Source: an optimization exercise on an open RTL-to-GDS flow (aim: small area, a short achievable clock period and few clock cycles per item). Production flows keep margins and buffers that such runs may drop. In this exercise RTL edits were held to simulation tests only and were not proved equivalent to the original. The series may have gaps, and a smaller design here may also do less where the tests do not look.

Fig. 1: run 1, the clock tree on the layout
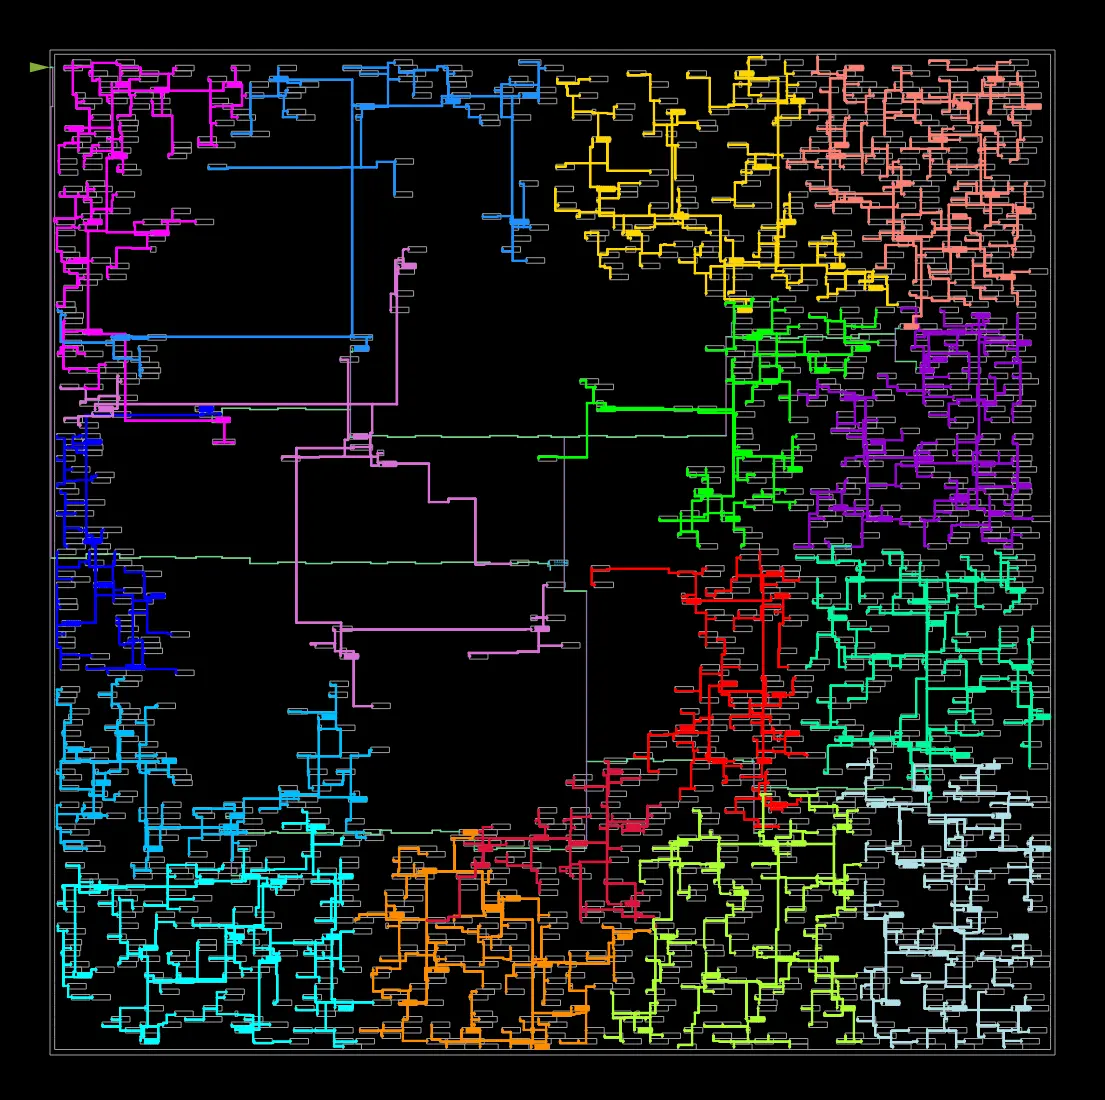
Fig. 2: run 1, cells coloured by class
Fill, decap, tap and diode cells in grey.
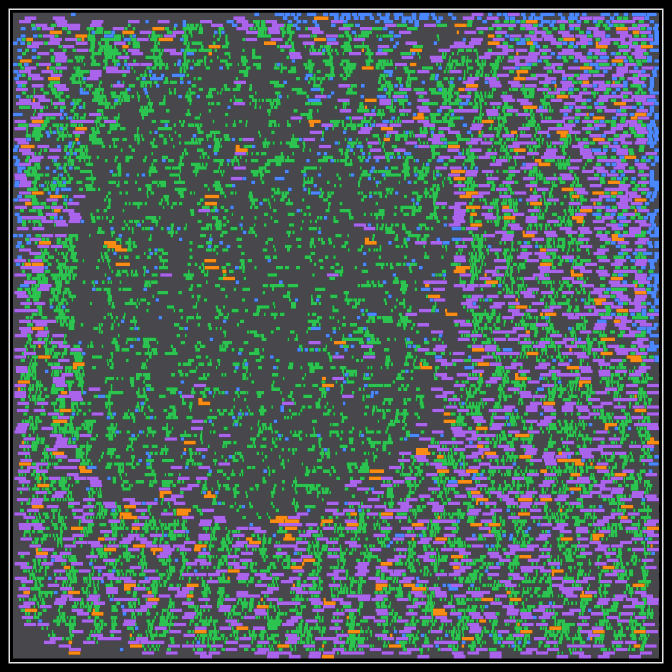
Fig. 3: run 1, cell density map
The die is cut into 25 by 25 equal tiles; dark blue is low, red is high, 0 to 100% covered.
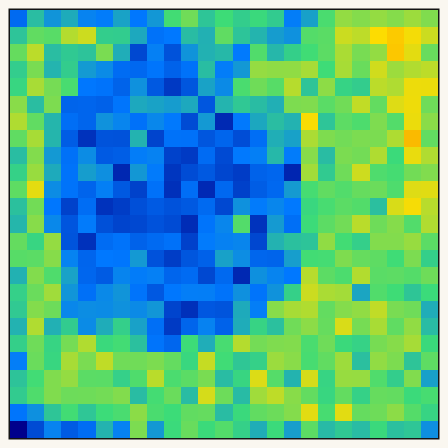
## flow/design.v

```verilog
module cla(A, B, c_in, sum, G, P);
    input [7:0] A, B;
    input c_in;
    output [7:0] sum;
    output G, P;
    wire g_0, p_0;
    and g0 (g_0, A[0], B[0]);
    or p0 (p_0, A[0], B[0]);
    wire g_1, p_1;
    and g1( g_1, A[1], B[1]);
    or p1( p_1, A[1], B[1]);
    wire g_2, p_2;
    and g2( g_2, A[2], B[2]);
    or p2( p_2, A[2], B[2]);
    wire g_3, p_3;
    and g3( g_3, A[3], B[3]);
    or p3( p_3, A[3], B[3]);
    wire g_4, p_4;
    and g4( g_4, A[4], B[4]);
    or p4( p_4, A[4], B[4]);
    wire g_5, p_5;
    and g5( g_5, A[5], B[5]);
    or p5( p_5, A[5], B[5]);
    wire g_6, p_6;
    and g6( g_6, A[6], B[6]);
    or p6( p_6, A[6], B[6]);
    wire g_7, p_7;
    and g7( g_7, A[7], B[7]);
    or p7( p_7, A[7], B[7]);
    wire c_1;  
    wire w1;
    and and1 (w1, p_0, c_in);
    or or1 (c_1, g_0, w1);
    wire c_2;  
    wire w21, w22, t21;
    and and2_1 (w21, p_1, w1);  
    and and2_2 (w22, p_1, g_0);  
    or or2_1 (t21, w21, w22);
    or or2_2 (c_2, g_1, t21);
    wire c_3;  
    wire w31, w32, w33, t31, t32;
    and and3_1 (w31, p_2, w21);  
    and and3_2 (w32, p_2, w22);  
    and and3_3 (w33, p_2, g_1);  
    or or3_1 (t31, w31, w32);
    or or3_2 (t32, w33, t31);
    or or3_3 (c_3, g_2, t32);
    wire c_4;  
    wire w41, w42, w43, w44, t41, t42, t43;
    and and4_1 (w41, p_3, w31);  
    and and4_2 (w42, p_3, w32);  
    and and4_3 (w43, p_3, w33);  
    and and4_4 (w44, p_3, g_2);  
    or or4_1 (t41, w41, w42);
    or or4_2 (t42, w43, t41);
    or or4_3 (t43, w44, t42);
    or or4_4 (c_4, g_3, t43);
    wire c_5;  
    wire w51, w52, w53, w54, w55, t51, t52, t53, t54;
    and and5_1 (w51, p_4, w41);  
    and and5_2 (w52, p_4, w42);  
    and and5_3 (w53, p_4, w43);  
    and and5_4 (w54, p_4, w44);  
    and and5_5 (w55, p_4, g_3);  
    or or5_1 (t51, w51, w52);
    or or5_2 (t52, w53, t51);
    or or5_3 (t53, w54, t52);
    or or5_4 (t54, w55, t53);
    or or5_5 (c_5, g_4, t54);
    wire c_6;  
    wire w61, w62, w63, w64, w65, w66, t61, t62, t63, t64, t65;
    and and6_1 (w61, p_5, w51);  
    and and6_2 (w62, p_5, w52);  
    and and6_3 (w63, p_5, w53);  
    and and6_4 (w64, p_5, w54);  
    and and6_5 (w65, p_5, w55);  
    and and6_6 (w66, p_5, g_4);  
    or or6_1 (t61, w61, w62);
    or or6_2 (t62, w63, t61);
    or or6_3 (t63, w64, t62);
    or or6_4 (t64, w65, t63);
    or or6_5 (t65, w66, t64);
    or or6_6 (c_6, g_5, t65);
    wire c_7;  
    wire w71, w72, w73, w74, w75, w76, w77, t71, t72, t73, t74, t75, t76;
    and and7_1 (w71, p_6, w61);  
    and and7_2 (w72, p_6, w62);  
    and and7_3 (w73, p_6, w63);  
    and and7_4 (w74, p_6, w64);  
    and and7_5 (w75, p_6, w65);  
    and and7_6 (w76, p_6, w66);  
    and and7_7 (w77, p_6, g_5);  
    or or7_1 (t71, w71, w72);
    or or7_2 (t72, w73, t71);
    or or7_3 (t73, w74, t72);
    or or7_4 (t74, w75, t73);
    or or7_5 (t75, w76, t74);
    or or7_6 (t76, w77, t75);
    or or7_7 (c_7, g_6, t76);
    wire ptemp1, ptemp2, ptemp3, ptemp4, ptemp5, ptemp6, ptemp7;
    and and_p1 (ptemp1, p_1, p_0);
    and and_p2 (ptemp2, p_2, ptemp1);
    and and_p3 (ptemp3, p_3, ptemp2);
    and and_p4 (ptemp4, p_4, ptemp3);
    and and_p5 (ptemp5, p_5, ptemp4);
    and and_p6 (ptemp6, p_6, ptemp5);
    and and_p7 (P, p_7, ptemp6);
    wire gand1, gand2, gand3, gand4, gand5, gand6, gand7;
    wire intermediate1, intermediate2, intermediate3, intermediate4, intermediate5, intermediate6;
    and and_g1 (gand1, p_7, g_6);  
    and and_g2_1 (intermediate1, p_7, p_6);
    and and_g2_2 (gand2, g_5, intermediate1);  
    and and_g3_1 (intermediate2, p_5, intermediate1);
    and and_g3_2 (gand3, g_4, intermediate2);  
    and and_g4_1 (intermediate3, p_4, intermediate2);
    and and_g4_2 (gand4, g_3, intermediate3);  
    and and_g5_1 (intermediate4, p_3, intermediate3);
    and and_g5_2 (gand5, g_2, intermediate4);  
    and and_g6_1 (intermediate5, p_2, intermediate4);
    and and_g6_2 (gand6, g_1, intermediate5);  
    and and_g7_1 (intermediate6, p_1, intermediate5);
    and and_g7_2 (gand7, g_0, intermediate6);  
    wire gor1, gor2, gor3, gor4, gor5, gor6, gor7;
    or or_g1 (gor1, gand1, g_7);
    or or_g2 (gor2, gand2, gor1);
    or or_g3 (gor3, gand3, gor2);
    or or_g4 (gor4, gand4, gor3);
    or or_g5 (gor5, gand5, gor4);
    or or_g6 (gor6, gand6, gor5);
    or or_g7 (G, gand7, gor6);
    wire x_0, x_1, x_2, x_3, x_4, x_5, x_6, x_7;
    xor xor0_1 (x_0, A[0], B[0]);
    xor xor0_2 (sum[0], c_in, x_0);
    xor xor1_1 (x_1, A[1], B[1]);
    xor xor1_2 (sum[1], c_1, x_1);
    xor xor2_1 (x_2, A[2], B[2]);
    xor xor2_2 (sum[2], c_2, x_2);
    xor xor3_1 (x_3, A[3], B[3]);
    xor xor3_2 (sum[3], c_3, x_3);
    xor xor4_1 (x_4, A[4], B[4]);
    xor xor4_2 (sum[4], c_4, x_4);
    xor xor5_1 (x_5, A[5], B[5]);
    xor xor5_2 (sum[5], c_5, x_5);
    xor xor6_1 (x_6, A[6], B[6]);
    xor xor6_2 (sum[6], c_6, x_6);
    xor xor7_1 (x_7, A[7], B[7]);
    xor xor7_2 (sum[7], c_7, x_7);
endmodule
module alu_adder(data_operandA, data_operandB, c_0, data_result);
    input [31:0] data_operandA, data_operandB;
    input c_0;
    output [31:0] data_result;
    wire G_0, P_0, G_1, P_1, G_2, P_2, G_3, P_3;
    wire c_8, c_16, c_24, c_32;
    cla block_0 (data_operandA[7:0], data_operandB[7:0], c_0, data_result[7:0], G_0, P_0);
    wire w0;
    and and8 (w0, P_0, c_0);
    or or8 (c_8, G_0, w0);
    cla block_1 (data_operandA[15:8], data_operandB[15:8], c_8, data_result[15:8], G_1, P_1);
    wire w11, w12, t11;
    and and16_1 (w11, P_1, w0);
    and and16_2 (w12, P_1, G_0);
    or or16_1 (t11, w11, w12);
    or or16_2 (c_16, G_1, t11);
    cla block_2 (data_operandA[23:16], data_operandB[23:16], c_16, data_result[23:16], G_2, P_2);
    wire w21, w22, w23, t21, t22;
    and and24_1 (w21, P_2, w11);
    and and24_2 (w22, P_2, w12);
    and and24_3 (w23, P_2, G_1);
    or or24_1 (t21, w21, w22);
    or or24_2 (t22, w23, t21);
    or or24_3 (c_24, G_2, t22);
    cla block_3 (data_operandA[31:24], data_operandB[31:24], c_24, data_result[31:24], G_3, P_3);
    wire w31, w32, w33, w34, t31, t32, t33;
    wire c_out;
    and and32_1 (w31, P_3, w21);
    and and32_2 (w32, P_3, w22);
    and and32_3 (w33, P_3, w23);
    and and32_4 (w34, P_3, G_2);
    or or32_1 (t31, w31, w32);
    or or32_2 (t32, w33, t31);
    or or32_3 (t33, w34, t32);
    or or32_4 (c_out, G_3, t33);
endmodule
module right_rotate(in, out, rotate_amt);
    input [31:0] in;
    input [4:0] rotate_amt;
    output [31:0] out;
    wire [31:0] r1, r2, r4, r8, r16;
    wire [31:0] mux1, mux2, mux3, mux4;
    rotate_16 first_rotate(.in(in), .out(r16));
    assign mux1 = rotate_amt[4] ? r16 : in;
    rotate_8 second_rotate(.in(mux1), .out(r8));
    assign mux2 = rotate_amt[3] ? r8 : mux1;
    rotate_4 third_rotate(.in(mux2), .out(r4));
    assign mux3 = rotate_amt[2] ? r4 : mux2;
    rotate_2 fourth_rotate(.in(mux3), .out(r2));
    assign mux4 = rotate_amt[1] ? r2 : mux3;
    rotate_1 fifth_rotate(.in(mux4), .out(r1));
    assign out = rotate_amt[0] ? r1 : mux4;
endmodule
module rotate_1(in, out);
    input[31:0] in;
    output[31:0] out;
    wire [30:0] body;
    assign body = in[31:1];
    assign out[30:0] = body;
    assign out[31] = in[0];
endmodule
module rotate_2(in, out);
    input[31:0] in;
    output[31:0] out;
    wire [31:0] r1;
    rotate_1 first (in, r1);
    rotate_1 second (r1, out);
endmodule
module rotate_4(in, out);
    input [31:0] in;
    output [31:0] out;
    wire [31:0] r2;
    rotate_2 first (in, r2);
    rotate_2 second (r2, out);
endmodule
module rotate_8(in, out);
    input [31:0] in;
    output [31:0] out;
    wire [31:0] r4;
    rotate_4 first (in, r4);
    rotate_4 second (r4, out);
endmodule
module rotate_16(in, out);
    input [31:0] in;
    output [31:0] out;
    wire [31:0] r8;
    rotate_8 first (in, r8);
    rotate_8 second (r8, out);
endmodule
module alu(data_operandA, data_operandB, ctrl_ALUopcode,
			ctrl_shiftamt, data_result, isNotEqual, isLessThan, overflow);
	input [31:0] data_operandA, data_operandB;
	input [4:0] ctrl_ALUopcode, ctrl_shiftamt;
	output [31:0] data_result;
	output isNotEqual, isLessThan, overflow;
	wire signed[31:0] inner_A, inner_B;
	reg signed[31:0] inner_result;
	reg inner_cout;
	assign inner_A = data_operandA;
	assign inner_B = data_operandB;
	assign isNotEqual = data_operandA != data_operandB;
	assign isLessThan = data_operandA < data_operandB;
	assign overflow = inner_cout != inner_result[31];
	wire [31:0] rotr_result;
	right_rotate ROTR (inner_A, rotr_result, ctrl_shiftamt);
	assign data_result = (ctrl_ALUopcode == 5'b01001) ? rotr_result : inner_result;
	always @(*)
		begin
			case (ctrl_ALUopcode)
				0 : {inner_cout, inner_result} = inner_A + inner_B;      
				1 : {inner_cout, inner_result} = inner_A - inner_B;	     
				2 : begin 
						inner_result = inner_A & inner_B;  			     
						inner_cout = inner_result[31];
					end
				3 : begin 
						inner_result = inner_A | inner_B;  			     
						inner_cout = inner_result[31];
					end
				4 : begin 
						inner_result = inner_A << ctrl_shiftamt;		 
						inner_cout = inner_result[31];
					end
				5 : begin 
						inner_result = inner_A >>> ctrl_shiftamt;	     
						inner_cout = inner_result[31];
					end
				8 : begin
						inner_result = inner_A ^ inner_B;                
						inner_cout = inner_result[31];
					end
				9 : begin
						inner_result = rotr_result;                      
						inner_cout = inner_result[31];
					end
				10 : begin
						inner_result = data_operandA + data_operandB;	 
					 	inner_cout = inner_result[31];
					 end
				11 : begin
						inner_result = inner_A >> ctrl_shiftamt;	     
					 	inner_cout = inner_result[31];
					 end
				default : begin
						inner_result = 32'b0;                            
						inner_cout = 1'b0;
					 end
			endcase
		end
endmodule
module control (instruction, opcode, rd, rs, rt, shamt, ALUop, imm);
    input [31:0] instruction;
    output [4:0] opcode, rd, rs, rt, shamt, ALUop;
    output [31:0] imm;
    wire [4:0] opcode;
    assign opcode = instruction[31:27];
    wire r_type, i_type, ji_type, jii_type;
    assign r_type = ~opcode[4] && ~opcode[3] && ~opcode[2] && ~opcode[1] && ~opcode[0];
    assign i_type = (~opcode[4] && ~opcode[3] && opcode[2] && ~opcode[1] && opcode[0]) ||
                    (~opcode[4] && ~opcode[3] && opcode[2] && opcode[1] && opcode[0]) ||
                    (~opcode[4] && opcode[3] && ~opcode[2] && ~opcode[1] && ~opcode[0]) ||
                    (~opcode[4] && ~opcode[3] && ~opcode[2] && opcode[1] && ~opcode[0]) || 
                    (~opcode[4] && ~opcode[3] && opcode[2] && opcode[1] && ~opcode[0]);
    assign ji_type = (~opcode[4] && ~opcode[3] && ~opcode[2] && ~opcode[1] && opcode[0]) ||
                     (~opcode[4] && ~opcode[3] && ~opcode[2] && opcode[1] && opcode[0]) ||
                     (opcode[4] && ~opcode[3] && opcode[2] && opcode[1] && ~opcode[0]) ||
                     (opcode[4] && ~opcode[3] && opcode[2] && ~opcode[1] && opcode[0]);
    assign jii_type = ~opcode[4] && ~opcode[3] && opcode[2] && ~opcode[1] && ~opcode[0];
    wire [31:0] i_imm;  
    assign i_imm[16:0] = instruction[16:0];
    wire sign;
    assign sign = i_imm[16];
    wire [15:0] ones, zeros;
    assign ones = 15'b111111111111111;
    assign zeros = 15'b0;
    assign i_imm[31:17] = sign ? ones : zeros;
    wire [31:0] ji_imm;
    wire [26:0] target;
    assign target = instruction[26:0];  
    assign ji_imm[26:0] = target;
    assign ji_imm[31:27] = 5'b0;
    assign imm = i_type ? i_imm : ji_imm;
    wire is_sw, is_lw, is_bne, is_blt, is_bex, is_setx, is_jal;
    assign is_sw = opcode == 5'b00111;
    assign is_lw = opcode == 5'b01000;
    assign is_bne = opcode == 5'b00010;
    assign is_blt = opcode == 5'b00110;
    assign is_bex = opcode == 5'b10110;
    assign is_setx = opcode == 5'b10101;
    assign is_jal = opcode == 5'b00011;
    wire is_rotr, is_sla;
    assign is_rotr = opcode == 5'b11101;
    assign is_sla = ALUop == 5'b01011;
    wire [4:0] shamt_if_rotr;
    assign shamt_if_rotr = is_rotr ? imm : instruction[11:7];
    assign shamt = is_sla ? rt : shamt_if_rotr;
    wire [4:0] ALUop_if_I, ALUop_if_branch;
    assign ALUop_if_I = (i_type) ? 5'b00000 : instruction[6:2];
    assign ALUop_if_branch = (is_blt || is_bne || is_bex) ? 5'b00001 : ALUop_if_I;
    assign ALUop = is_rotr ? 5'b01001 : ALUop_if_branch;
    wire [4:0] rd_if_setx;
    assign rd_if_setx = is_setx ? 5'b11110 : instruction[26:22];
    assign rd = is_jal ? 5'b11111 : rd_if_setx;
    wire [4:0] rs_if_bne_or_blt;
    assign rs_if_bne_or_blt = (is_bne || is_blt || (opcode == 5'b00100)) ? instruction[26:22] : instruction[21:17];
    assign rs = is_bex ? 5'b11110 : rs_if_bne_or_blt;
    wire [4:0] rt_if_I_not_addi, rt_if_bex;
    assign rt_if_I_not_addi = (is_lw || is_bne || is_blt) ? instruction[21:17] : instruction[16:12];
    assign rt_if_bex = is_bex ? 5'b0 : rt_if_I_not_addi;
    assign rt = is_sw ? instruction[26:22] : rt_if_bex;
endmodule
module dffe_ref (q, d, clk, en, clr);
   input d, clk, en, clr;
   wire clr;
   output q;
   reg q;
   always @(posedge clk or posedge clr) begin
       if (clr) begin
           q <= 1'b0;
       end else if (en) begin
           q <= d;
       end
   end
endmodule
module register (clock, ctrl_reset, input_enable, input_data, output_data);
    input clock, ctrl_reset, input_enable;
    input [31:0] input_data;
	output [31:0] output_data;
    dffe_ref dff0(output_data[0], input_data[0], clock, input_enable, ctrl_reset);
    dffe_ref dff1(output_data[1], input_data[1], clock, input_enable, ctrl_reset);
    dffe_ref dff2(output_data[2], input_data[2], clock, input_enable, ctrl_reset);
    dffe_ref dff3(output_data[3], input_data[3], clock, input_enable, ctrl_reset);
    dffe_ref dff4(output_data[4], input_data[4], clock, input_enable, ctrl_reset);
    dffe_ref dff5(output_data[5], input_data[5], clock, input_enable, ctrl_reset);
    dffe_ref dff6(output_data[6], input_data[6], clock, input_enable, ctrl_reset);
    dffe_ref dff7(output_data[7], input_data[7], clock, input_enable, ctrl_reset);
    dffe_ref dff8(output_data[8], input_data[8], clock, input_enable, ctrl_reset);
    dffe_ref dff9(output_data[9], input_data[9], clock, input_enable, ctrl_reset);
    dffe_ref dff10(output_data[10], input_data[10], clock, input_enable, ctrl_reset);
    dffe_ref dff11(output_data[11], input_data[11], clock, input_enable, ctrl_reset);
    dffe_ref dff12(output_data[12], input_data[12], clock, input_enable, ctrl_reset);
    dffe_ref dff13(output_data[13], input_data[13], clock, input_enable, ctrl_reset);
    dffe_ref dff14(output_data[14], input_data[14], clock, input_enable, ctrl_reset);
    dffe_ref dff15(output_data[15], input_data[15], clock, input_enable, ctrl_reset);
    dffe_ref dff16(output_data[16], input_data[16], clock, input_enable, ctrl_reset);
    dffe_ref dff17(output_data[17], input_data[17], clock, input_enable, ctrl_reset);
    dffe_ref dff18(output_data[18], input_data[18], clock, input_enable, ctrl_reset);
    dffe_ref dff19(output_data[19], input_data[19], clock, input_enable, ctrl_reset);
    dffe_ref dff20(output_data[20], input_data[20], clock, input_enable, ctrl_reset);
    dffe_ref dff21(output_data[21], input_data[21], clock, input_enable, ctrl_reset);
    dffe_ref dff22(output_data[22], input_data[22], clock, input_enable, ctrl_reset);
    dffe_ref dff23(output_data[23], input_data[23], clock, input_enable, ctrl_reset);
    dffe_ref dff24(output_data[24], input_data[24], clock, input_enable, ctrl_reset);
    dffe_ref dff25(output_data[25], input_data[25], clock, input_enable, ctrl_reset);
    dffe_ref dff26(output_data[26], input_data[26], clock, input_enable, ctrl_reset);
    dffe_ref dff27(output_data[27], input_data[27], clock, input_enable, ctrl_reset);
    dffe_ref dff28(output_data[28], input_data[28], clock, input_enable, ctrl_reset);
    dffe_ref dff29(output_data[29], input_data[29], clock, input_enable, ctrl_reset);
    dffe_ref dff30(output_data[30], input_data[30], clock, input_enable, ctrl_reset);
    dffe_ref dff31(output_data[31], input_data[31], clock, input_enable, ctrl_reset);
endmodule
module decoder (out, select, enable);
    input [4:0] select;
    input enable;
    output [31:0] out;
    wire [31:0] en;
    assign en[0] = enable;
    assign en[1] = 1'b0;
    assign en[2] = 1'b0;
    assign en[3] = 1'b0;
    assign en[4] = 1'b0;
    assign en[5] = 1'b0;
    assign en[6] = 1'b0;
    assign en[7] = 1'b0;
    assign en[8] = 1'b0;
    assign en[9] = 1'b0;
    assign en[10] = 1'b0;
    assign en[11] = 1'b0;
    assign en[12] = 1'b0;
    assign en[13] = 1'b0;
    assign en[14] = 1'b0;
    assign en[15] = 1'b0;
    assign en[16] = 1'b0;
    assign en[17] = 1'b0;
    assign en[18] = 1'b0;
    assign en[19] = 1'b0;
    assign en[20] = 1'b0;
    assign en[21] = 1'b0;
    assign en[22] = 1'b0;
    assign en[23] = 1'b0;
    assign en[24] = 1'b0;
    assign en[25] = 1'b0;
    assign en[26] = 1'b0;
    assign en[27] = 1'b0;
    assign en[28] = 1'b0;
    assign en[29] = 1'b0;
    assign en[30] = 1'b0;
    assign en[31] = 1'b0;
    assign out = en << select;
endmodule
module fd_latch(
    in_ir, in_pc,
    out_ir, out_pc,
    clock, ctrl_reset, input_enable);
    input clock, ctrl_reset, input_enable;
    input [31:0] in_ir, in_pc;
    output [31:0] out_ir, out_pc;
    register pc (clock, ctrl_reset, input_enable, in_pc, out_pc);
    register ir (clock, ctrl_reset, input_enable, in_ir, out_ir);
endmodule
module dx_latch(
    in_A, in_B, in_ir, in_pc,
    out_A, out_B, out_ir, out_pc,
    clock, ctrl_reset, input_enable);
    input clock, ctrl_reset, input_enable;
    input [31:0] in_A, in_B, in_ir, in_pc;
    output [31:0] out_A, out_B, out_ir, out_pc;
    register pc (clock, ctrl_reset, input_enable, in_pc, out_pc);
    register A (clock, ctrl_reset, input_enable, in_A, out_A);
    register B (clock, ctrl_reset, input_enable, in_B, out_B);    
    register ir (clock, ctrl_reset, input_enable, in_ir, out_ir);
endmodule
module xm_latch(
    in_O, in_B, in_ir, 
    out_O, out_B, out_ir, 
    clock, ctrl_reset, input_enable);
    input clock, ctrl_reset, input_enable;
    input [31:0] in_O, in_B, in_ir;
    output [31:0] out_O, out_B, out_ir;
    register O (clock, ctrl_reset, input_enable, in_O, out_O);
    register B (clock, ctrl_reset, input_enable, in_B, out_B);    
    register ir (clock, ctrl_reset, input_enable, in_ir, out_ir);
endmodule
module mw_latch(
    in_O, in_D, in_ir, 
    out_O, out_D, out_ir, 
    clock, ctrl_reset, input_enable);
    input clock, ctrl_reset, input_enable;
    input [31:0] in_O, in_D, in_ir;
    output [31:0] out_O, out_D, out_ir;
    register O (clock, ctrl_reset, input_enable, in_O, out_O);
    register D (clock, ctrl_reset, input_enable, in_D, out_D);    
    register ir (clock, ctrl_reset, input_enable, in_ir, out_ir);
endmodule
module regfile (
	clock,
	ctrl_writeEnable, ctrl_reset, ctrl_writeReg,
	ctrl_readRegA, ctrl_readRegB, data_writeReg,
	data_readRegA, data_readRegB
);
	input clock, ctrl_writeEnable, ctrl_reset;
	input [4:0] ctrl_writeReg, ctrl_readRegA, ctrl_readRegB;
	input [31:0] data_writeReg;
	output [31:0] data_readRegA, data_readRegB;
	wire [31:0] reg_in_enable;
	wire reg0_in_enable, reg1_in_enable, reg2_in_enable, reg3_in_enable, reg4_in_enable, reg5_in_enable, reg6_in_enable, reg7_in_enable, reg8_in_enable, reg9_in_enable, reg10_in_enable, reg11_in_enable, reg12_in_enable, reg13_in_enable, reg14_in_enable, reg15_in_enable, reg16_in_enable, reg17_in_enable, reg18_in_enable, reg19_in_enable, reg20_in_enable, reg21_in_enable, reg22_in_enable, reg23_in_enable, reg24_in_enable, reg25_in_enable, reg26_in_enable, reg27_in_enable, reg28_in_enable, reg29_in_enable, reg30_in_enable, reg31_in_enable;
	decoder decode_writeReg (reg_in_enable, ctrl_writeReg, ctrl_writeEnable);
	and and0(reg0_in_enable, ctrl_writeEnable, reg_in_enable[0]);
	and and1(reg1_in_enable, ctrl_writeEnable, reg_in_enable[1]);
	and and2(reg2_in_enable, ctrl_writeEnable, reg_in_enable[2]);
	and and3(reg3_in_enable, ctrl_writeEnable, reg_in_enable[3]);
	and and4(reg4_in_enable, ctrl_writeEnable, reg_in_enable[4]);
	and and5(reg5_in_enable, ctrl_writeEnable, reg_in_enable[5]);
	and and6(reg6_in_enable, ctrl_writeEnable, reg_in_enable[6]);
	and and7(reg7_in_enable, ctrl_writeEnable, reg_in_enable[7]);
	and and8(reg8_in_enable, ctrl_writeEnable, reg_in_enable[8]);
	and and9(reg9_in_enable, ctrl_writeEnable, reg_in_enable[9]);
	and and10(reg10_in_enable, ctrl_writeEnable, reg_in_enable[10]);
	and and11(reg11_in_enable, ctrl_writeEnable, reg_in_enable[11]);
	and and12(reg12_in_enable, ctrl_writeEnable, reg_in_enable[12]);
	and and13(reg13_in_enable, ctrl_writeEnable, reg_in_enable[13]);
	and and14(reg14_in_enable, ctrl_writeEnable, reg_in_enable[14]);
	and and15(reg15_in_enable, ctrl_writeEnable, reg_in_enable[15]);
	and and16(reg16_in_enable, ctrl_writeEnable, reg_in_enable[16]);
	and and17(reg17_in_enable, ctrl_writeEnable, reg_in_enable[17]);
	and and18(reg18_in_enable, ctrl_writeEnable, reg_in_enable[18]);
	and and19(reg19_in_enable, ctrl_writeEnable, reg_in_enable[19]);
	and and20(reg20_in_enable, ctrl_writeEnable, reg_in_enable[20]);
	and and21(reg21_in_enable, ctrl_writeEnable, reg_in_enable[21]);
	and and22(reg22_in_enable, ctrl_writeEnable, reg_in_enable[22]);
	and and23(reg23_in_enable, ctrl_writeEnable, reg_in_enable[23]);
	and and24(reg24_in_enable, ctrl_writeEnable, reg_in_enable[24]);
	and and25(reg25_in_enable, ctrl_writeEnable, reg_in_enable[25]);
	and and26(reg26_in_enable, ctrl_writeEnable, reg_in_enable[26]);
	and and27(reg27_in_enable, ctrl_writeEnable, reg_in_enable[27]);
	and and28(reg28_in_enable, ctrl_writeEnable, reg_in_enable[28]);
	and and29(reg29_in_enable, ctrl_writeEnable, reg_in_enable[29]);
	and and30(reg30_in_enable, ctrl_writeEnable, reg_in_enable[30]);
	and and31(reg31_in_enable, ctrl_writeEnable, reg_in_enable[31]);	
	wire reg_clock;
	assign reg_clock = clock;  
	wire [31:0] reg0_result, reg1_result, reg2_result, reg3_result, reg4_result, reg5_result, reg6_result, reg7_result, reg8_result, reg9_result, reg10_result, reg11_result, reg12_result, reg13_result, reg14_result, reg15_result, reg16_result, reg17_result, reg18_result, reg19_result, reg20_result, reg21_result, reg22_result, reg23_result, reg24_result, reg25_result, reg26_result, reg27_result, reg28_result, reg29_result, reg30_result, reg31_result;
	register reg0(reg_clock, ctrl_reset, 1'b0, data_writeReg, reg0_result);
	register reg1(reg_clock, ctrl_reset, reg1_in_enable, data_writeReg, reg1_result);
	register reg2(reg_clock, ctrl_reset, reg2_in_enable, data_writeReg, reg2_result);
	register reg3(reg_clock, ctrl_reset, reg3_in_enable, data_writeReg, reg3_result);
	register reg4(reg_clock, ctrl_reset, reg4_in_enable, data_writeReg, reg4_result);
	register reg5(reg_clock, ctrl_reset, reg5_in_enable, data_writeReg, reg5_result);
	register reg6(reg_clock, ctrl_reset, reg6_in_enable, data_writeReg, reg6_result);
	register reg7(reg_clock, ctrl_reset, reg7_in_enable, data_writeReg, reg7_result);
	register reg8(reg_clock, ctrl_reset, reg8_in_enable, data_writeReg, reg8_result);
	register reg9(reg_clock, ctrl_reset, reg9_in_enable, data_writeReg, reg9_result);
	register reg10(reg_clock, ctrl_reset, reg10_in_enable, data_writeReg, reg10_result);
	register reg11(reg_clock, ctrl_reset, reg11_in_enable, data_writeReg, reg11_result);
	register reg12(reg_clock, ctrl_reset, reg12_in_enable, data_writeReg, reg12_result);
	register reg13(reg_clock, ctrl_reset, reg13_in_enable, data_writeReg, reg13_result);
	register reg14(reg_clock, ctrl_reset, reg14_in_enable, data_writeReg, reg14_result);
	register reg15(reg_clock, ctrl_reset, reg15_in_enable, data_writeReg, reg15_result);
	register reg16(reg_clock, ctrl_reset, reg16_in_enable, data_writeReg, reg16_result);
	register reg17(reg_clock, ctrl_reset, reg17_in_enable, data_writeReg, reg17_result);
	register reg18(reg_clock, ctrl_reset, reg18_in_enable, data_writeReg, reg18_result);
	register reg19(reg_clock, ctrl_reset, reg19_in_enable, data_writeReg, reg19_result);
	register reg20(reg_clock, ctrl_reset, reg20_in_enable, data_writeReg, reg20_result);
	register reg21(reg_clock, ctrl_reset, reg21_in_enable, data_writeReg, reg21_result);
	register reg22(reg_clock, ctrl_reset, reg22_in_enable, data_writeReg, reg22_result);
	register reg23(reg_clock, ctrl_reset, reg23_in_enable, data_writeReg, reg23_result);
	register reg24(reg_clock, ctrl_reset, reg24_in_enable, data_writeReg, reg24_result);
	register reg25(reg_clock, ctrl_reset, reg25_in_enable, data_writeReg, reg25_result);
	register reg26(reg_clock, ctrl_reset, reg26_in_enable, data_writeReg, reg26_result);
	register reg27(reg_clock, ctrl_reset, reg27_in_enable, data_writeReg, reg27_result);
	register reg28(reg_clock, ctrl_reset, reg28_in_enable, data_writeReg, reg28_result);
	register reg29(reg_clock, ctrl_reset, reg29_in_enable, data_writeReg, reg29_result);
	register reg30(reg_clock, ctrl_reset, reg30_in_enable, data_writeReg, reg30_result);
	register reg31(reg_clock, ctrl_reset, reg31_in_enable, data_writeReg, reg31_result);
	wire [1023:0] all_regs;
	assign all_regs = {reg31_result, reg30_result, reg29_result, reg28_result, reg27_result, reg26_result, reg25_result, reg24_result, reg23_result, reg22_result, reg21_result, reg20_result, reg19_result, reg18_result, reg17_result, reg16_result, reg15_result, reg14_result, reg13_result, reg12_result, reg11_result, reg10_result, reg9_result, reg8_result, reg7_result, reg6_result, reg5_result, reg4_result, reg3_result, reg2_result, reg1_result, reg0_result};
	wire [31:0] raw_readRegA, raw_readRegB;
	assign raw_readRegA = all_regs[ctrl_readRegA*32 +: 32];
	assign raw_readRegB = all_regs[ctrl_readRegB*32 +: 32];
	assign data_readRegA = (ctrl_writeEnable && (ctrl_writeReg == ctrl_readRegA) && (ctrl_readRegA != 5'b00000))
	                       ? data_writeReg : raw_readRegA;
	assign data_readRegB = (ctrl_writeEnable && (ctrl_writeReg == ctrl_readRegB) && (ctrl_readRegB != 5'b00000))
	                       ? data_writeReg : raw_readRegB;
endmodule
module processor(
    clock,                           
    reset,                           
    address_imem,                    
    q_imem,                          
    address_dmem,                    
    data,                            
    wren,                            
    q_dmem,                          
    ctrl_writeEnable,                
    ctrl_writeReg,                   
    ctrl_readRegA,                   
    ctrl_readRegB,                   
    data_writeReg,                   
    data_readRegA,                   
    data_readRegB,                   
    hashOutput,                      
    isHashDone                       
	);
	input clock, reset;
    output [31:0] address_imem;
	input [31:0] q_imem;
	output [31:0] address_dmem, data;
	output wren;
	input [31:0] q_dmem;
	output ctrl_writeEnable;
	output [4:0] ctrl_writeReg, ctrl_readRegA, ctrl_readRegB;
	output [31:0] data_writeReg;
	input [31:0] data_readRegA, data_readRegB;
    output [255:0] hashOutput;
    output isHashDone;
    wire stall;
    wire input_enable;
    assign input_enable = 1'b1;
    wire [31:0] nop;
    assign nop = 32'b0;
    wire [31:0] in_pc, out_pc;
    register pc (clock, reset, input_enable, in_pc, out_pc);
    wire [31:0] fd_in_ir, fd_in_pc;
    wire [31:0] fd_out_ir, fd_out_pc;
    fd_latch fd (fd_in_ir, fd_in_pc, fd_out_ir, fd_out_pc, clock, reset, input_enable);
    wire [31:0] dx_in_A, dx_in_B, dx_in_ir, dx_in_pc;
    wire [31:0] dx_out_A, dx_out_B, dx_out_ir, dx_out_pc;
    dx_latch dx (dx_in_A, dx_in_B, dx_in_ir, dx_in_pc, 
                 dx_out_A, dx_out_B, dx_out_ir, dx_out_pc,
                 clock, reset, input_enable);
    wire [31:0] xm_in_O, xm_in_B, xm_in_ir;
    wire [31:0] xm_out_O, xm_out_B, xm_out_ir;
    xm_latch xm (xm_in_O, xm_in_B, xm_in_ir, 
                 xm_out_O, xm_out_B, xm_out_ir, 
                 clock, reset, input_enable);
    wire [31:0] mw_in_O, mw_in_D, mw_in_ir;
    wire [31:0] mw_out_O, mw_out_D, mw_out_ir;
    mw_latch mw (mw_in_O, mw_in_D, mw_in_ir, 
                 mw_out_O, mw_out_D, mw_out_ir, 
                 clock, reset, input_enable);
    wire [4:0] d_opcode, d_rd, d_rs, d_rt, d_shamt, d_ALUop;
    wire [31:0] d_imm;
    control decode_control(fd_out_ir, d_opcode, d_rd, d_rs, d_rt, d_shamt, d_ALUop, d_imm);
    wire [4:0] x_opcode, x_rd, x_rs, x_rt, x_shamt, x_ALUop;
    wire [31:0] x_imm;
    control execute_control(dx_out_ir, x_opcode, x_rd, x_rs, x_rt, x_shamt, x_ALUop, x_imm);
    wire [4:0] m_opcode, m_rd, m_rs, m_rt, m_shamt, m_ALUop;
    wire [31:0] m_imm;
    control memory_control(xm_out_ir, m_opcode, m_rd, m_rs, m_rt, m_shamt, m_ALUop, m_imm);
    wire [4:0] w_opcode, w_rd, w_rs, w_rt, w_shamt, w_ALUop;
    wire [31:0] w_imm;
    control writeback_control(mw_out_ir, w_opcode, w_rd, w_rs, w_rt, w_shamt, w_ALUop, w_imm);
    wire h_ctrl_reset, h_input_enable;
    assign h_ctrl_reset = reset;
    assign h_input_enable = 1'b1;
    wire [31:0] h0_in, h1_in, h2_in, h3_in, h4_in, h5_in, h6_in, h7_in;
    wire [31:0] h0_out, h1_out, h2_out, h3_out, h4_out, h5_out, h6_out, h7_out;
    register h_0 (clock, h_ctrl_reset, h_input_enable, h0_in, h0_out);
    register h_1 (clock, h_ctrl_reset, h_input_enable, h1_in, h1_out);
    register h_2 (clock, h_ctrl_reset, h_input_enable, h2_in, h2_out);
    register h_3 (clock, h_ctrl_reset, h_input_enable, h3_in, h3_out);
    register h_4 (clock, h_ctrl_reset, h_input_enable, h4_in, h4_out);
    register h_5 (clock, h_ctrl_reset, h_input_enable, h5_in, h5_out);
    register h_6 (clock, h_ctrl_reset, h_input_enable, h6_in, h6_out);
    register h_7 (clock, h_ctrl_reset, h_input_enable, h7_in, h7_out);
    assign h0_in = (m_opcode == 5'b11110 && m_rd == 5'b00000) ? xm_out_O : h0_out;
    assign h1_in = (m_opcode == 5'b11110 && m_rd == 5'b00001) ? xm_out_O : h1_out;
    assign h2_in = (m_opcode == 5'b11110 && m_rd == 5'b00010) ? xm_out_O : h2_out;
    assign h3_in = (m_opcode == 5'b11110 && m_rd == 5'b00011) ? xm_out_O : h3_out;
    assign h4_in = (m_opcode == 5'b11110 && m_rd == 5'b00100) ? xm_out_O : h4_out;
    assign h5_in = (m_opcode == 5'b11110 && m_rd == 5'b00101) ? xm_out_O : h5_out;
    assign h6_in = (m_opcode == 5'b11110 && m_rd == 5'b00110) ? xm_out_O : h6_out;
    assign h7_in = (m_opcode == 5'b11110 && m_rd == 5'b00111) ? xm_out_O : h7_out;
    assign hashOutput[31:0] = h7_out;
    assign hashOutput[63:32] = h6_out;
    assign hashOutput[95:64] = h5_out;
    assign hashOutput[127:96] = h4_out;
    assign hashOutput[159:128] = h3_out;
    assign hashOutput[191:160] = h2_out;
    assign hashOutput[223:192] = h1_out;
    assign hashOutput[255:224] = h0_out;
    assign isHashDone = (m_opcode == 5'b11111) ? 1'b1 : 1'b0;
    wire [31:0] pc_select_1, pc_select_2;
    wire [31:0] new_pc;
    wire pc_jump;
    assign pc_jump = pc_branch || pc_imm || pc_rd;
    assign pc_select_1 = pc_branch ? pc_plus_imm : pc_plus_1;
    assign pc_select_2 = pc_imm ? x_imm : pc_select_1;
    assign new_pc = pc_rd ? ALU_in_A : pc_select_2;
    assign in_pc = stall ? out_pc : new_pc;
    wire [31:0] pc_plus_1, new_pc_plus_1;
    wire [31:0] one;
    assign one = 32'b00000000000000000000000000000001;
    alu_adder pc_add_1 (out_pc, one, 1'b0, pc_plus_1);
    alu_adder new_pc_add_1 (new_pc, one, 1'b0, new_pc_plus_1);
    assign address_imem = in_pc;
    assign fd_in_pc = pc_jump ? new_pc_plus_1 : (stall ? fd_out_pc : pc_plus_1);
    wire [31:0] fd_stall;
    assign fd_stall = stall ? fd_out_ir : q_imem;
    assign fd_in_ir = pc_jump ? nop : fd_stall;
    assign ctrl_readRegA = d_rs;
    assign ctrl_readRegB = d_rt;
    assign dx_in_A = (stall || pc_jump) ? 32'b0 : data_readRegA;
    assign dx_in_B = (stall || pc_jump) ? 32'b0 : data_readRegB;
    assign dx_in_pc = fd_out_pc;
    assign dx_in_ir = (stall || pc_jump) ? nop : fd_out_ir;
    wire [31:0] ALU_in_A, ALU_in_B;
    wire xm_no_bypass, mw_no_bypass;
    assign xm_no_bypass = ~((m_opcode == 5'b00000) || (m_opcode == 5'b00101) || (m_opcode == 5'b01000) ||
                            (m_opcode == 5'b00011) || (m_opcode == 5'b10101) || (m_opcode == 5'b11101));
    assign mw_no_bypass = ~((w_opcode == 5'b00000) || (w_opcode == 5'b00101) || (w_opcode == 5'b01000) ||
                            (w_opcode == 5'b00011) || (w_opcode == 5'b10101) || (w_opcode == 5'b11101));
    wire [31:0] A_bypass_1, A_bypass_2;
    wire A_xm_bypass, A_mw_bypass, A_no_bypass;
    assign A_xm_bypass = x_rs == m_rd;
    assign A_mw_bypass = x_rs == w_rd;
    assign A_bypass_1 = (A_xm_bypass && ~xm_no_bypass)      
                        ? xm_out_O : data_writeReg;         
    assign A_bypass_2 = ((A_xm_bypass && ~xm_no_bypass) ||  
                        (A_mw_bypass && ~mw_no_bypass))     
                        ? A_bypass_1 : dx_out_A;  
    assign ALU_in_A = (x_rs == 5'b00000) ? dx_out_A : A_bypass_2;
    wire [31:0] B_choice, B_bypass_1, B_bypass_2;
    wire B_xm_bypass, B_mw_bypass, B_no_bypass;
    assign B_xm_bypass = x_rt == m_rd; 
    assign B_mw_bypass = x_rt == w_rd;
    assign B_bypass_1 = (B_xm_bypass && ~xm_no_bypass)      
                        ? xm_out_O : data_writeReg;         
    assign B_bypass_2 = ((B_xm_bypass && ~xm_no_bypass) ||  
                        (B_mw_bypass && ~mw_no_bypass))     
                        ? B_bypass_1 : dx_out_B;  
    assign B_choice = (x_rt == 5'b00000) ? dx_out_B : B_bypass_2;
    assign ALU_in_B = ((x_opcode == 5'b00101) ||  
                      (x_opcode == 5'b00111) ||   
                      (x_opcode == 5'b01000))     
                      ? x_imm : B_choice;         
    wire isNotEqual, isLessThan, alu_overflow;
    wire [31:0] alu_out;
    alu ALU (ALU_in_A, ALU_in_B, x_ALUop, x_shamt, alu_out, isNotEqual, isLessThan, alu_overflow);
    wire overflow, is_add, is_sub, is_addi;
    assign is_add = (x_opcode == 5'b00000) && (x_ALUop == 5'b00000);
    assign is_sub = (x_opcode == 5'b00000) && (x_ALUop == 5'b00001);
    assign is_addi = (x_opcode == 5'b00101);
    assign overflow = alu_overflow && (is_add || is_sub || is_addi);
    wire [31:0] rstatus_val;
    assign rstatus_val = is_sub ? 32'd3 : (is_addi ? 32'd2 : 32'd1);
    wire [31:0] overflow_inst;  
    assign overflow_inst[31:27] = x_opcode; 
    assign overflow_inst[26:22] = 5'b11110;  
    assign overflow_inst[21:0] = dx_out_ir[21:0];
    assign xm_in_ir = overflow ? overflow_inst : dx_out_ir;
    wire [31:0] xm_in_O_if_jal, xm_in_O_if_setx;
    assign xm_in_O_if_jal = (x_opcode == 5'b00011) ? dx_out_pc : alu_out;
    wire [31:0] xm_in_O_if_swhash;
    assign xm_in_O_if_setx = (x_opcode == 5'b10101) ? x_imm : xm_in_O_if_jal;
    assign xm_in_O_if_swhash = (x_opcode == 5'b11110) ? ALU_in_A : xm_in_O_if_setx;  
    assign xm_in_O = overflow ? rstatus_val : xm_in_O_if_swhash;
    assign xm_in_B = B_choice;
    wire [31:0] pc_plus_imm;
    alu_adder pc_add_imm (dx_out_pc, x_imm, 1'b0, pc_plus_imm);  
    wire pc_branch, pc_imm, pc_rd;
    assign pc_branch = ((x_opcode == 5'b00010) && isNotEqual) ||  
                       ((x_opcode == 5'b00110) && isLessThan);    
    assign pc_imm = (x_opcode == 5'b00001) ||                     
                    (x_opcode == 5'b00011) ||                     
                    ((x_opcode == 5'b10110) && isNotEqual);       
    assign pc_rd = (x_opcode == 5'b00100);                        
    assign address_dmem = xm_out_O;
    assign wren = (m_opcode == 5'b00111) ? 1'b1 : 1'b0;  
    wire mem_bypass_select;                               
    assign mem_bypass_select = (m_opcode == 5'b00111) &&  
                               (w_opcode == 5'b01000) &&  
                               (m_rd == w_rd) &&          
                               (w_rd != 5'b00000);        
    wire mem_no_bypass;  
    assign mem_no_bypass = ((w_opcode == 5'b00111) ||  
                           (w_opcode == 5'b00010) ||   
                           (w_opcode == 5'b00110) ||   
                           (w_opcode == 5'b00100)) &&  
                           (m_rd == w_rd);
    assign data = (mem_bypass_select && ~mem_no_bypass) ? data_writeReg : xm_out_B;
    assign mw_in_O = xm_out_O;
    assign mw_in_D = q_dmem;
    assign mw_in_ir = xm_out_ir;
    assign ctrl_writeReg = w_rd;
    assign data_writeReg = (w_opcode == 5'b01000) ? q_dmem : mw_out_O;
    assign ctrl_writeEnable = (w_opcode == 5'b00000) ||  
                              (w_opcode == 5'b00101) ||  
                              (w_opcode == 5'b01000) ||  
                              (w_opcode == 5'b00011) ||  
                              (w_opcode == 5'b10101) ||  
                              (w_opcode == 5'b11101);    
    assign stall = ((x_opcode == 5'b01000) && ((d_rs == x_rd) || ((d_rt == x_rd) && (d_opcode != 5'b00111))));
endmodule
module sha_cpu (
    input          clock,
    input          reset,
    output [11:0]  address_imem,
    input  [31:0]  q_imem,
    output [11:0]  address_dmem,
    output [31:0]  data,
    output         wren,
    input  [31:0]  q_dmem,
    output [255:0] hashOutput,
    output         isHashDone
);
    wire        rwe;
    wire [4:0]  rd, rs1, rs2;
    wire [31:0] rData, regA, regB;
    wire [31:0] instAddr, memAddr;
    processor CPU(.clock(clock), .reset(reset),
        .address_imem(instAddr), .q_imem(q_imem),
        .ctrl_writeEnable(rwe), .ctrl_writeReg(rd),
        .ctrl_readRegA(rs1), .ctrl_readRegB(rs2),
        .data_writeReg(rData), .data_readRegA(regA), .data_readRegB(regB),
        .wren(wren), .address_dmem(memAddr),
        .data(data), .q_dmem(q_dmem),
        .hashOutput(hashOutput), .isHashDone(isHashDone));
    regfile RegisterFile(.clock(clock),
        .ctrl_writeEnable(rwe), .ctrl_reset(reset),
        .ctrl_writeReg(rd),
        .ctrl_readRegA(rs1), .ctrl_readRegB(rs2),
        .data_writeReg(rData), .data_readRegA(regA), .data_readRegB(regB));
    assign address_imem = instAddr[11:0];
    assign address_dmem = memAddr[11:0];
endmodule
```

## flow/run.sh

```bash
#!/bin/bash
# synth_recipe.tcl (not shown) runs the flow's synth.tcl, then flattens the netlist and writes it again
# the make line also repeats each setting of config.mk as NAME=value (left out here)
make -C /OpenROAD-flow-scripts/flow DESIGN_CONFIG=/design/flow/config.mk WORK_HOME=/design/flow/orfs CLKGATE_MAP_FILE= SYNTH_SCRIPT=/design/flow/synth_recipe.tcl finish
```

## flow/config.mk

```make
export PLATFORM = sky130hd
export DESIGN_NAME = sha_cpu
export DESIGN_NICKNAME = sha_cpu
export VERILOG_FILES = /design/flow/design.v
export SDC_FILE = /design/flow/constraint.sdc
export NUM_CORES = 4
export LEC_CHECK = 0
export CAP_MARGIN = 20
export CORE_MARGIN = 2
export CORE_UTILIZATION = 40
export SLEW_MARGIN = 20
```

## flow/constraint.sdc

```tcl
create_clock -name core_clock -period 12.0 [get_ports {clock}]
set_input_delay 2.4000 -clock core_clock [delete_from_list [all_inputs] [get_ports {clock}]]
set_output_delay 2.4000 -clock core_clock [all_outputs]
set_load 0.01 [all_outputs]
```

==> summary.md, run 1 <==
| Metric | Value |
|---|---|
| MaxCap Viol Count | `0` |
| Post-synth top area cell | `dfrtp_1` |
| Synth Area in Adders | `2.863%` |
| FFs w/ async S/R, synth | `100.0%` |
| Area of the multi-input gates | `0.05160 mm^2` |
| CP Capture Type | `output port` |
| Placed inst area | `0.1040 mm^2` |
| Reg2reg start | `CPU.dx.ir.dff30.q` |
| Antenna violations before repair | `57` |
| DP HPWL | `385800 um` |
| Critical Path RT | `9600 ps` |
| EDFF count, synth | `0` |
| Grt peak-use layer | `met2` |
| Max Freq | `85.38 MHz` |
| Reg area | `0.03974 mm^2` |
| Synthesized area | `0.09728 mm^2` |
| Routed wl met3 | `53610 um` |
| Most frequent cells in the layout | `nand2_1, dfrtp_1, nand3_1` |
| Post-synthesis simple-gate area fraction | `22.29%` |
| Post-CTS setup repair buffer count | `0` |
| Largest cells by area after synthesis | `dfrtp_1, nand2_1, a21oi_1` |
| Top Metal Used | `met5` |
| Clock buffer count | `256` |
| First-pass GRT wire length | `759400 um` |
| Crit path largest cell delay | `660 ps` |
| Met2 WL | `233700 um` |
| Vias in the first global route | `93170` |
| First-pass DRT Iterations | `7` |
| Met1 Track Usage GR | `54.50%` |
| Post-placement cell count | `14940` |
| Dpl ws | `948.2 ps` |
| Setup ws final | `288.3 ps` |
| Mux cell area share after synthesis | `5.011%` |
| Reg clk slew, reported paths | `60 ps` |
| Worst clock skew | `122.1 ps` |
| Largest net degree at the start of global routing | `168` |
| Minimum clock period | `11710 ps` |
| Via density per instance | `6.491` |
| Final Hold Viols | `0` |
| Complex-gate fraction of the synthesized area | `20.96%` |
| Worst hold start | `CPU.fd.pc.dff27.q` |
| Yosys warns | `2` |
| Synth top cells by count | `nand2_1, dfrtp_1, clkbuf_1, a21oi_1, nand3_1` |
| # fillers | `23600` |
| Sequential-to-total area share from yosys stat | `40.85%` |
| Routed WL | `551400 um` |
| Non-Filler Instances | `15320` |
| Rel. slew slack | `6.502%` |
| Synth Net Count | `12520` |
| Mapped Cells | `12240` |
| Vias post-DR | `99460` |
| Die W | `497.2 um` |
| Rows | `181` |
| Hold depth | `0` |
| Hold endpoint | `CPU.dx.pc.dff27.q` |
| Layout cell share with drive strength beyond 1 | `11.39%` |
| Register bit total from synthesis | `1588` |
| M3 GR Usage | `10.12%` |
| # resized after CTS | `0` |
| Nets | `12220` |
| NonClk Buf Share | `7.164%` |
| Layout area overhead | `13.70%` |
| WP buf/inv | `9` |
| Final Util | `45.60%` |
| Leading cell kind | `multi-input combinational cells` |
| Diode count | `35` |
| Status | `timing/DRC/antenna clean` |
| Chip height | `497.2 um` |
| Slowest-stage cell, CP | `a31oi_1` |
| Initial DRC count | `13550` |
| I/O pin count | `380` |
| DRC Markers | `0` |
| Netlist cell types | `109` |
| Cell area after layout | `0.1106 mm^2` |
| Most frequent cell after synthesis | `nand2_1` |
| N_taps | `3202` |
| Reg2reg end | `CPU.fd.pc.dff31.q` |
| Met1 WL | `211900 um` |
| PortBufs | `379` |
| Hold_buf cts | `0` |
| DR WL/cell | `35.99 um` |
| Setup TNS | `0 ps` |
| Clock-cell share | `5.852%` |
| Leading cell type in the layout, fill and taps excluded | `nand2_1` |
| CP dominant cell by count | `buf_4` |
| Fin. max-slew vios | `0` |
| Critical Path Stages | `27` |
| Gpl congestion | `1.114` |
| Worst hold slack | `344.3 ps` |
| Tot GR Track Use | `43.24%` |
| Top-area cell type share of the netlist area | `40.85%` |
| Post-DRT Antenna Nets | `0` |
Testbench counts for the RTL of run 1, summed over its fixed seeds: cycles 136,260, items 18.
## Picture notes: Fig. 1
clock buffer count from CTS: 184
Seq cells: 1588
Root Buffer: clkbuf_16
CTS sink count: 1588

## Picture notes: Fig. 2
class	colour	cells
flip-flops	purple	1588
all other logic	green	9274
clock drivers and dummy loads	orange	340
other buffers and delay cells	blue	884

## Picture notes: Fig. 3
densest ninth of the die	top right
emptiest ninth of the die	middle
mean over tiles	43%

## Run 2: files that changed since run 1, shown whole
removed: flow/run.sh
==> flow/design.v <==
module alu (
    input  [31:0] A,
    input  [31:0] B,
    input         cin,
    input         r_and,
    input         r_or,
    input         r_xor,
    input         r_sh,
    input  [4:0]  rot,
    input  [4:0]  msk,
    input         shl,
    input         shr,
    input         sar,
    output [31:0] sum,    
    output [31:0] oth     
);
    wire [32:0] s0 = {A, 1'b1} + {B, cin};
    assign sum = s0[32:1];
    wire [63:0] aa = {A, A} >> rot;
    wire [31:0] r = aa[31:0];
    wire [31:0] mr = 32'hffffffff >> msk;
    wire [31:0] ml = 32'hffffffff << msk;
    wire [31:0] keep = shr ? mr : (shl ? ml : 32'hffffffff);
    wire [31:0] sh = (r & keep) | (~keep & {32{sar & A[31]}});
    assign oth = ({32{r_and}} & (A & B)) |
                 ({32{r_or}}  & (A | B)) |
                 ({32{r_xor}} & (A ^ B)) |
                 ({32{r_sh}}  & sh);
endmodule
module regfile (
    input             clock,
    input             clear,
    input             we,
    input      [4:0]  wdest,
    input      [31:0] wdata,
    input      [31:1] sa,      
    input      [4:0]  rb,
    input             fb,      
    output     [31:0] da,
    output     [31:0] db
);
    wire [31:0] q [0:31];
    assign q[0] = 32'b0;
    wire [31:0] wd = clear ? 32'b0 : wdata;
    genvar i;
    generate
        for (i = 1; i < 32; i = i + 1) begin : r
            reg [31:0] d;
            always @(posedge clock)
                if (clear | (we & (wdest == i))) d <= wd;
            assign q[i] = d;
        end
    endgenerate
    reg [31:0] ta, tb;
    integer k;
    always @(*) begin
        ta = 32'b0;
        tb = 32'b0;
        for (k = 1; k < 32; k = k + 1) begin
            ta = ta | (q[k] & {32{sa[k]}});
            tb = tb | (q[k] & {32{(rb == k) & ~fb}});
        end
    end
    assign da = ta;
    assign db = tb;
endmodule
module sha_cpu (
    input          clock,
    input          reset,
    output [11:0]  address_imem,
    input  [31:0]  q_imem,
    output [11:0]  address_dmem,
    output [31:0]  data,
    output         wren,
    input  [31:0]  q_dmem,
    output [255:0] hashOutput,
    output         isHashDone
);
    localparam OP_R    = 5'b00000, OP_J    = 5'b00001, OP_BNE  = 5'b00010,
               OP_JAL  = 5'b00011, OP_JR   = 5'b00100, OP_ADDI = 5'b00101,
               OP_BLT  = 5'b00110, OP_SW   = 5'b00111, OP_LW   = 5'b01000,
               OP_SETX = 5'b10101, OP_BEX  = 5'b10110, OP_ROTR = 5'b11101,
               OP_SWH  = 5'b11110, OP_HD   = 5'b11111;
    reg  [11:0] pc;           
    reg         btb_v;        
    reg  [11:0] btb_pc, btb_tg;
    reg         f_valid;      
    reg         f_btb;        
    reg  [11:0] f_pc;
    reg         d_valid;      
    reg  [1:0]  d_cnt;        
    reg  [31:0] d_ir;
    reg  [4:0]  d_ia, d_ib;   
    reg  [11:0] d_alt;        
    reg         d_pt;         
    reg  [11:0] d_pc, d_tgt;  
    reg         d_new;        
    reg         d_fix;        
    reg  [31:1] d_sa;         
    reg         x_valid;      
    reg  [31:0] x_a, x_b;
    reg         x_ba, x_bb;   
    reg         x_la, x_lb;   
    reg         x_sub, x_radd, x_rand, x_ror, x_rxor, x_rsh;
    reg  [4:0]  x_rot, x_msk;
    reg         x_shl, x_shr, x_sar;
    reg  [4:0]  x_dst;
    reg         x_wr, x_ld, x_ovf;
    reg  [1:0]  x_code;
    reg         x_bne, x_blt, x_bex, x_jr, x_pt;
    reg  [11:0] x_alt;
    reg         x_swh;
    reg  [2:0]  x_hidx;
    reg         x_sw;
    reg  [11:0] x_sa;         
    reg         w_we, w_ld, w_ovc;  
    reg         w_a31, w_b31, w_s31;    
    reg  [1:0]  w_code;
    reg         wt_a, wt_b;   
    reg  [4:0]  w_dst;
    reg  [31:0] w_sum, w_oth;    
    reg         w_isadd;
    reg  [11:0] w_alt;
    reg  [11:0] m_addr;       
    reg  [31:0] m_data;
    reg         m_wren;
    reg         qv;           
    reg  [11:0] qa;
    reg  [31:0] qd;
    reg         done, hd_pend;
    wire [31:0] w_val = w_isadd ? w_sum : w_oth;
    wire ovf_w = w_ovc & (w_a31 == w_b31) & (w_s31 != w_a31);
    wire [31:0] wdata = w_ld ? q_dmem : (ovf_w ? {30'b0, w_code} : w_val);
    wire [31:0] rf_a, rf_b;
    regfile RF (.clock(clock), .clear(reset),
                .we(w_we | ovf_w), .wdest(ovf_w ? 5'd30 : w_dst), .wdata(wdata),
                .sa(d_sa), .rb(d_ib), .fb(wt_b), .da(rf_a), .db(rf_b));
    wire [31:0] Ab = x_ba ? w_val : x_a;    
    wire [31:0] Bb = x_bb ? w_val : x_b;
    wire [31:0] A = x_la ? q_dmem : Ab;
    wire [31:0] B = x_lb ? q_dmem : (Bb ^ {32{x_sub}});
    wire [31:0] alu_sum, alu_oth;
    alu ALU (.A(A), .B(B), .cin(x_sub),
             .r_and(x_rand), .r_or(x_ror), .r_xor(x_rxor), .r_sh(x_rsh),
             .rot(x_rot), .msk(x_msk), .shl(x_shl), .shr(x_shr), .sar(x_sar),
             .sum(alu_sum), .oth(alu_oth));
    wire wflush = ovf_w;
    wire br_ne = Ab != Bb;
    wire br_lt = Ab < Bb;
    wire ldconf = x_ld & qv & (qa == m_addr);    
    wire xflush = x_valid & ((((x_bne | x_bex) & br_ne) ^ ((x_bne | x_bex) & x_pt)) |
                             ((x_blt & br_lt) ^ (x_blt & x_pt)) | x_jr | ldconf);
    wire flush = wflush | xflush;
    wire [11:0] redirect = wflush ? w_alt : (x_jr ? Ab[11:0] : x_alt);
    wire x_live = x_valid & ~wflush;
    wire [4:0] f_op = q_imem[31:27];
    wire [4:0] f_rd = q_imem[26:22];
    wire [4:0] f_rs = q_imem[21:17];
    wire [4:0] f_rt = q_imem[16:12];
    wire [4:0] f_fn = q_imem[6:2];
    wire f_isr  = f_op == OP_R;
    wire f_j    = f_op == OP_J;
    wire f_jal  = f_op == OP_JAL;
    wire f_bne  = f_op == OP_BNE;
    wire f_blt  = f_op == OP_BLT;
    wire f_jr   = f_op == OP_JR;
    wire f_bex  = f_op == OP_BEX;
    wire f_sw   = f_op == OP_SW;
    wire f_lw   = f_op == OP_LW;
    wire [4:0] f_ia = (f_bne | f_blt | f_jr) ? f_rd : (f_bex ? 5'd30 : f_rs);
    wire [4:0] f_ib = f_isr ? f_rt : ((f_bne | f_blt) ? f_rs : f_rd);
    wire f_mem = f_lw | f_sw;                       
    wire [4:0] d_op = d_ir[31:27];
    wire d_isr  = d_op == OP_R;
    wire d_addi = d_op == OP_ADDI;
    wire d_lw   = d_op == OP_LW;
    wire d_sw   = d_op == OP_SW;
    wire d_jal  = d_op == OP_JAL;
    wire d_setx = d_op == OP_SETX;
    wire d_rotr = d_op == OP_ROTR;
    wire [4:0] d_fn = d_ir[6:2];
    wire [4:0] d_dst = d_jal ? 5'd31 : (d_setx ? 5'd30 : d_ir[26:22]);
    wire d_wr  = (d_isr | d_addi | d_lw | d_jal | d_setx | d_rotr) & (d_dst != 5'd0);
    wire d_ovf = d_addi | (d_isr & (d_fn == 5'd0 || d_fn == 5'd1));
    wire dw  = d_valid & d_wr;
    wire dl  = dw & d_lw;
    wire e_rd = d_dst == f_rd;
    wire e_rs = d_dst == f_rs;
    wire e_rt = d_dst == f_rt;
    wire e_30 = d_dst == 5'd30;
    wire xl_rs = x_valid & x_ld & x_wr & (x_dst == f_rs);
    wire g2 = dl & f_mem & e_rs;
    wire g1 = (dl & (((f_bne | f_blt | f_jr) & e_rd) | ((f_bne | f_blt) & e_rs) | (f_bex & e_30) |
                     (f_isr & (f_fn == 5'd1) & e_rt))) |
              (dw & f_mem & e_rs) | (f_mem & xl_rs);
    wire [1:0] g = g2 ? 2'd2 : (g1 ? 2'd1 : 2'd0);
    wire fixD = d_valid & d_new & d_fix & ~flush;
    wire fv = f_valid & ~fixD;
    wire [1:0] cnt_n = flush ? 2'd0 :
                       (fv ? g : ((d_cnt != 2'd0) ? d_cnt - 2'd1 : 2'd0));
    wire hold = ~flush & (fv ? g1 : d_cnt[1]);
    wire pt = f_j | f_jal | ((f_bne | f_blt) & q_imem[16]);
    wire [11:0] f_pc1 = f_pc + 12'd1;
    wire [11:0] tgt = (f_j | f_jal | f_bex) ? q_imem[11:0] : (f_pc1 + q_imem[11:0]);
    wire hit = btb_v & (btb_pc == pc);
    always @(posedge clock or posedge reset)
        if (reset) begin
            pc <= 12'd5;
            f_valid <= 1'b0;
            f_btb <= 1'b0;
            btb_v <= 1'b0;
        end else begin
            pc <= flush ? redirect :
                  fixD  ? (d_pt ? d_tgt : d_pc + 12'd1) :
                  hold  ? pc :
                  hit   ? btb_tg : pc + 12'd1;
            f_valid <= ~flush & ~fixD & ~hold;
            f_btb <= hit;
            if (fixD & d_pt) btb_v <= 1'b1;
        end
    always @(posedge clock) begin
        f_pc <= pc;
        if (fixD & d_pt) begin
            btb_pc <= d_pc;
            btb_tg <= d_tgt;
        end
    end
    assign address_imem = pc;
    wire d_go = d_valid & (d_cnt == 2'd0) & ~flush;   
    always @(posedge clock or posedge reset)
        if (reset) begin
            d_valid <= 1'b0;
            d_cnt <= 2'd0;
        end else begin
            d_valid <= ~flush & (fv | (d_valid & (d_cnt != 2'd0)));
            d_cnt <= cnt_n;
        end
    always @(posedge clock) begin
        d_new <= fv;
        if (fv) begin
            d_ir <= q_imem;
            d_ia <= f_ia;
            d_ib <= f_ib;
            d_alt <= f_lw ? f_pc : ((pt | ~(f_bne | f_blt | f_bex)) ? f_pc1 : tgt);
            d_pt <= pt;
            d_pc <= f_pc;
            d_tgt <= tgt;
            d_fix <= pt ^ f_btb;
        end
    end
    wire d_bne  = d_op == OP_BNE;
    wire d_blt  = d_op == OP_BLT;
    wire d_jr   = d_op == OP_JR;
    wire d_bex  = d_op == OP_BEX;
    wire d_swh  = d_op == OP_SWH;
    wire d_hd   = d_op == OP_HD;
    wire [4:0] d_sh = d_ir[11:7];
    wire d_rt_used = d_isr & (d_fn == 5'd0 || d_fn == 5'd1 || d_fn == 5'd2 ||
                              d_fn == 5'd3 || d_fn == 5'd8 || d_fn == 5'd10);
    wire d_ua_alu = d_isr | d_addi | d_rotr | d_swh;
    wire d_ua = d_ua_alu | d_bne | d_blt | d_jr | d_bex;
    wire d_ub = d_rt_used | d_bne | d_blt;
    wire [31:0] ra = rf_a | ({32{wt_a}} & wdata);    
    wire [31:0] rb = rf_b | ({32{wt_b}} & wdata);
    wire x_wr_nl = x_valid & x_wr & ~x_ld;
    wire x_wr_l  = x_valid & x_wr & x_ld;
    wire fa_rd = x_wr_nl & (x_dst == d_ia);
    wire fb_rd = x_wr_nl & (x_dst == d_ib);
    wire la_rd = x_wr_l & (x_dst == d_ia);
    wire lb_rd = x_wr_l & (x_dst == d_ib);
    wire [31:0] d_simm = {{15{d_ir[16]}}, d_ir[16:0]};
    always @(posedge clock or posedge reset)
        if (reset) x_valid <= 1'b0;
        else x_valid <= d_go;
    always @(posedge clock) begin
        x_a <= (d_setx | d_jal) ? 32'b0 : ra;
        x_b <= d_addi ? d_simm :
               d_setx ? {5'b0, d_ir[26:0]} :
               d_jal  ? {20'b0, d_alt} :
               d_bex  ? 32'b0 : rb;
        x_ba <= d_ua & fa_rd;
        x_bb <= (d_ub | d_sw) & fb_rd;
        x_la <= d_ua_alu & la_rd;
        x_lb <= (d_rt_used | d_sw) & lb_rd;
        x_sub  <= d_isr & d_fn == 5'd1;
        x_radd <= d_addi | (d_isr & (d_fn == 5'd0 || d_fn == 5'd1 || d_fn == 5'd10));
        x_rand <= d_isr & d_fn == 5'd2;
        x_ror  <= (d_isr & d_fn == 5'd3) | d_setx | d_jal;
        x_rxor <= d_isr & d_fn == 5'd8;
        x_rsh  <= d_rotr | (d_isr & (d_fn == 5'd4 || d_fn == 5'd5 || d_fn == 5'd9 || d_fn == 5'd11));
        x_rot  <= d_rotr ? d_ir[4:0] :
                  (d_isr & d_fn == 5'd11) ? d_ir[16:12] :
                  (d_isr & d_fn == 5'd4) ? (5'd0 - d_sh) : d_sh;
        x_msk  <= (d_isr & d_fn == 5'd11) ? d_ir[16:12] : d_sh;
        x_shl  <= d_isr & d_fn == 5'd4;
        x_shr  <= d_isr & (d_fn == 5'd5 || d_fn == 5'd11);
        x_sar  <= d_isr & d_fn == 5'd5;
        x_dst  <= d_dst;
        x_wr   <= d_wr;
        x_ld   <= d_lw;
        x_ovf  <= d_ovf;
        x_code <= d_addi ? 2'd2 : ((d_fn == 5'd1) ? 2'd3 : 2'd1);
        x_bne  <= d_bne;
        x_blt  <= d_blt;
        x_bex  <= d_bex;
        x_jr   <= d_jr;
        x_pt   <= d_pt;
        x_alt  <= d_alt;
        x_swh  <= d_swh & (d_ir[26:25] == 2'b00);
        x_hidx <= d_ir[24:22];
        x_sw   <= d_sw;
        x_sa   <= agu;
    end
    wire [31:0] base = rf_a | ({32{wt_a}} & w_val);   
    wire [11:0] im = d_ir[11:0];
    wire [4:0] ag_l  = {1'b0, base[3:0]} + {1'b0, im[3:0]};
    wire [5:0] ag_m0 = {1'b0, base[7:4], 1'b0} + {1'b0, im[7:4], 1'b0};
    wire [5:0] ag_m1 = {1'b0, base[7:4], 1'b1} + {1'b0, im[7:4], 1'b1};
    wire [4:0] ag_h0 = {base[11:8], 1'b0} + {im[11:8], 1'b0};
    wire [4:0] ag_h1 = {base[11:8], 1'b1} + {im[11:8], 1'b1};
    wire ag_c4 = ag_l[4];
    wire ag_c8 = ag_c4 ? ag_m1[5] : ag_m0[5];
    wire [11:0] agu = {ag_c8 ? ag_h1[4:1] : ag_h0[4:1],
                       ag_c4 ? ag_m1[4:1] : ag_m0[4:1], ag_l[3:0]};
    wire ld_next = d_valid & d_lw & (d_cnt == 2'd0);
    wire newst = x_live & x_sw;                
    wire qv_n = ld_next ? (qv | newst) : (qv & newst);
    wire hdr = (d_go & d_hd) | hd_pend;         
    always @(posedge clock) begin
        m_addr <= ld_next ? agu : (qv ? qa : x_sa);
        m_data <= qv ? qd : B;
        if (newst & (ld_next | qv)) begin
            qa <= x_sa;
            qd <= B;
        end
    end
    always @(posedge clock or posedge reset)
        if (reset) begin
            m_wren <= 1'b0;
            qv <= 1'b0;
            done <= 1'b0;
            hd_pend <= 1'b0;
        end else begin
            m_wren <= ~ld_next & (qv | newst);
            qv <= qv_n;
            done <= hdr & ~qv_n;
            hd_pend <= hdr & qv_n;
        end
    assign address_dmem = m_addr;
    assign data = m_data;
    assign wren = m_wren;
    assign isHashDone = done;
    wire w_we_n = x_live & ~ldconf & x_wr;
    wire fv0 = f_valid & ~(d_valid & d_new & d_fix);
    wire [4:0] ia_n = fv0 ? f_ia : d_ia;
    wire [4:0] ib_n = fv0 ? f_ib : d_ib;
    wire wt_a_n = x_valid & x_wr & (x_dst == ia_n);
    wire wt_b_n = x_valid & x_wr & (x_dst == ib_n);
    integer j;
    always @(posedge clock or posedge reset)
        if (reset) begin
            w_we <= 1'b0;
            w_ovc <= 1'b0;
            wt_a <= 1'b0;
            wt_b <= 1'b0;
        end else begin
            w_we <= w_we_n;
            w_ovc <= x_live & x_ovf;
            wt_a <= wt_a_n;
            wt_b <= wt_b_n;
        end
    always @(posedge clock) begin
        for (j = 1; j < 32; j = j + 1)
            d_sa[j] <= (ia_n == j) & ~wt_a_n;
        w_ld <= x_ld;
        w_dst <= x_dst;
        w_sum <= alu_sum;
        w_oth <= alu_oth;
        w_isadd <= x_radd;
        w_a31 <= A[31];
        w_b31 <= B[31];
        w_s31 <= alu_sum[31];
        w_code <= x_code;
        w_alt <= x_alt;
    end
    wire [31:0] hd = reset ? 32'b0 : A;
    wire [31:0] h [0:7];
    genvar hi;
    generate
        for (hi = 0; hi < 8; hi = hi + 1) begin : hr
            reg [31:0] q;
            always @(posedge clock)
                if (reset | (x_live & x_swh & (x_hidx == hi))) q <= hd;
            assign h[hi] = q;
        end
    endgenerate
    assign hashOutput = {h[0], h[1], h[2], h[3], h[4], h[5], h[6], h[7]};
endmodule
==> flow/flow/run.sh <==
#!/bin/bash
set -o pipefail
bash standard.sh SETUP_SLACK_MARGIN=8.2 "BUFFER_PORTS_ARGS=-buffer_cell sky130_fd_sc_hd__buf_2" finish > standard_flow.log 2>&1
==> flow/standard.sh <==
#!/bin/bash
# synth_recipe.tcl (not shown) runs the flow's synth.tcl, then flattens the netlist and writes it again
# the make line also repeats each setting of config.mk as NAME=value (left out here)
make -C /OpenROAD-flow-scripts/flow DESIGN_CONFIG=/design/flow/config.mk WORK_HOME=/design/flow/orfs CLKGATE_MAP_FILE= SYNTH_SCRIPT=/design/flow/synth_recipe.tcl "${@:-finish}"
==> flow/config.mk <==
export PLATFORM = sky130hd
export DESIGN_NAME = sha_cpu
export DESIGN_NICKNAME = sha_cpu
export VERILOG_FILES = /design/flow/design.v
export SDC_FILE = /design/flow/constraint.sdc
export NUM_CORES = 4
export LEC_CHECK = 0
export ABC_CLOCK_PERIOD_IN_PS = 2500
export CAP_MARGIN = 20
export CORE_MARGIN = 2
export CORE_UTILIZATION = 60
export SLEW_MARGIN = 20
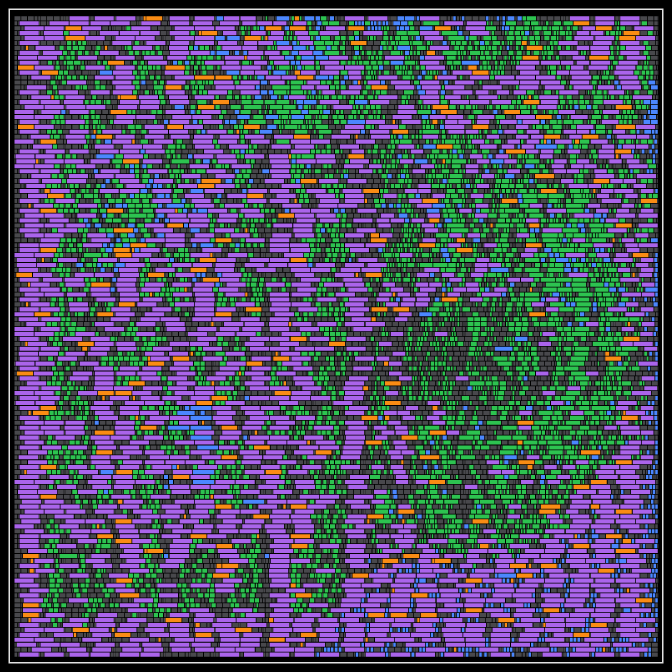
Fig. 4. Cells coloured by class (run 2).
Fill, decap, tap and diode cells in grey.
class	colour	cells
all other logic	green	3755
clock drivers and dummy loads	orange	318
flip-flops	purple	1729
other buffers and delay cells	blue	727
sequential cell area share: 53.83%
Rows: 130

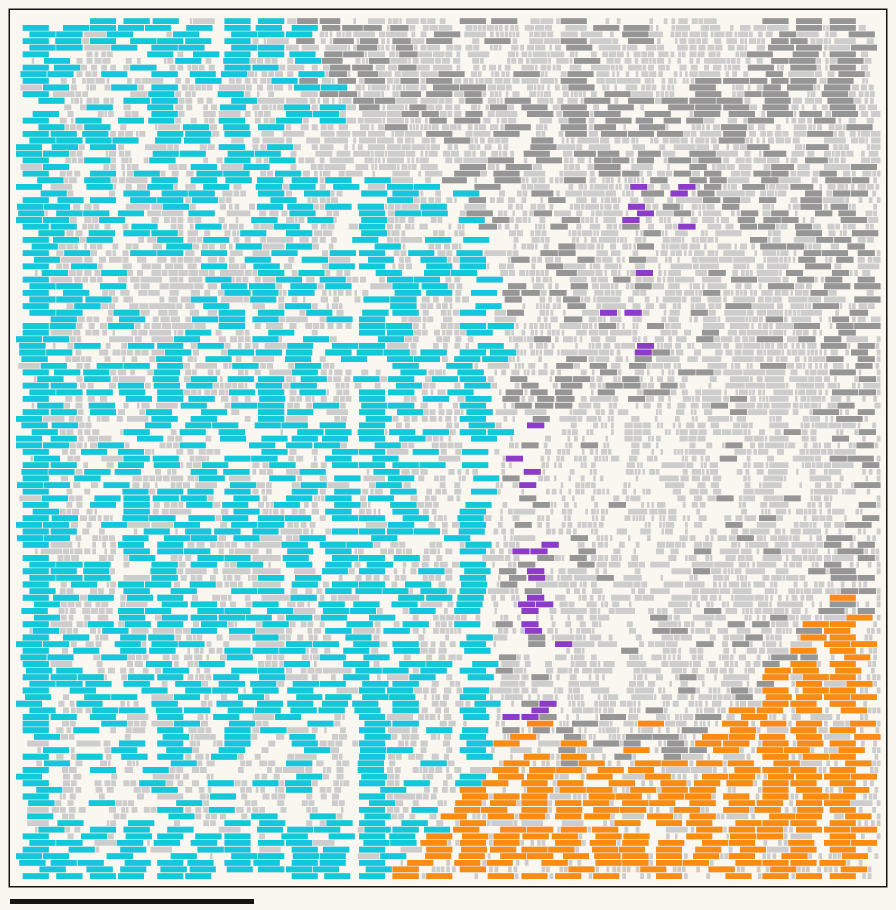
Fig. 5. Sequential cells grouped by signal name (run 2).
The bar under the picture is 100 um long. Other sequential cells in the stronger grey, the rest of the logic in the fainter grey.
signal	colour	sequential cells
x_b	purple	32
hr.q	orange	256
RF.r.d	cyan	992
Final Util: 72.26%
Reg area: 0.04884 mm^2

==> run 2 against run 1 <==
Compared with the run above: the layout now fails its checks (capacitance limit, slew limit); fmax rose to 2.7 times the previous value; non-clock buffer count down 157; routed wire length shrank 39%; synthesized cell count shrank 52%; highest routed layer unchanged.
==> summary.md, run 2 <==
| Metric | Value |
|---|---|
| Seq cells | `1729 (+8.9%)` |
| Tot GR Track Use | `50.04% (+6.8 points)` |
| Setup ws final | `7735 ps (+7447 ps)` |
| Largest cells by area after synthesis | `edfxtp_1, dfxtp_1, a22oi_1` |
| Worst hold slack | `333.5 ps (-10.78 ps)` |
| Diode count | `19 (-46%)` |
| Post-DRT Antenna Nets | `0 (unchanged)` |
| Minimum clock period | `4265 ps (-7447 ps)` |
| Crit path largest cell delay | `420 ps (-240 ps)` |
| Hold depth | `0 (unchanged)` |
| Met1 Track Usage GR | `61.47% (+7.0 points)` |
| Worst hold start | `x_radd` |
| Largest net degree at the start of global routing | `78 (-54%)` |
| Synth top cells by count | `edfxtp_1, a22oi_1, nand2_1, nor2_1, dfxtp_1` |
| Critical Path Stages | `13 (-52%)` |
| Max Freq | `234.5 MHz (+170%)` |
| Root Buffer | `clkbuf_16` |
| Clock buffer count from CTS | `171 (-7.1%)` |
| Met2 WL | `134900 um (-42%)` |
| Post-CTS setup repair buffer count | `142 (+142)` |
| Gpl congestion | `1.004 (-9.9%)` |
| Dpl ws | `6229 ps (+5281 ps)` |
| Most frequent cells in the layout | `edfxtp_1, a22oi_1, nand2_1` |
| Post-synth top area cell | `edfxtp_1` |
| Reg2reg start | `d_sa[31]` |
| Most frequent cell after synthesis | `edfxtp_1` |
| Synth Net Count | `6082 (-51%)` |
| Top Metal Used | `met5` |
| Vias in the first global route | `58360 (-37%)` |
| DR WL/cell | `40.70 um (+13%)` |
| Sequential-to-total area share from yosys stat | `64.24% (+23 points)` |
| Layout cell share with drive strength beyond 1 | `23.13% (+12 points)` |
| Slowest-stage cell, CP | `a2111oi_4` |
| Hold endpoint | `w_isadd` |
| Complex-gate fraction of the synthesized area | `16.56% (-4.4 points)` |
| Reg clk slew, reported paths | `70 ps (about the same)` |
| Synth Area in Adders | `2.230% (-0.63 points)` |
| Post-placement cell count | `7642 (-49%)` |
| Actual slew at the worst max-slew pin | `1564 ps` |
| Met1 WL | `107000 um (-50%)` |
| Violated Checks | `capacitance limit, slew limit` |
| Post-synthesis simple-gate area fraction | `8.419% (-14 points)` |
| Register bit total from synthesis | `1729 (+8.9%)` |
| Status | `complete, but fails checks` |
| MaxCap Viol Count | `2 (+2)` |
| N_taps | `1650 (-48%)` |
| Yosys warns | `2 (unchanged)` |
| Netlist cell types | `87 (-20%)` |
| Initial DRC count | `13380 (-1.3%)` |
| Mapped Cells | `5885 (-52%)` |
| Via density per instance | `7.748 (+19%)` |
| Cell area after layout | `0.09074 mm^2 (-18%)` |
| First-pass GRT wire length | `451500 um (-41%)` |
| # fillers | `8449 (-64%)` |
| # resized after CTS | `380 (+380)` |
| Leading cell type in the layout, fill and taps excluded | `edfxtp_1` |
| Clock-cell share | `6.267% (+0.42 points)` |
| Hold_buf cts | `0 (unchanged)` |
| Layout area overhead | `19.62%` |
| Worst clock skew | `47.22 ps (-74.87 ps)` |
| Routed wl met3 | `60490 um (+13%)` |
| PortBufs | `379 (unchanged)` |
| Fin. max-slew vios | `2 (+2)` |
| Placed inst area | `0.08053 mm^2 (-23%)` |
| Nets | `6581 (-46%)` |
| Synthesized area | `0.07585 mm^2 (-22%)` |
| M3 GR Usage | `24.45% (+14 points)` |
| DP HPWL | `190100 um (-51%)` |
| DRC Markers | `0 (unchanged)` |
| Critical Path RT | `12700 ps (+3100 ps)` |
| Non-Filler Instances | `8198 (-46%)` |
Testbench counts for the RTL of run 2, summed over its fixed seeds: cycles 110,952, items 18.
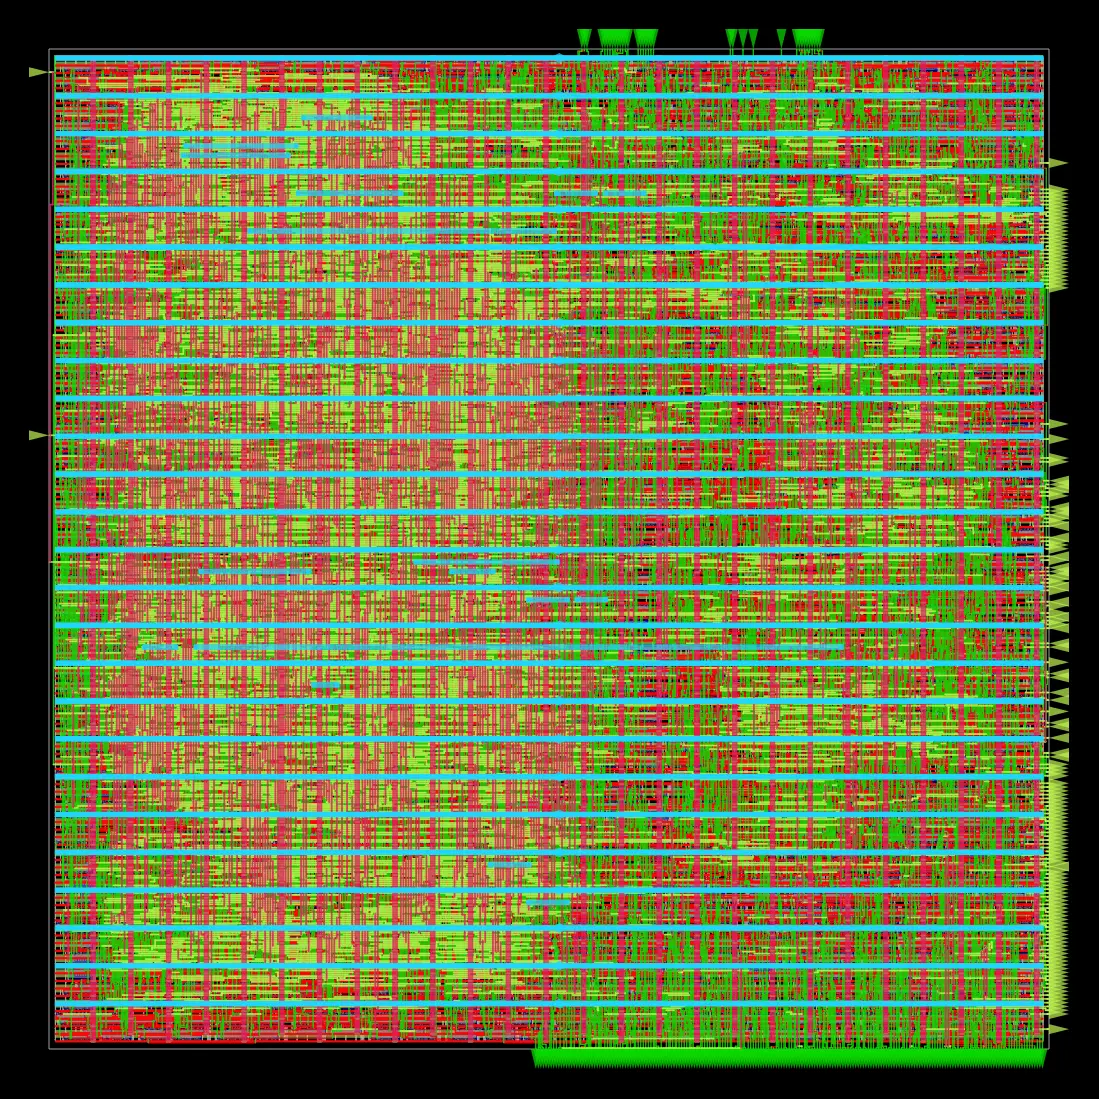
Fig. 6. The whole layout, all layers (run 2).
Routed WL: 333700 um
chip height: 359.6 um
I/O pin count: 380
Die W: 359.6 um

==> run 3: a larger rewrite; changed files in full <==
==> flow/design.v <==
module opadd (
    input  [31:0] q,
    input         la,
    input         lb,
    input  [31:0] ra,
    input  [31:0] rb,
    output [31:0] a,
    output [31:0] b,
    output [31:0] s
);
    assign a = la ? q : ra;
    assign b = lb ? q : rb;
    assign s = a + b;
endmodule
module agu (
    input  [11:0] base,
    input  [11:0] imm,
    output [11:0] addr
);
    assign addr = base + imm;
endmodule
module sha_cpu (
    input          clock,
    input          reset,
    output [11:0]  address_imem,
    input  [31:0]  q_imem,
    output [11:0]  address_dmem,
    output [31:0]  data,
    output         wren,
    input  [31:0]  q_dmem,
    output [255:0] hashOutput,
    output         isHashDone
);
    localparam OP_R    = 5'b00000, OP_J    = 5'b00001, OP_BNE  = 5'b00010,
               OP_JAL  = 5'b00011, OP_JR   = 5'b00100, OP_ADDI = 5'b00101,
               OP_BLT  = 5'b00110, OP_SW   = 5'b00111, OP_LW   = 5'b01000,
               OP_SETX = 5'b10101, OP_BEX  = 5'b10110, OP_ROTR = 5'b11101,
               OP_SWH  = 5'b11110, OP_HD   = 5'b11111;
    reg  [11:0] pc;           
    reg         btb_v;        
    reg  [11:0] btb_pc, btb_tg;
    reg         f_valid;      
    reg         f_btb;        
    reg  [11:0] f_pc;
    reg         d_valid;      
    reg  [1:0]  d_cnt;        
    reg  [31:0] d_ir;
    reg  [4:0]  d_ia, d_ib;   
    reg         d_pt;         
    reg  [11:0] d_pc, d_tgt;  
    reg         d_new;        
    reg         d_fix;        
    reg         x_valid;      
    reg  [31:0] x_a, x_b;
    reg         x_ba, x_bb;   
    reg         x_la, x_lb;   
    reg         x_sub, x_radd, x_rand, x_ror, x_rxor, x_rsh;
    reg  [4:0]  x_rot, x_msk;
    reg         x_shl, x_shr, x_sar;
    reg  [4:0]  x_dst;
    reg         x_wr, x_ld, x_ovf;
    reg  [1:0]  x_code;
    reg         x_bne, x_blt, x_bex, x_jr, x_pt;
    reg  [11:0] x_alt;
    reg         x_swh;
    reg  [2:0]  x_hidx;
    reg         x_sw;
    reg  [11:0] x_sa;         
    wire [11:0] ag_addr;      
    reg         w_we, w_ld, w_ovc;  
    reg         w_a31, w_b31, w_s31;    
    reg  [1:0]  w_code;
    reg         wt_a, wt_b;   
    reg  [4:0]  w_dst;
    reg  [31:0] w_sum, w_oth;    
    reg         w_isadd, w_sub;
    reg  [11:0] w_alt;
    reg  [11:0] m_addr;       
    reg  [31:0] m_data;
    reg         m_wren;
    reg         qv;           
    reg  [11:0] qa;
    reg  [31:0] qd;
    reg         done, hd_pend;
    wire [31:0] w_val = w_isadd ? (w_sum ^ {32{w_sub}}) : w_oth;
    wire ovf_w = w_ovc & (w_a31 == w_b31) & ((w_s31 ^ w_sub) != w_a31);
    wire [31:0] wdata = w_ld ? q_dmem : (ovf_w ? {30'b0, w_code} : w_val);
    wire [31:0] rq [0:31];
    assign rq[0] = 32'b0;
    wire [31:0] rwd = reset ? 32'b0 : wdata;
    wire rwe = w_we | ovf_w;
    wire [4:0] rwdst = ovf_w ? 5'd30 : w_dst;
    genvar ri;
    generate
        for (ri = 1; ri < 32; ri = ri + 1) begin : r
            reg [31:0] d;
            always @(posedge clock)
                if (reset | (rwe & (rwdst == ri))) d <= rwd;
            assign rq[ri] = d;
        end
    endgenerate
    reg [31:0] rf_a, rf_b;
    integer rk;
    always @(*) begin
        rf_a = 32'b0;
        rf_b = 32'b0;
        for (rk = 1; rk < 32; rk = rk + 1) begin
            rf_a = rf_a | (rq[rk] & {32{(d_ia == rk) & ~wt_a}});
            rf_b = rf_b | (rq[rk] & {32{(d_ib == rk) & ~wt_b}});
        end
    end
    wire [31:0] Ab = x_ba ? w_val : x_a;    
    wire [31:0] Bb = x_bb ? w_val : x_b;
    wire [31:0] A, B;       
    wire [31:0] alu_sum;
    opadd ADD (.q(q_dmem), .la(x_la), .lb(x_lb), .ra(Ab), .rb(Bb),
               .a(A), .b(B), .s(alu_sum));
    wire [63:0] sh_aa = {A, A} >> x_rot;
    wire [31:0] sh_mr = 32'hffffffff >> x_msk;
    wire [31:0] sh_ml = 32'hffffffff << x_msk;
    wire [31:0] sh_keep = x_shr ? sh_mr : (x_shl ? sh_ml : 32'hffffffff);
    wire [31:0] sh_res = (sh_aa[31:0] & sh_keep) | (~sh_keep & {32{x_sar & A[31]}});
    wire [31:0] alu_oth = ({32{x_rand}} & (A & B)) |
                          ({32{x_ror}}  & (A | B)) |
                          ({32{x_rxor}} & (A ^ B)) |
                          ({32{x_rsh}}  & sh_res);
    wire wflush = ovf_w;
    wire br_ne = Ab != Bb;
    wire br_lt = Ab < Bb;
    wire ldconf = x_ld & qv & (qa == m_addr);    
    wire xflush = x_valid & ((((x_bne | x_bex) & br_ne) ^ ((x_bne | x_bex) & x_pt)) |
                             ((x_blt & br_lt) ^ (x_blt & x_pt)) | x_jr | ldconf);
    wire flush = wflush | xflush;
    wire [11:0] redirect = wflush ? w_alt : (x_jr ? Ab[11:0] : x_alt);
    wire x_live = x_valid & ~wflush;
    wire [4:0] f_op = q_imem[31:27];
    wire [4:0] f_rd = q_imem[26:22];
    wire [4:0] f_rs = q_imem[21:17];
    wire [4:0] f_rt = q_imem[16:12];
    wire [4:0] f_fn = q_imem[6:2];
    wire f_isr  = f_op == OP_R;
    wire f_j    = f_op == OP_J;
    wire f_jal  = f_op == OP_JAL;
    wire f_bne  = f_op == OP_BNE;
    wire f_blt  = f_op == OP_BLT;
    wire f_jr   = f_op == OP_JR;
    wire f_bex  = f_op == OP_BEX;
    wire f_sw   = f_op == OP_SW;
    wire f_lw   = f_op == OP_LW;
    wire [4:0] f_ia = (f_bne | f_blt | f_jr) ? f_rd : (f_bex ? 5'd30 : f_rs);
    wire [4:0] f_ib = f_isr ? f_rt : ((f_bne | f_blt) ? f_rs : f_rd);
    wire f_mem = f_lw | f_sw;                       
    wire [4:0] d_op = d_ir[31:27];
    wire d_isr  = d_op == OP_R;
    wire d_addi = d_op == OP_ADDI;
    wire d_lw   = d_op == OP_LW;
    wire d_sw   = d_op == OP_SW;
    wire d_jal  = d_op == OP_JAL;
    wire d_setx = d_op == OP_SETX;
    wire d_rotr = d_op == OP_ROTR;
    wire [4:0] d_fn = d_ir[6:2];
    wire [4:0] d_dst = d_jal ? 5'd31 : (d_setx ? 5'd30 : d_ir[26:22]);
    wire d_wr  = (d_isr | d_addi | d_lw | d_jal | d_setx | d_rotr) & (d_dst != 5'd0);
    wire d_ovf = d_addi | (d_isr & (d_fn == 5'd0 || d_fn == 5'd1));
    wire dw  = d_valid & d_wr;
    wire dl  = dw & d_lw;
    wire e_rd = d_dst == f_rd;
    wire e_rs = d_dst == f_rs;
    wire e_rt = d_dst == f_rt;
    wire e_30 = d_dst == 5'd30;
    wire xl_rs = x_valid & x_ld & x_wr & (x_dst == f_rs);
    wire g2 = dl & f_mem & e_rs;
    wire g1 = (dl & (((f_bne | f_blt | f_jr) & e_rd) | ((f_bne | f_blt) & e_rs) | (f_bex & e_30))) |
              (dw & f_isr & (f_fn == 5'd1) & (e_rt | e_rs)) |
              (dw & f_mem & e_rs) | (f_mem & xl_rs);
    wire [1:0] g = g2 ? 2'd2 : (g1 ? 2'd1 : 2'd0);
    wire fixD = d_valid & d_new & d_fix;
    wire fv = f_valid & ~fixD;
    wire [1:0] cnt_n = flush ? 2'd0 :
                       (fv ? g : ((d_cnt != 2'd0) ? d_cnt - 2'd1 : 2'd0));
    wire hold = ~flush & (fv ? g1 : d_cnt[1]);
    wire pt = f_j | f_jal | ((f_bne | f_blt) & q_imem[16]);
    wire [11:0] f_pc1 = f_pc + 12'd1;
    wire [11:0] tgt = (f_j | f_jal | f_bex) ? q_imem[11:0] : (f_pc1 + q_imem[11:0]);
    wire hit = btb_v & (btb_pc == pc);
    always @(posedge clock or posedge reset)
        if (reset) begin
            pc <= 12'd5;
            f_valid <= 1'b0;
            f_btb <= 1'b0;
            btb_v <= 1'b0;
        end else begin
            pc <= flush ? redirect :
                  fixD  ? (d_pt ? d_tgt : d_pc + 12'd1) :
                  hold  ? pc :
                  hit   ? btb_tg : pc + 12'd1;
            f_valid <= ~flush & ~fixD & ~hold;
            f_btb <= hit;
            if (fixD & d_pt) btb_v <= 1'b1;
        end
    always @(posedge clock) begin
        f_pc <= pc;
        if (fixD & d_pt) begin
            btb_pc <= d_pc;
            btb_tg <= d_tgt;
        end
    end
    assign address_imem = pc;
    wire d_go = d_valid & (d_cnt == 2'd0) & ~flush;   
    always @(posedge clock or posedge reset)
        if (reset) begin
            d_valid <= 1'b0;
            d_cnt <= 2'd0;
        end else begin
            d_valid <= ~flush & (fv | (d_valid & (d_cnt != 2'd0)));
            d_cnt <= cnt_n;
        end
    always @(posedge clock) begin
        d_new <= fv;
        if (fv) begin
            d_ir <= q_imem;
            d_ia <= f_ia;
            d_ib <= f_ib;
            d_pt <= pt;
            d_pc <= f_pc;
            d_tgt <= tgt;
            d_fix <= pt ^ f_btb;
        end
    end
    wire d_bne  = d_op == OP_BNE;
    wire d_blt  = d_op == OP_BLT;
    wire d_jr   = d_op == OP_JR;
    wire d_bex  = d_op == OP_BEX;
    wire [11:0] d_alt = d_lw ? d_pc : ((d_pt | ~(d_bne | d_blt | d_bex)) ? d_pc + 12'd1 : d_tgt);
    wire d_swh  = d_op == OP_SWH;
    wire d_hd   = d_op == OP_HD;
    wire [4:0] d_sh = d_ir[11:7];
    wire d_rt_used = d_isr & (d_fn == 5'd0 || d_fn == 5'd1 || d_fn == 5'd2 ||
                              d_fn == 5'd3 || d_fn == 5'd8 || d_fn == 5'd10);
    wire d_ua_alu = d_isr | d_addi | d_rotr | d_swh;
    wire d_ua = d_ua_alu | d_bne | d_blt | d_jr | d_bex;
    wire d_ub = d_rt_used | d_bne | d_blt;
    wire [31:0] ra = rf_a | ({32{wt_a}} & wdata);
    wire [31:0] rb = rf_b | ({32{wt_b}} & wdata);
    wire x_wr_nl = x_valid & x_wr & ~x_ld;
    wire x_wr_l  = x_valid & x_wr & x_ld;
    wire fa_rd = x_wr_nl & (x_dst == d_ia);
    wire fb_rd = x_wr_nl & (x_dst == d_ib);
    wire la_rd = x_wr_l & (x_dst == d_ia);
    wire lb_rd = x_wr_l & (x_dst == d_ib);
    wire [31:0] d_simm = {{15{d_ir[16]}}, d_ir[16:0]};
    always @(posedge clock or posedge reset)
        if (reset) x_valid <= 1'b0;
        else x_valid <= d_go;
    always @(posedge clock) begin
        x_a <= (d_setx | d_jal) ? 32'b0 : (ra ^ {32{d_isr & (d_fn == 5'd1)}});
        x_b <= d_addi ? d_simm :
               d_setx ? {5'b0, d_ir[26:0]} :
               d_jal  ? {20'b0, d_alt} :
               d_bex  ? 32'b0 : rb;
        x_ba <= d_ua & fa_rd;
        x_bb <= (d_ub | d_sw) & fb_rd;
        x_la <= d_ua_alu & la_rd;
        x_lb <= (d_rt_used | d_sw) & lb_rd;
        x_sub  <= d_isr & d_fn == 5'd1;
        x_radd <= d_addi | (d_isr & (d_fn == 5'd0 || d_fn == 5'd1 || d_fn == 5'd10));
        x_rand <= d_isr & d_fn == 5'd2;
        x_ror  <= (d_isr & d_fn == 5'd3) | d_setx | d_jal;
        x_rxor <= d_isr & d_fn == 5'd8;
        x_rsh  <= d_rotr | (d_isr & (d_fn == 5'd4 || d_fn == 5'd5 || d_fn == 5'd9 || d_fn == 5'd11));
        x_rot  <= d_rotr ? d_ir[4:0] :
                  (d_isr & d_fn == 5'd11) ? d_ir[16:12] :
                  (d_isr & d_fn == 5'd4) ? (5'd0 - d_sh) : d_sh;
        x_msk  <= (d_isr & d_fn == 5'd11) ? d_ir[16:12] : d_sh;
        x_shl  <= d_isr & d_fn == 5'd4;
        x_shr  <= d_isr & (d_fn == 5'd5 || d_fn == 5'd11);
        x_sar  <= d_isr & d_fn == 5'd5;
        x_dst  <= d_dst;
        x_wr   <= d_wr;
        x_ld   <= d_lw;
        x_ovf  <= d_ovf;
        x_code <= d_addi ? 2'd2 : ((d_fn == 5'd1) ? 2'd3 : 2'd1);
        x_bne  <= d_bne;
        x_blt  <= d_blt;
        x_bex  <= d_bex;
        x_jr   <= d_jr;
        x_pt   <= d_pt;
        x_alt  <= d_alt;
        x_swh  <= d_swh & (d_ir[26:25] == 2'b00);
        x_hidx <= d_ir[24:22];
        x_sw   <= d_sw;
        x_sa   <= ag_addr;
    end
    wire [31:0] base = rf_a | ({32{wt_a}} & w_val);   
    agu AGU (.base(base[11:0]), .imm(d_ir[11:0]), .addr(ag_addr));
    wire ld_next = d_valid & d_lw & (d_cnt == 2'd0);
    wire newst = x_live & x_sw;                
    wire qv_n = ld_next ? (qv | newst) : (qv & newst);
    wire hdr = (d_go & d_hd) | hd_pend;         
    always @(posedge clock) begin
        m_addr <= ld_next ? ag_addr : (qv ? qa : x_sa);
        m_data <= qv ? qd : B;
        if (newst & (ld_next | qv)) begin
            qa <= x_sa;
            qd <= B;
        end
    end
    always @(posedge clock or posedge reset)
        if (reset) begin
            m_wren <= 1'b0;
            qv <= 1'b0;
            done <= 1'b0;
            hd_pend <= 1'b0;
        end else begin
            m_wren <= ~ld_next & (qv | newst);
            qv <= qv_n;
            done <= hdr & ~qv_n;
            hd_pend <= hdr & qv_n;
        end
    assign address_dmem = m_addr;
    assign data = m_data;
    assign wren = m_wren;
    assign isHashDone = done;
    wire w_we_n = x_live & ~ldconf & x_wr;
    wire [4:0] ia_n = fv ? f_ia : d_ia;
    wire [4:0] ib_n = fv ? f_ib : d_ib;
    wire wt_a_n = x_valid & x_wr & (x_dst == ia_n);
    wire wt_b_n = x_valid & x_wr & (x_dst == ib_n);
    always @(posedge clock or posedge reset)
        if (reset) begin
            w_we <= 1'b0;
            w_ovc <= 1'b0;
            wt_a <= 1'b0;
            wt_b <= 1'b0;
        end else begin
            w_we <= w_we_n;
            w_ovc <= x_live & x_ovf;
            wt_a <= wt_a_n;
            wt_b <= wt_b_n;
        end
    always @(posedge clock) begin
        w_ld <= x_ld;
        w_dst <= x_dst;
        w_sum <= alu_sum;
        w_oth <= alu_oth;
        w_isadd <= x_radd;
        w_sub <= x_sub;
        w_a31 <= x_la ? q_dmem[31] : (Ab[31] ^ x_sub);  
        w_b31 <= x_lb ? q_dmem[31] : (Bb[31] ^ x_sub);  
        w_s31 <= alu_sum[31];
        w_code <= x_code;
        w_alt <= x_alt;
    end
    wire [31:0] hd = reset ? 32'b0 : A;
    wire [31:0] h [0:7];
    genvar hi;
    generate
        for (hi = 0; hi < 8; hi = hi + 1) begin : hr
            reg [31:0] q;
            always @(posedge clock)
                if (reset | (x_live & x_swh & (x_hidx == hi))) q <= hd;
            assign h[hi] = q;
        end
    endgenerate
    assign hashOutput = {h[0], h[1], h[2], h[3], h[4], h[5], h[6], h[7]};
endmodule
==> flow/config.mk <==
export PLATFORM = sky130hd
export DESIGN_NAME = sha_cpu
export DESIGN_NICKNAME = sha_cpu
export VERILOG_FILES = /design/flow/design.v
export SDC_FILE = /design/flow/constraint.sdc
export NUM_CORES = 4
export LEC_CHECK = 0
export CAP_MARGIN = 40
export CORE_MARGIN = 2
export CORE_UTILIZATION = 60
export SLEW_MARGIN = 40
export SYNTH_HIERARCHICAL = 1
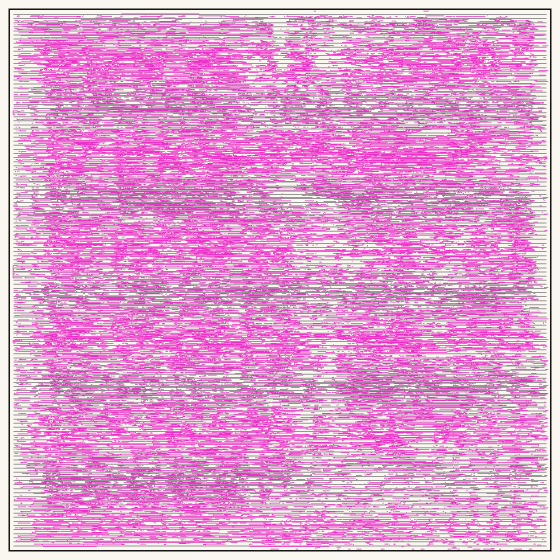
Fig. 7. Signal wires on met1 (run 3).
Supply wires on this layer in grey.
share of all routed wire	33%
nets with wire on the layer	6388
Routed WL: 329100 um
vias post-DR: 63920
met1 Track Usage GR: 61.17%

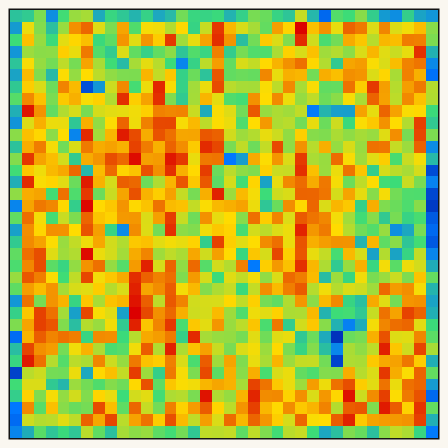
Fig. 8. Cell density map (run 3).
The die is cut into 36 by 36 equal tiles; dark blue is low, red is high, 0 to 100% covered.
Final Util: 72.64%
Initial Util: 60.41%
CORE AREA: 0.1254 mm^2

==> run 3 against run 2 <==
Compared with the run above: now clean on timing, DRC and antenna; first-iteration DRC count grew 12%; via count increased by 0.63%; global-route usage fell by 0.84 points; count of clock-buffer cells in the layout is 2 lower; design area increased by 0.39%; sequential share of layout area down 1.4 points; critical endpoint is now x_b[1]; largest cell class unchanged.
==> summary.md, run 3 <==
| Metric | Value |
|---|---|
| Unrepaired setup endpoints after global routing | `yes` |
| Layout area overhead | `20.25%` |
| Register bit total from synthesis | `1687 (-2.4%)` |
| Top-area cell type share of the netlist area | `54.46%` |
| Grt total ovfl | `0` |
| Met1 WL | `107600 um (+0.55%)` |
| Die area | `0.1291 mm^2` |
| Leading cell type in the layout, fill and taps excluded | `edfxtp_1` |
| Routed wl met3 | `57070 um (-5.7%)` |
| Ys flop type | `edfxtp_1` |
| Complex-gate fraction of the synthesized area | `15.80% (-0.76 points)` |
| Clock-cell share | `6.017% (-0.25 points)` |
| Post-synthesis simple-gate area fraction | `8.777% (+0.36 points)` |
| Largest net degree at the start of global routing | `81 (+3.8%)` |
| # resized after CTS | `336 (-12%)` |
| XOR/XNOR Fraction of Synth Area | `2.243%` |
| Chip height | `359.3 um (about the same)` |
| Synthesized area | `0.07576 mm^2 (-0.13%)` |
| TritonCTS clock tree | `yes` |
| Area of the multi-input gates | `0.02957 mm^2` |
| Reg area | `0.04772 mm^2 (-2.3%)` |
| Largest family of logic cells by synthesized area | `compound AO/OA/AOI/OAI gates` |
| M3 GR Usage | `22.69% (-1.8 points)` |
| Max Freq | `242.4 MHz (+3.4%)` |
| Setup ws final | `7875 ps (+139.5 ps)` |
| Reg2reg start | `wt_b` |
| Gpl congestion | `0.9945 (-0.93%)` |
| Yosys warns | `7 (+5)` |
| R2R setup slack | `7870 ps` |
| Vias in the first global route | `58430 (+0.13%)` |
| Most frequent cells in the layout | `edfxtp_1, a22oi_1, nand2_1` |
| GR Layer Usage met2 | `69.32%` |
| R2R depth | `11` |
| Slowest-stage cell, CP | `nor2_4` |
| Root Buffer | `clkbuf_16` |
| Worst hold slack | `333.6 ps (+0.09600 ps)` |
| Netlist cell types | `91 (+4.6%)` |
| CP dominant cell by count | `buf_4` |
| Hold_buf cts | `0 (unchanged)` |
| Placed inst area | `0.08101 mm^2 (+0.59%)` |
| Non-Filler Instances | `8345 (+1.8%)` |
| Grt peak-use layer | `met2` |
| Via density per instance | `7.659 (-1.1%)` |
| CP Cell Sequence | `buf_4 -> nand4bb_1 -> nor2_4 -> buf_4 -> a222oi_1 -> nand3_1 -> nor3_1 -> nand2_1 -> a21oi_1 -> a2bb2oi_1 -> o21ai_0` |
| First-pass GRT wire length | `445500 um (-1.3%)` |
| HP Class | `flip-flop to flip-flop` |
| Number of flip-flops under the largest register name | `992` |
| Synth Area in Adders | `2.590% (+0.36 points)` |
| Most flops, register | `r.d` |
| Worst clock skew | `53.62 ps (+6.393 ps)` |
| Clock buffer count | `219` |
| First-pass DRT Iterations | `15` |
| FFs w/ async S/R, synth | `1.600%` |
| Reg2reg end | `x_b[1]` |
| Top Metal Used | `met5` |
| CTS Buffer Depth | `3` |
| DRC Markers | `0 (unchanged)` |
| N_taps | `1650 (unchanged)` |
| Critical Path Stages | `11 (-2)` |
| Setup TNS | `0 ps` |
| Syn Area/Cell | `12.53 um^2` |
| Final Hold Viols | `0` |
| Reg clk slew, reported paths | `60 ps (about the same)` |
| Die W | `359.3 um (about the same)` |
| Worst hold start | `x_code[1]` |
| Leading cell kind | `flip-flops and latches` |
| Registers with the most flip-flops | `r.d (992), hr.q (256)` |
| Diode count | `17 (-2)` |
| Delay-heaviest family, CP | `simple AND/OR/NAND/NOR gates` |
| CTS sink count | `1687` |
| Dpl ws | `6866 ps (+636.8 ps)` |
| DR WL/cell | `39.43 um (-3.1%)` |
| DP HPWL | `192700 um (+1.4%)` |
| EDFF count, synth | `1374` |
| Actual slew at the worst max-slew pin | `1026 ps (-538.8 ps)` |
| Post-placement cell count | `7809 (+2.2%)` |
| Tot GR Track Use | `49.20% (-0.84 points)` |
| Origin of the worst setup path | `wt_b` |
| Initial DRC count | `14950 (+12%)` |
| MaxCap Viol Count | `0 (-2)` |
| I/O pin count | `380 (unchanged)` |
| Post-CTS setup repair buffer count | `146 (+2.8%)` |
| Antenna violations before repair | `28` |
| Crit path largest cell delay | `900 ps (+480 ps)` |
| Hold depth | `0 (unchanged)` |
| Startpoint Class | `flip-flop` |
| Worst-path fanout max | `20` |
| Layout cell share with drive strength beyond 1 | `24.48% (+1.4 points)` |
| Synth Net Count | `6267 (+3.0%)` |
| Mapped Cells | `6046 (+2.7%)` |
| Post-DRT Antenna Nets | `0 (unchanged)` |
| Mux cell area share after synthesis | `4.692%` |
| # fillers | `8388 (-0.72%)` |
| NonClk Buf Share | `6.061%` |
| CP Capture Type | `flip-flop` |
| Finish-stage setup viols | `0` |
| Final period util | `34.38%` |
| Minimum clock period | `4125 ps (-139.5 ps)` |
| Critical Path RT | `12690 ps (about the same)` |
| PortBufs | `379 (unchanged)` |
| Nets | `6760 (+2.7%)` |
| Rows | `130 (unchanged)` |
| Multi-input logic portion of the cell area | `32.46%` |
| Clock latency at the later pin of the worst-skew pair | `830 ps` |
| Fin. max-slew vios | `0 (-2)` |
| WP buf/inv | `2` |
| Data arrival, critical path | `4810 ps` |
| Met2 WL | `135100 um (+0.17%)` |
| Bufs w/o clock | `715` |
| Largest cells by area after synthesis | `edfxtp_1, a22oi_1, dfxtp_1` |
| Post-synth top area cell | `edfxtp_1` |
| Sequential-to-total area share from yosys stat | `62.92% (-1.3 points)` |
| Hold endpoint | `w_code[1]` |
| Comb_multi_in | `3788` |
| Most frequent cell after synthesis | `edfxtp_1` |
| CTS H-tree lvls | `4` |
| Rel. slew slack | `31.10%` |
| Worst Setup Path Type | `flip-flop to flip-flop` |
| Seq cells | `1687 (-2.4%)` |
| Worst setup endpoint | `x_b[1]` |
| Synth top cells by count | `edfxtp_1, a22oi_1, nand2_1, nor2_1, clkbuf_1` |
| Clock buffer count from CTS | `169 (-1.2%)` |
| Status | `timing/DRC/antenna clean` |
Testbench counts for the RTL of run 3, summed over its fixed seeds: cycles 110,952, items 18.
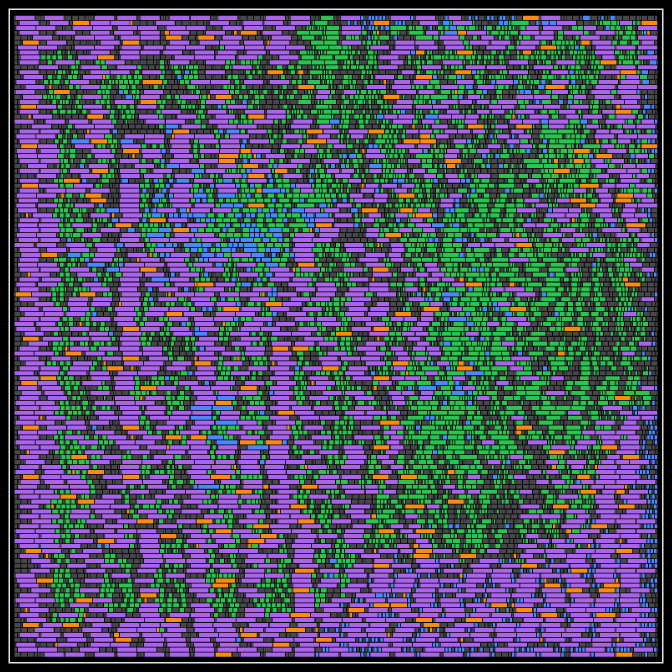
Fig. 9. Cells coloured by class (run 3).
Fill, decap, tap and diode cells in grey.
class	colour	cells
clock drivers and dummy loads	orange	310
other buffers and delay cells	blue	715
all other logic	green	3966
flip-flops	purple	1687
sequential cell area share: 52.39%
cell area after layout: 0.09109 mm^2

==> run 4, diff against run 3 <==
--- a/flow/design.v
+++ b/flow/design.v
@@ -47,7 +47,7 @@
     reg  [31:0] d_ir;
     reg  [4:0]  d_ia, d_ib;   
     reg         d_pt;         
-    reg  [11:0] d_pc, d_tgt;  
+    reg  [11:0] d_pc;         
     reg         d_new;        
     reg         d_fix;        
     reg         x_valid;      
@@ -158,6 +158,8 @@
     wire d_jal  = d_op == OP_JAL;
     wire d_setx = d_op == OP_SETX;
     wire d_rotr = d_op == OP_ROTR;
+    wire [11:0] d_pc1 = d_pc + 12'd1;
+    wire [11:0] d_tgt = (d_op == OP_J || d_op == OP_JAL || d_op == OP_BEX) ? d_ir[11:0] : (d_pc1 + d_ir[11:0]);
     wire [4:0] d_fn = d_ir[6:2];
     wire [4:0] d_dst = d_jal ? 5'd31 : (d_setx ? 5'd30 : d_ir[26:22]);
     wire d_wr  = (d_isr | d_addi | d_lw | d_jal | d_setx | d_rotr) & (d_dst != 5'd0);
@@ -180,8 +182,6 @@
                        (fv ? g : ((d_cnt != 2'd0) ? d_cnt - 2'd1 : 2'd0));
     wire hold = ~flush & (fv ? g1 : d_cnt[1]);
     wire pt = f_j | f_jal | ((f_bne | f_blt) & q_imem[16]);
-    wire [11:0] f_pc1 = f_pc + 12'd1;
-    wire [11:0] tgt = (f_j | f_jal | f_bex) ? q_imem[11:0] : (f_pc1 + q_imem[11:0]);
     wire hit = btb_v & (btb_pc == pc);
     always @(posedge clock or posedge reset)
         if (reset) begin
@@ -191,7 +191,7 @@
             btb_v <= 1'b0;
         end else begin
             pc <= flush ? redirect :
-                  fixD  ? (d_pt ? d_tgt : d_pc + 12'd1) :
+                  fixD  ? (d_pt ? d_tgt : d_pc1) :
                   hold  ? pc :
                   hit   ? btb_tg : pc + 12'd1;
             f_valid <= ~flush & ~fixD & ~hold;
@@ -223,7 +223,6 @@
             d_ib <= f_ib;
             d_pt <= pt;
             d_pc <= f_pc;
-            d_tgt <= tgt;
             d_fix <= pt ^ f_btb;
         end
     end
@@ -231,7 +230,7 @@
     wire d_blt  = d_op == OP_BLT;
     wire d_jr   = d_op == OP_JR;
     wire d_bex  = d_op == OP_BEX;
-    wire [11:0] d_alt = d_lw ? d_pc : ((d_pt | ~(d_bne | d_blt | d_bex)) ? d_pc + 12'd1 : d_tgt);
+    wire [11:0] d_alt = d_lw ? d_pc : ((d_pt | ~(d_bne | d_blt | d_bex)) ? d_pc1 : d_tgt);
     wire d_swh  = d_op == OP_SWH;
     wire d_hd   = d_op == OP_HD;
     wire [4:0] d_sh = d_ir[11:7];
--- a/flow/config.mk
+++ b/flow/config.mk
@@ -8,5 +8,8 @@
 export CAP_MARGIN = 40
 export CORE_MARGIN = 2
 export CORE_UTILIZATION = 60
+export CTS_CLUSTER_DIAMETER = 100
+export CTS_CLUSTER_SIZE = 30
 export SLEW_MARGIN = 40
 export SYNTH_HIERARCHICAL = 1
+export TNS_END_PERCENT = 20
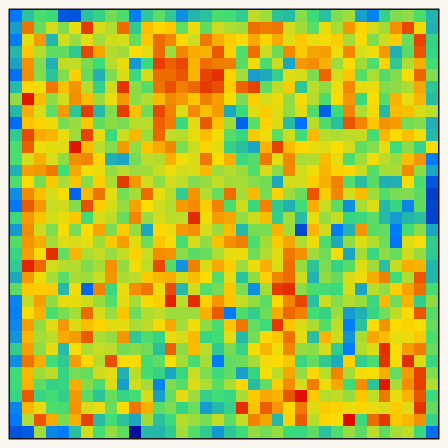
Fig. 10. Cell density map (run 4).
The die is cut into 36 by 36 equal tiles; dark blue is low, red is high, 0 to 100% covered.
fullest tile	99%
mean over tiles	65%
tiles over 75% full	31%
Initial Util: 60.31%
Final Util: 68.74%

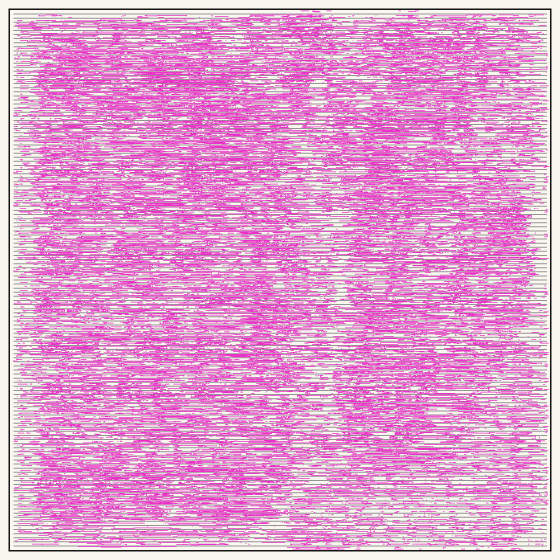
Fig. 11. Signal wires on met1 (run 4).
Supply wires on this layer in grey.
share of all routed wire	32%
nets with wire on the layer	6249
wire length on this layer	105 mm
longest straight run	121 um
vias post-DR: 63100
met1 Track Usage GR: 60.13%
Routed WL: 325400 um

==> run 4 against run 3 <==
Compared with the run above: register-to-register slack got worse by 40 ps; largest cell class unchanged; synthesized cell count down 0.33%; core utilization decreased by 3.9 points; clock skew shrank 14 ps; sequential share of layout area is 2.5 points higher; sequential cell count fell by 12; fmax shrank 1.3%; still clean; critical endpoint is now w_sum[26].
==> summary.md, run 4 <==
| Metric | Value |
|---|---|
| Rel. slew slack | `28.91% (-2.2 points)` |
| Largest family of logic cells by synthesized area | `compound AO/OA/AOI/OAI gates` |
| Clock-cell share | `2.322% (-3.7 points)` |
| Fin. max-slew vios | `0 (unchanged)` |
| DP HPWL | `191700 um (-0.48%)` |
| Non-Filler Instances | `8106 (-2.9%)` |
| DRC Markers | `0 (unchanged)` |
| Synth Net Count | `6247 (-0.32%)` |
| Setup TNS | `0 ps (unchanged)` |
| Top Metal Used | `met5` |
| CP Capture Type | `flip-flop` |
| Clock buffer count from CTS | `68 (-60%)` |
| MaxCap Viol Count | `0 (unchanged)` |
| Rows | `130 (unchanged)` |
| Multi-input logic portion of the cell area | `33.25% (+0.80 points)` |
| Max Freq | `239.3 MHz (-1.3%)` |
| Netlist cell types | `94 (+3.3%)` |
| Synthesized area | `0.07563 mm^2 (-0.17%)` |
| First-pass GRT wire length | `442000 um (-0.80%)` |
| Antenna violations before repair | `26 (-7.1%)` |
| Cell area after layout | `0.08621 mm^2 (-5.4%)` |
| Origin of the worst setup path | `q_dmem[0]` |
| Mapped Cells | `6026 (-0.33%)` |
| Reg2reg end | `m_addr[11]` |
| CORE AREA | `0.1254 mm^2 (unchanged)` |
| Final Hold Viols | `0 (unchanged)` |
| Hold depth | `0 (unchanged)` |
| Nets | `6632 (-1.9%)` |
| Most flops, register | `r.d` |
| Post-synthesis simple-gate area fraction | `8.753% (-0.023 points)` |
| WP buf/inv | `1 (-1)` |
| Reg clk slew, reported paths | `120 ps (+60 ps)` |
| Finish-stage setup viols | `0 (unchanged)` |
| Leading cell type in the layout, fill and taps excluded | `edfxtp_1` |
| Die W | `359.0 um (about the same)` |
| Seq cells | `1675 (-0.71%)` |
| Crit path largest cell delay | `360 ps (-540 ps)` |
| Most frequent cells in the layout | `edfxtp_1, a22oi_1, nand2_1` |
| Largest net degree at the start of global routing | `54 (-33%)` |
| Grt peak-use layer | `met2` |
| Worst hold slack | `334.7 ps (+1.117 ps)` |
| Layout area overhead | `13.99%` |
| Placed inst area | `0.08025 mm^2 (-0.94%)` |
| Tot GR Track Use | `48.62% (-0.58 points)` |
| GR Layer Usage met2 | `69.79% (+0.48 points)` |
| Vias in the first global route | `57490 (-1.6%)` |
| Setup ws final | `7820 ps (-54.61 ps)` |
| Chip height | `359.0 um (about the same)` |
| Top-area cell type share of the netlist area | `54.08% (-0.38 points)` |
| DR WL/cell | `40.14 um (+1.8%)` |
| XOR/XNOR Fraction of Synth Area | `2.177% (-0.066 points)` |
| Clock buffer count | `88 (-60%)` |
| Hold_buf cts | `0 (unchanged)` |
| Status | `timing/DRC/antenna clean` |
| Syn Area/Cell | `12.55 um^2 (+0.16%)` |
| Slowest-stage cell, CP | `fa_2` |
| Reg area | `0.04735 mm^2 (-0.78%)` |
| Worst Setup Path Type | `input port to flip-flop` |
| Number of flip-flops under the largest register name | `992 (unchanged)` |
| CTS H-tree lvls | `3 (-1)` |
| M3 GR Usage | `21.25% (-1.4 points)` |
| Worst clock skew | `39.48 ps (-14.14 ps)` |
| Synth top cells by count | `edfxtp_1, a22oi_1, nand2_1, nor2_1, clkbuf_1` |
| Final period util | `34.83% (+0.46 points)` |
| First-pass DRT Iterations | `15 (unchanged)` |
| Via density per instance | `7.785 (+1.6%)` |
| Data arrival, critical path | `4810 ps (about the same)` |
| TritonCTS clock tree | `yes` |
| CTS sink count | `1675 (-0.71%)` |
| HP Class | `flip-flop to flip-flop` |
| Hold endpoint | `w_isadd` |
| Minimum clock period | `4180 ps (+54.61 ps)` |
| Largest cells by area after synthesis | `edfxtp_1, a22oi_1, dfxtp_1` |
| Post-placement cell count | `7830 (+0.27%)` |
| Most frequent cell after synthesis | `edfxtp_1` |
| Worst-path fanout max | `3 (-85%)` |
| R2R setup slack | `7830 ps (-40 ps)` |
| Critical Path Stages | `10 (-1)` |
| Mux cell area share after synthesis | `4.435% (-0.26 points)` |
| Met2 WL | `134600 um (-0.40%)` |
| Post-CTS setup repair buffer count | `102 (-30%)` |
| R2R depth | `17 (+6)` |
| Grt total ovfl | `0 (unchanged)` |
| NonClk Buf Share | `6.252% (+0.19 points)` |
| Worst hold start | `x_radd` |
| Initial DRC count | `14070 (-5.9%)` |
| FFs w/ async S/R, synth | `1.612% (+0.011 points)` |
| Worst setup endpoint | `w_sum[26]` |
| Startpoint Class | `input port` |
| CP dominant cell by count | `a21o_1` |
| Critical Path RT | `12630 ps (-60 ps)` |
| Registers with the most flip-flops | `r.d (992), hr.q (256)` |
| Area of the multi-input gates | `0.02867 mm^2 (-3.0%)` |
| Register bit total from synthesis | `1675 (-0.71%)` |
| Post-synth top area cell | `edfxtp_1` |
| Met1 WL | `105000 um (-2.4%)` |
| Routed wl met3 | `56160 um (-1.6%)` |
| Actual slew at the worst max-slew pin | `1066 ps (+40.71 ps)` |
| Sequential-to-total area share from yosys stat | `62.55% (-0.37 points)` |
| Reg2reg start | `wt_a` |
| Leading cell kind | `flip-flops and latches` |
| Synth Area in Adders | `2.594% (+0.0044 points)` |
| # resized after CTS | `235 (-30%)` |
| Complex-gate fraction of the synthesized area | `16.53% (+0.72 points)` |
| Comb_multi_in | `3777 (-0.29%)` |
| Gpl congestion | `1.034 (+3.9%)` |
Testbench counts for the RTL of run 4, summed over its fixed seeds: cycles 110,952, items 18.
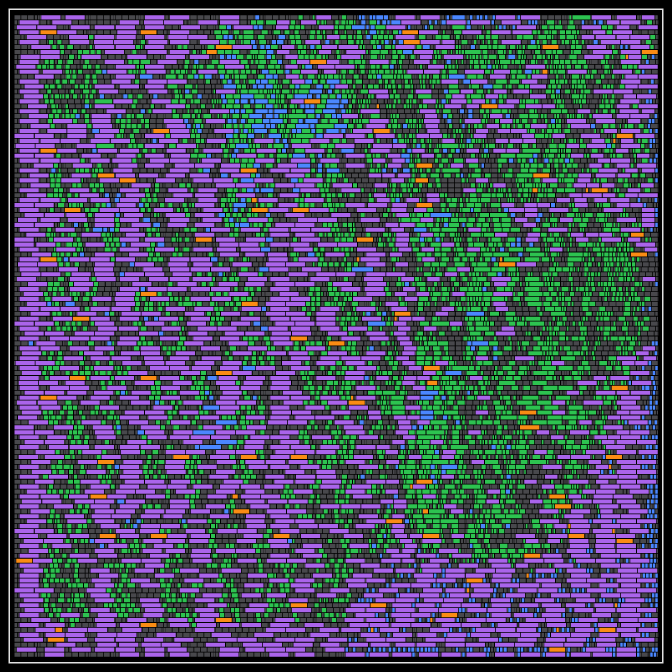
Fig. 12. Cells coloured by class (run 4).
Fill, decap, tap and diode cells in grey.
class	colour	cells
all other logic	green	3959
clock drivers and dummy loads	orange	100
other buffers and delay cells	blue	707
flip-flops	purple	1675


==> notes/layouts.md <==
Pictures saved along the way, in no particular order.

The whole layout, all layers.
picture 1
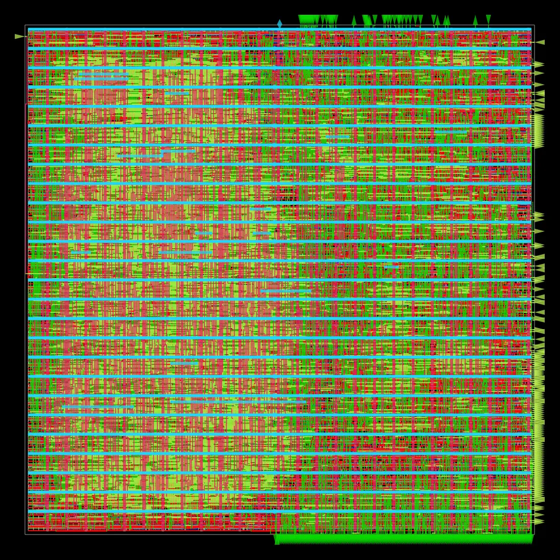
picture 2
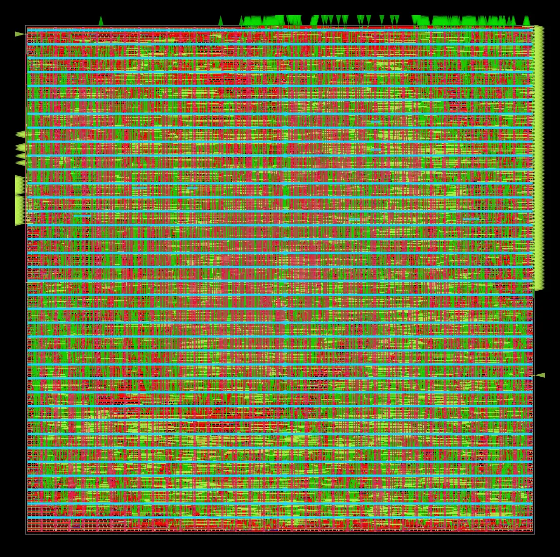
For run 1, see picture 2.
For run 3, see picture 1.

[port drivers added, routing unchanged]
No port has a modelled driver above. Below, the same layouts with a new extraction and two added sets of constraints.
Step 1 (the two cells are an assumption about what drives the block):
set clk [get_ports {clock}]
set_driving_cell -lib_cell sky130_fd_sc_hd__clkbuf_16 $clk
set_driving_cell -lib_cell sky130_fd_sc_hd__buf_2 [delete_from_list [all_inputs] $clk]
Step 2 moves the port delays by t, midway between the first and last clock arrival at a register: inputs arrive t later, outputs are due t later. That takes back most of the time a late clock gives input paths.
Three values: ideal ports, drivers, drivers and shift; two values: the first two.
| run | shift t [ns] | setup slack, ns | hold WS [ns] | clock arrival spread, ns | pins driven straight from the clock port |
|---|---|---|---|---|---|
| run 1 | 0.963 | 0.288 / 0.181 / 0.739 | 0.344 / 0.344 / 0.344 | 0.124 / 0.124 | 1 |
| run 2 | 0.898 | 7.735 / 7.737 / 6.847 | 0.334 / 0.334 / 0.334 | 0.049 / 0.048 | 1 |
| run 3 | 0.881 | 7.875 / 7.875 / 7.088 | 0.334 / 0.334 / 0.334 | 0.055 / 0.055 | 1 |
| run 4 | 0.817 | 7.820 / 7.830 / 7.037 | 0.335 / 0.335 / 0.335 | 0.043 / 0.043 | 1 |
For run 2, which loses most, drivers alone change the setup slack by +0.002 ns; drivers and shift together by -0.888 ns.
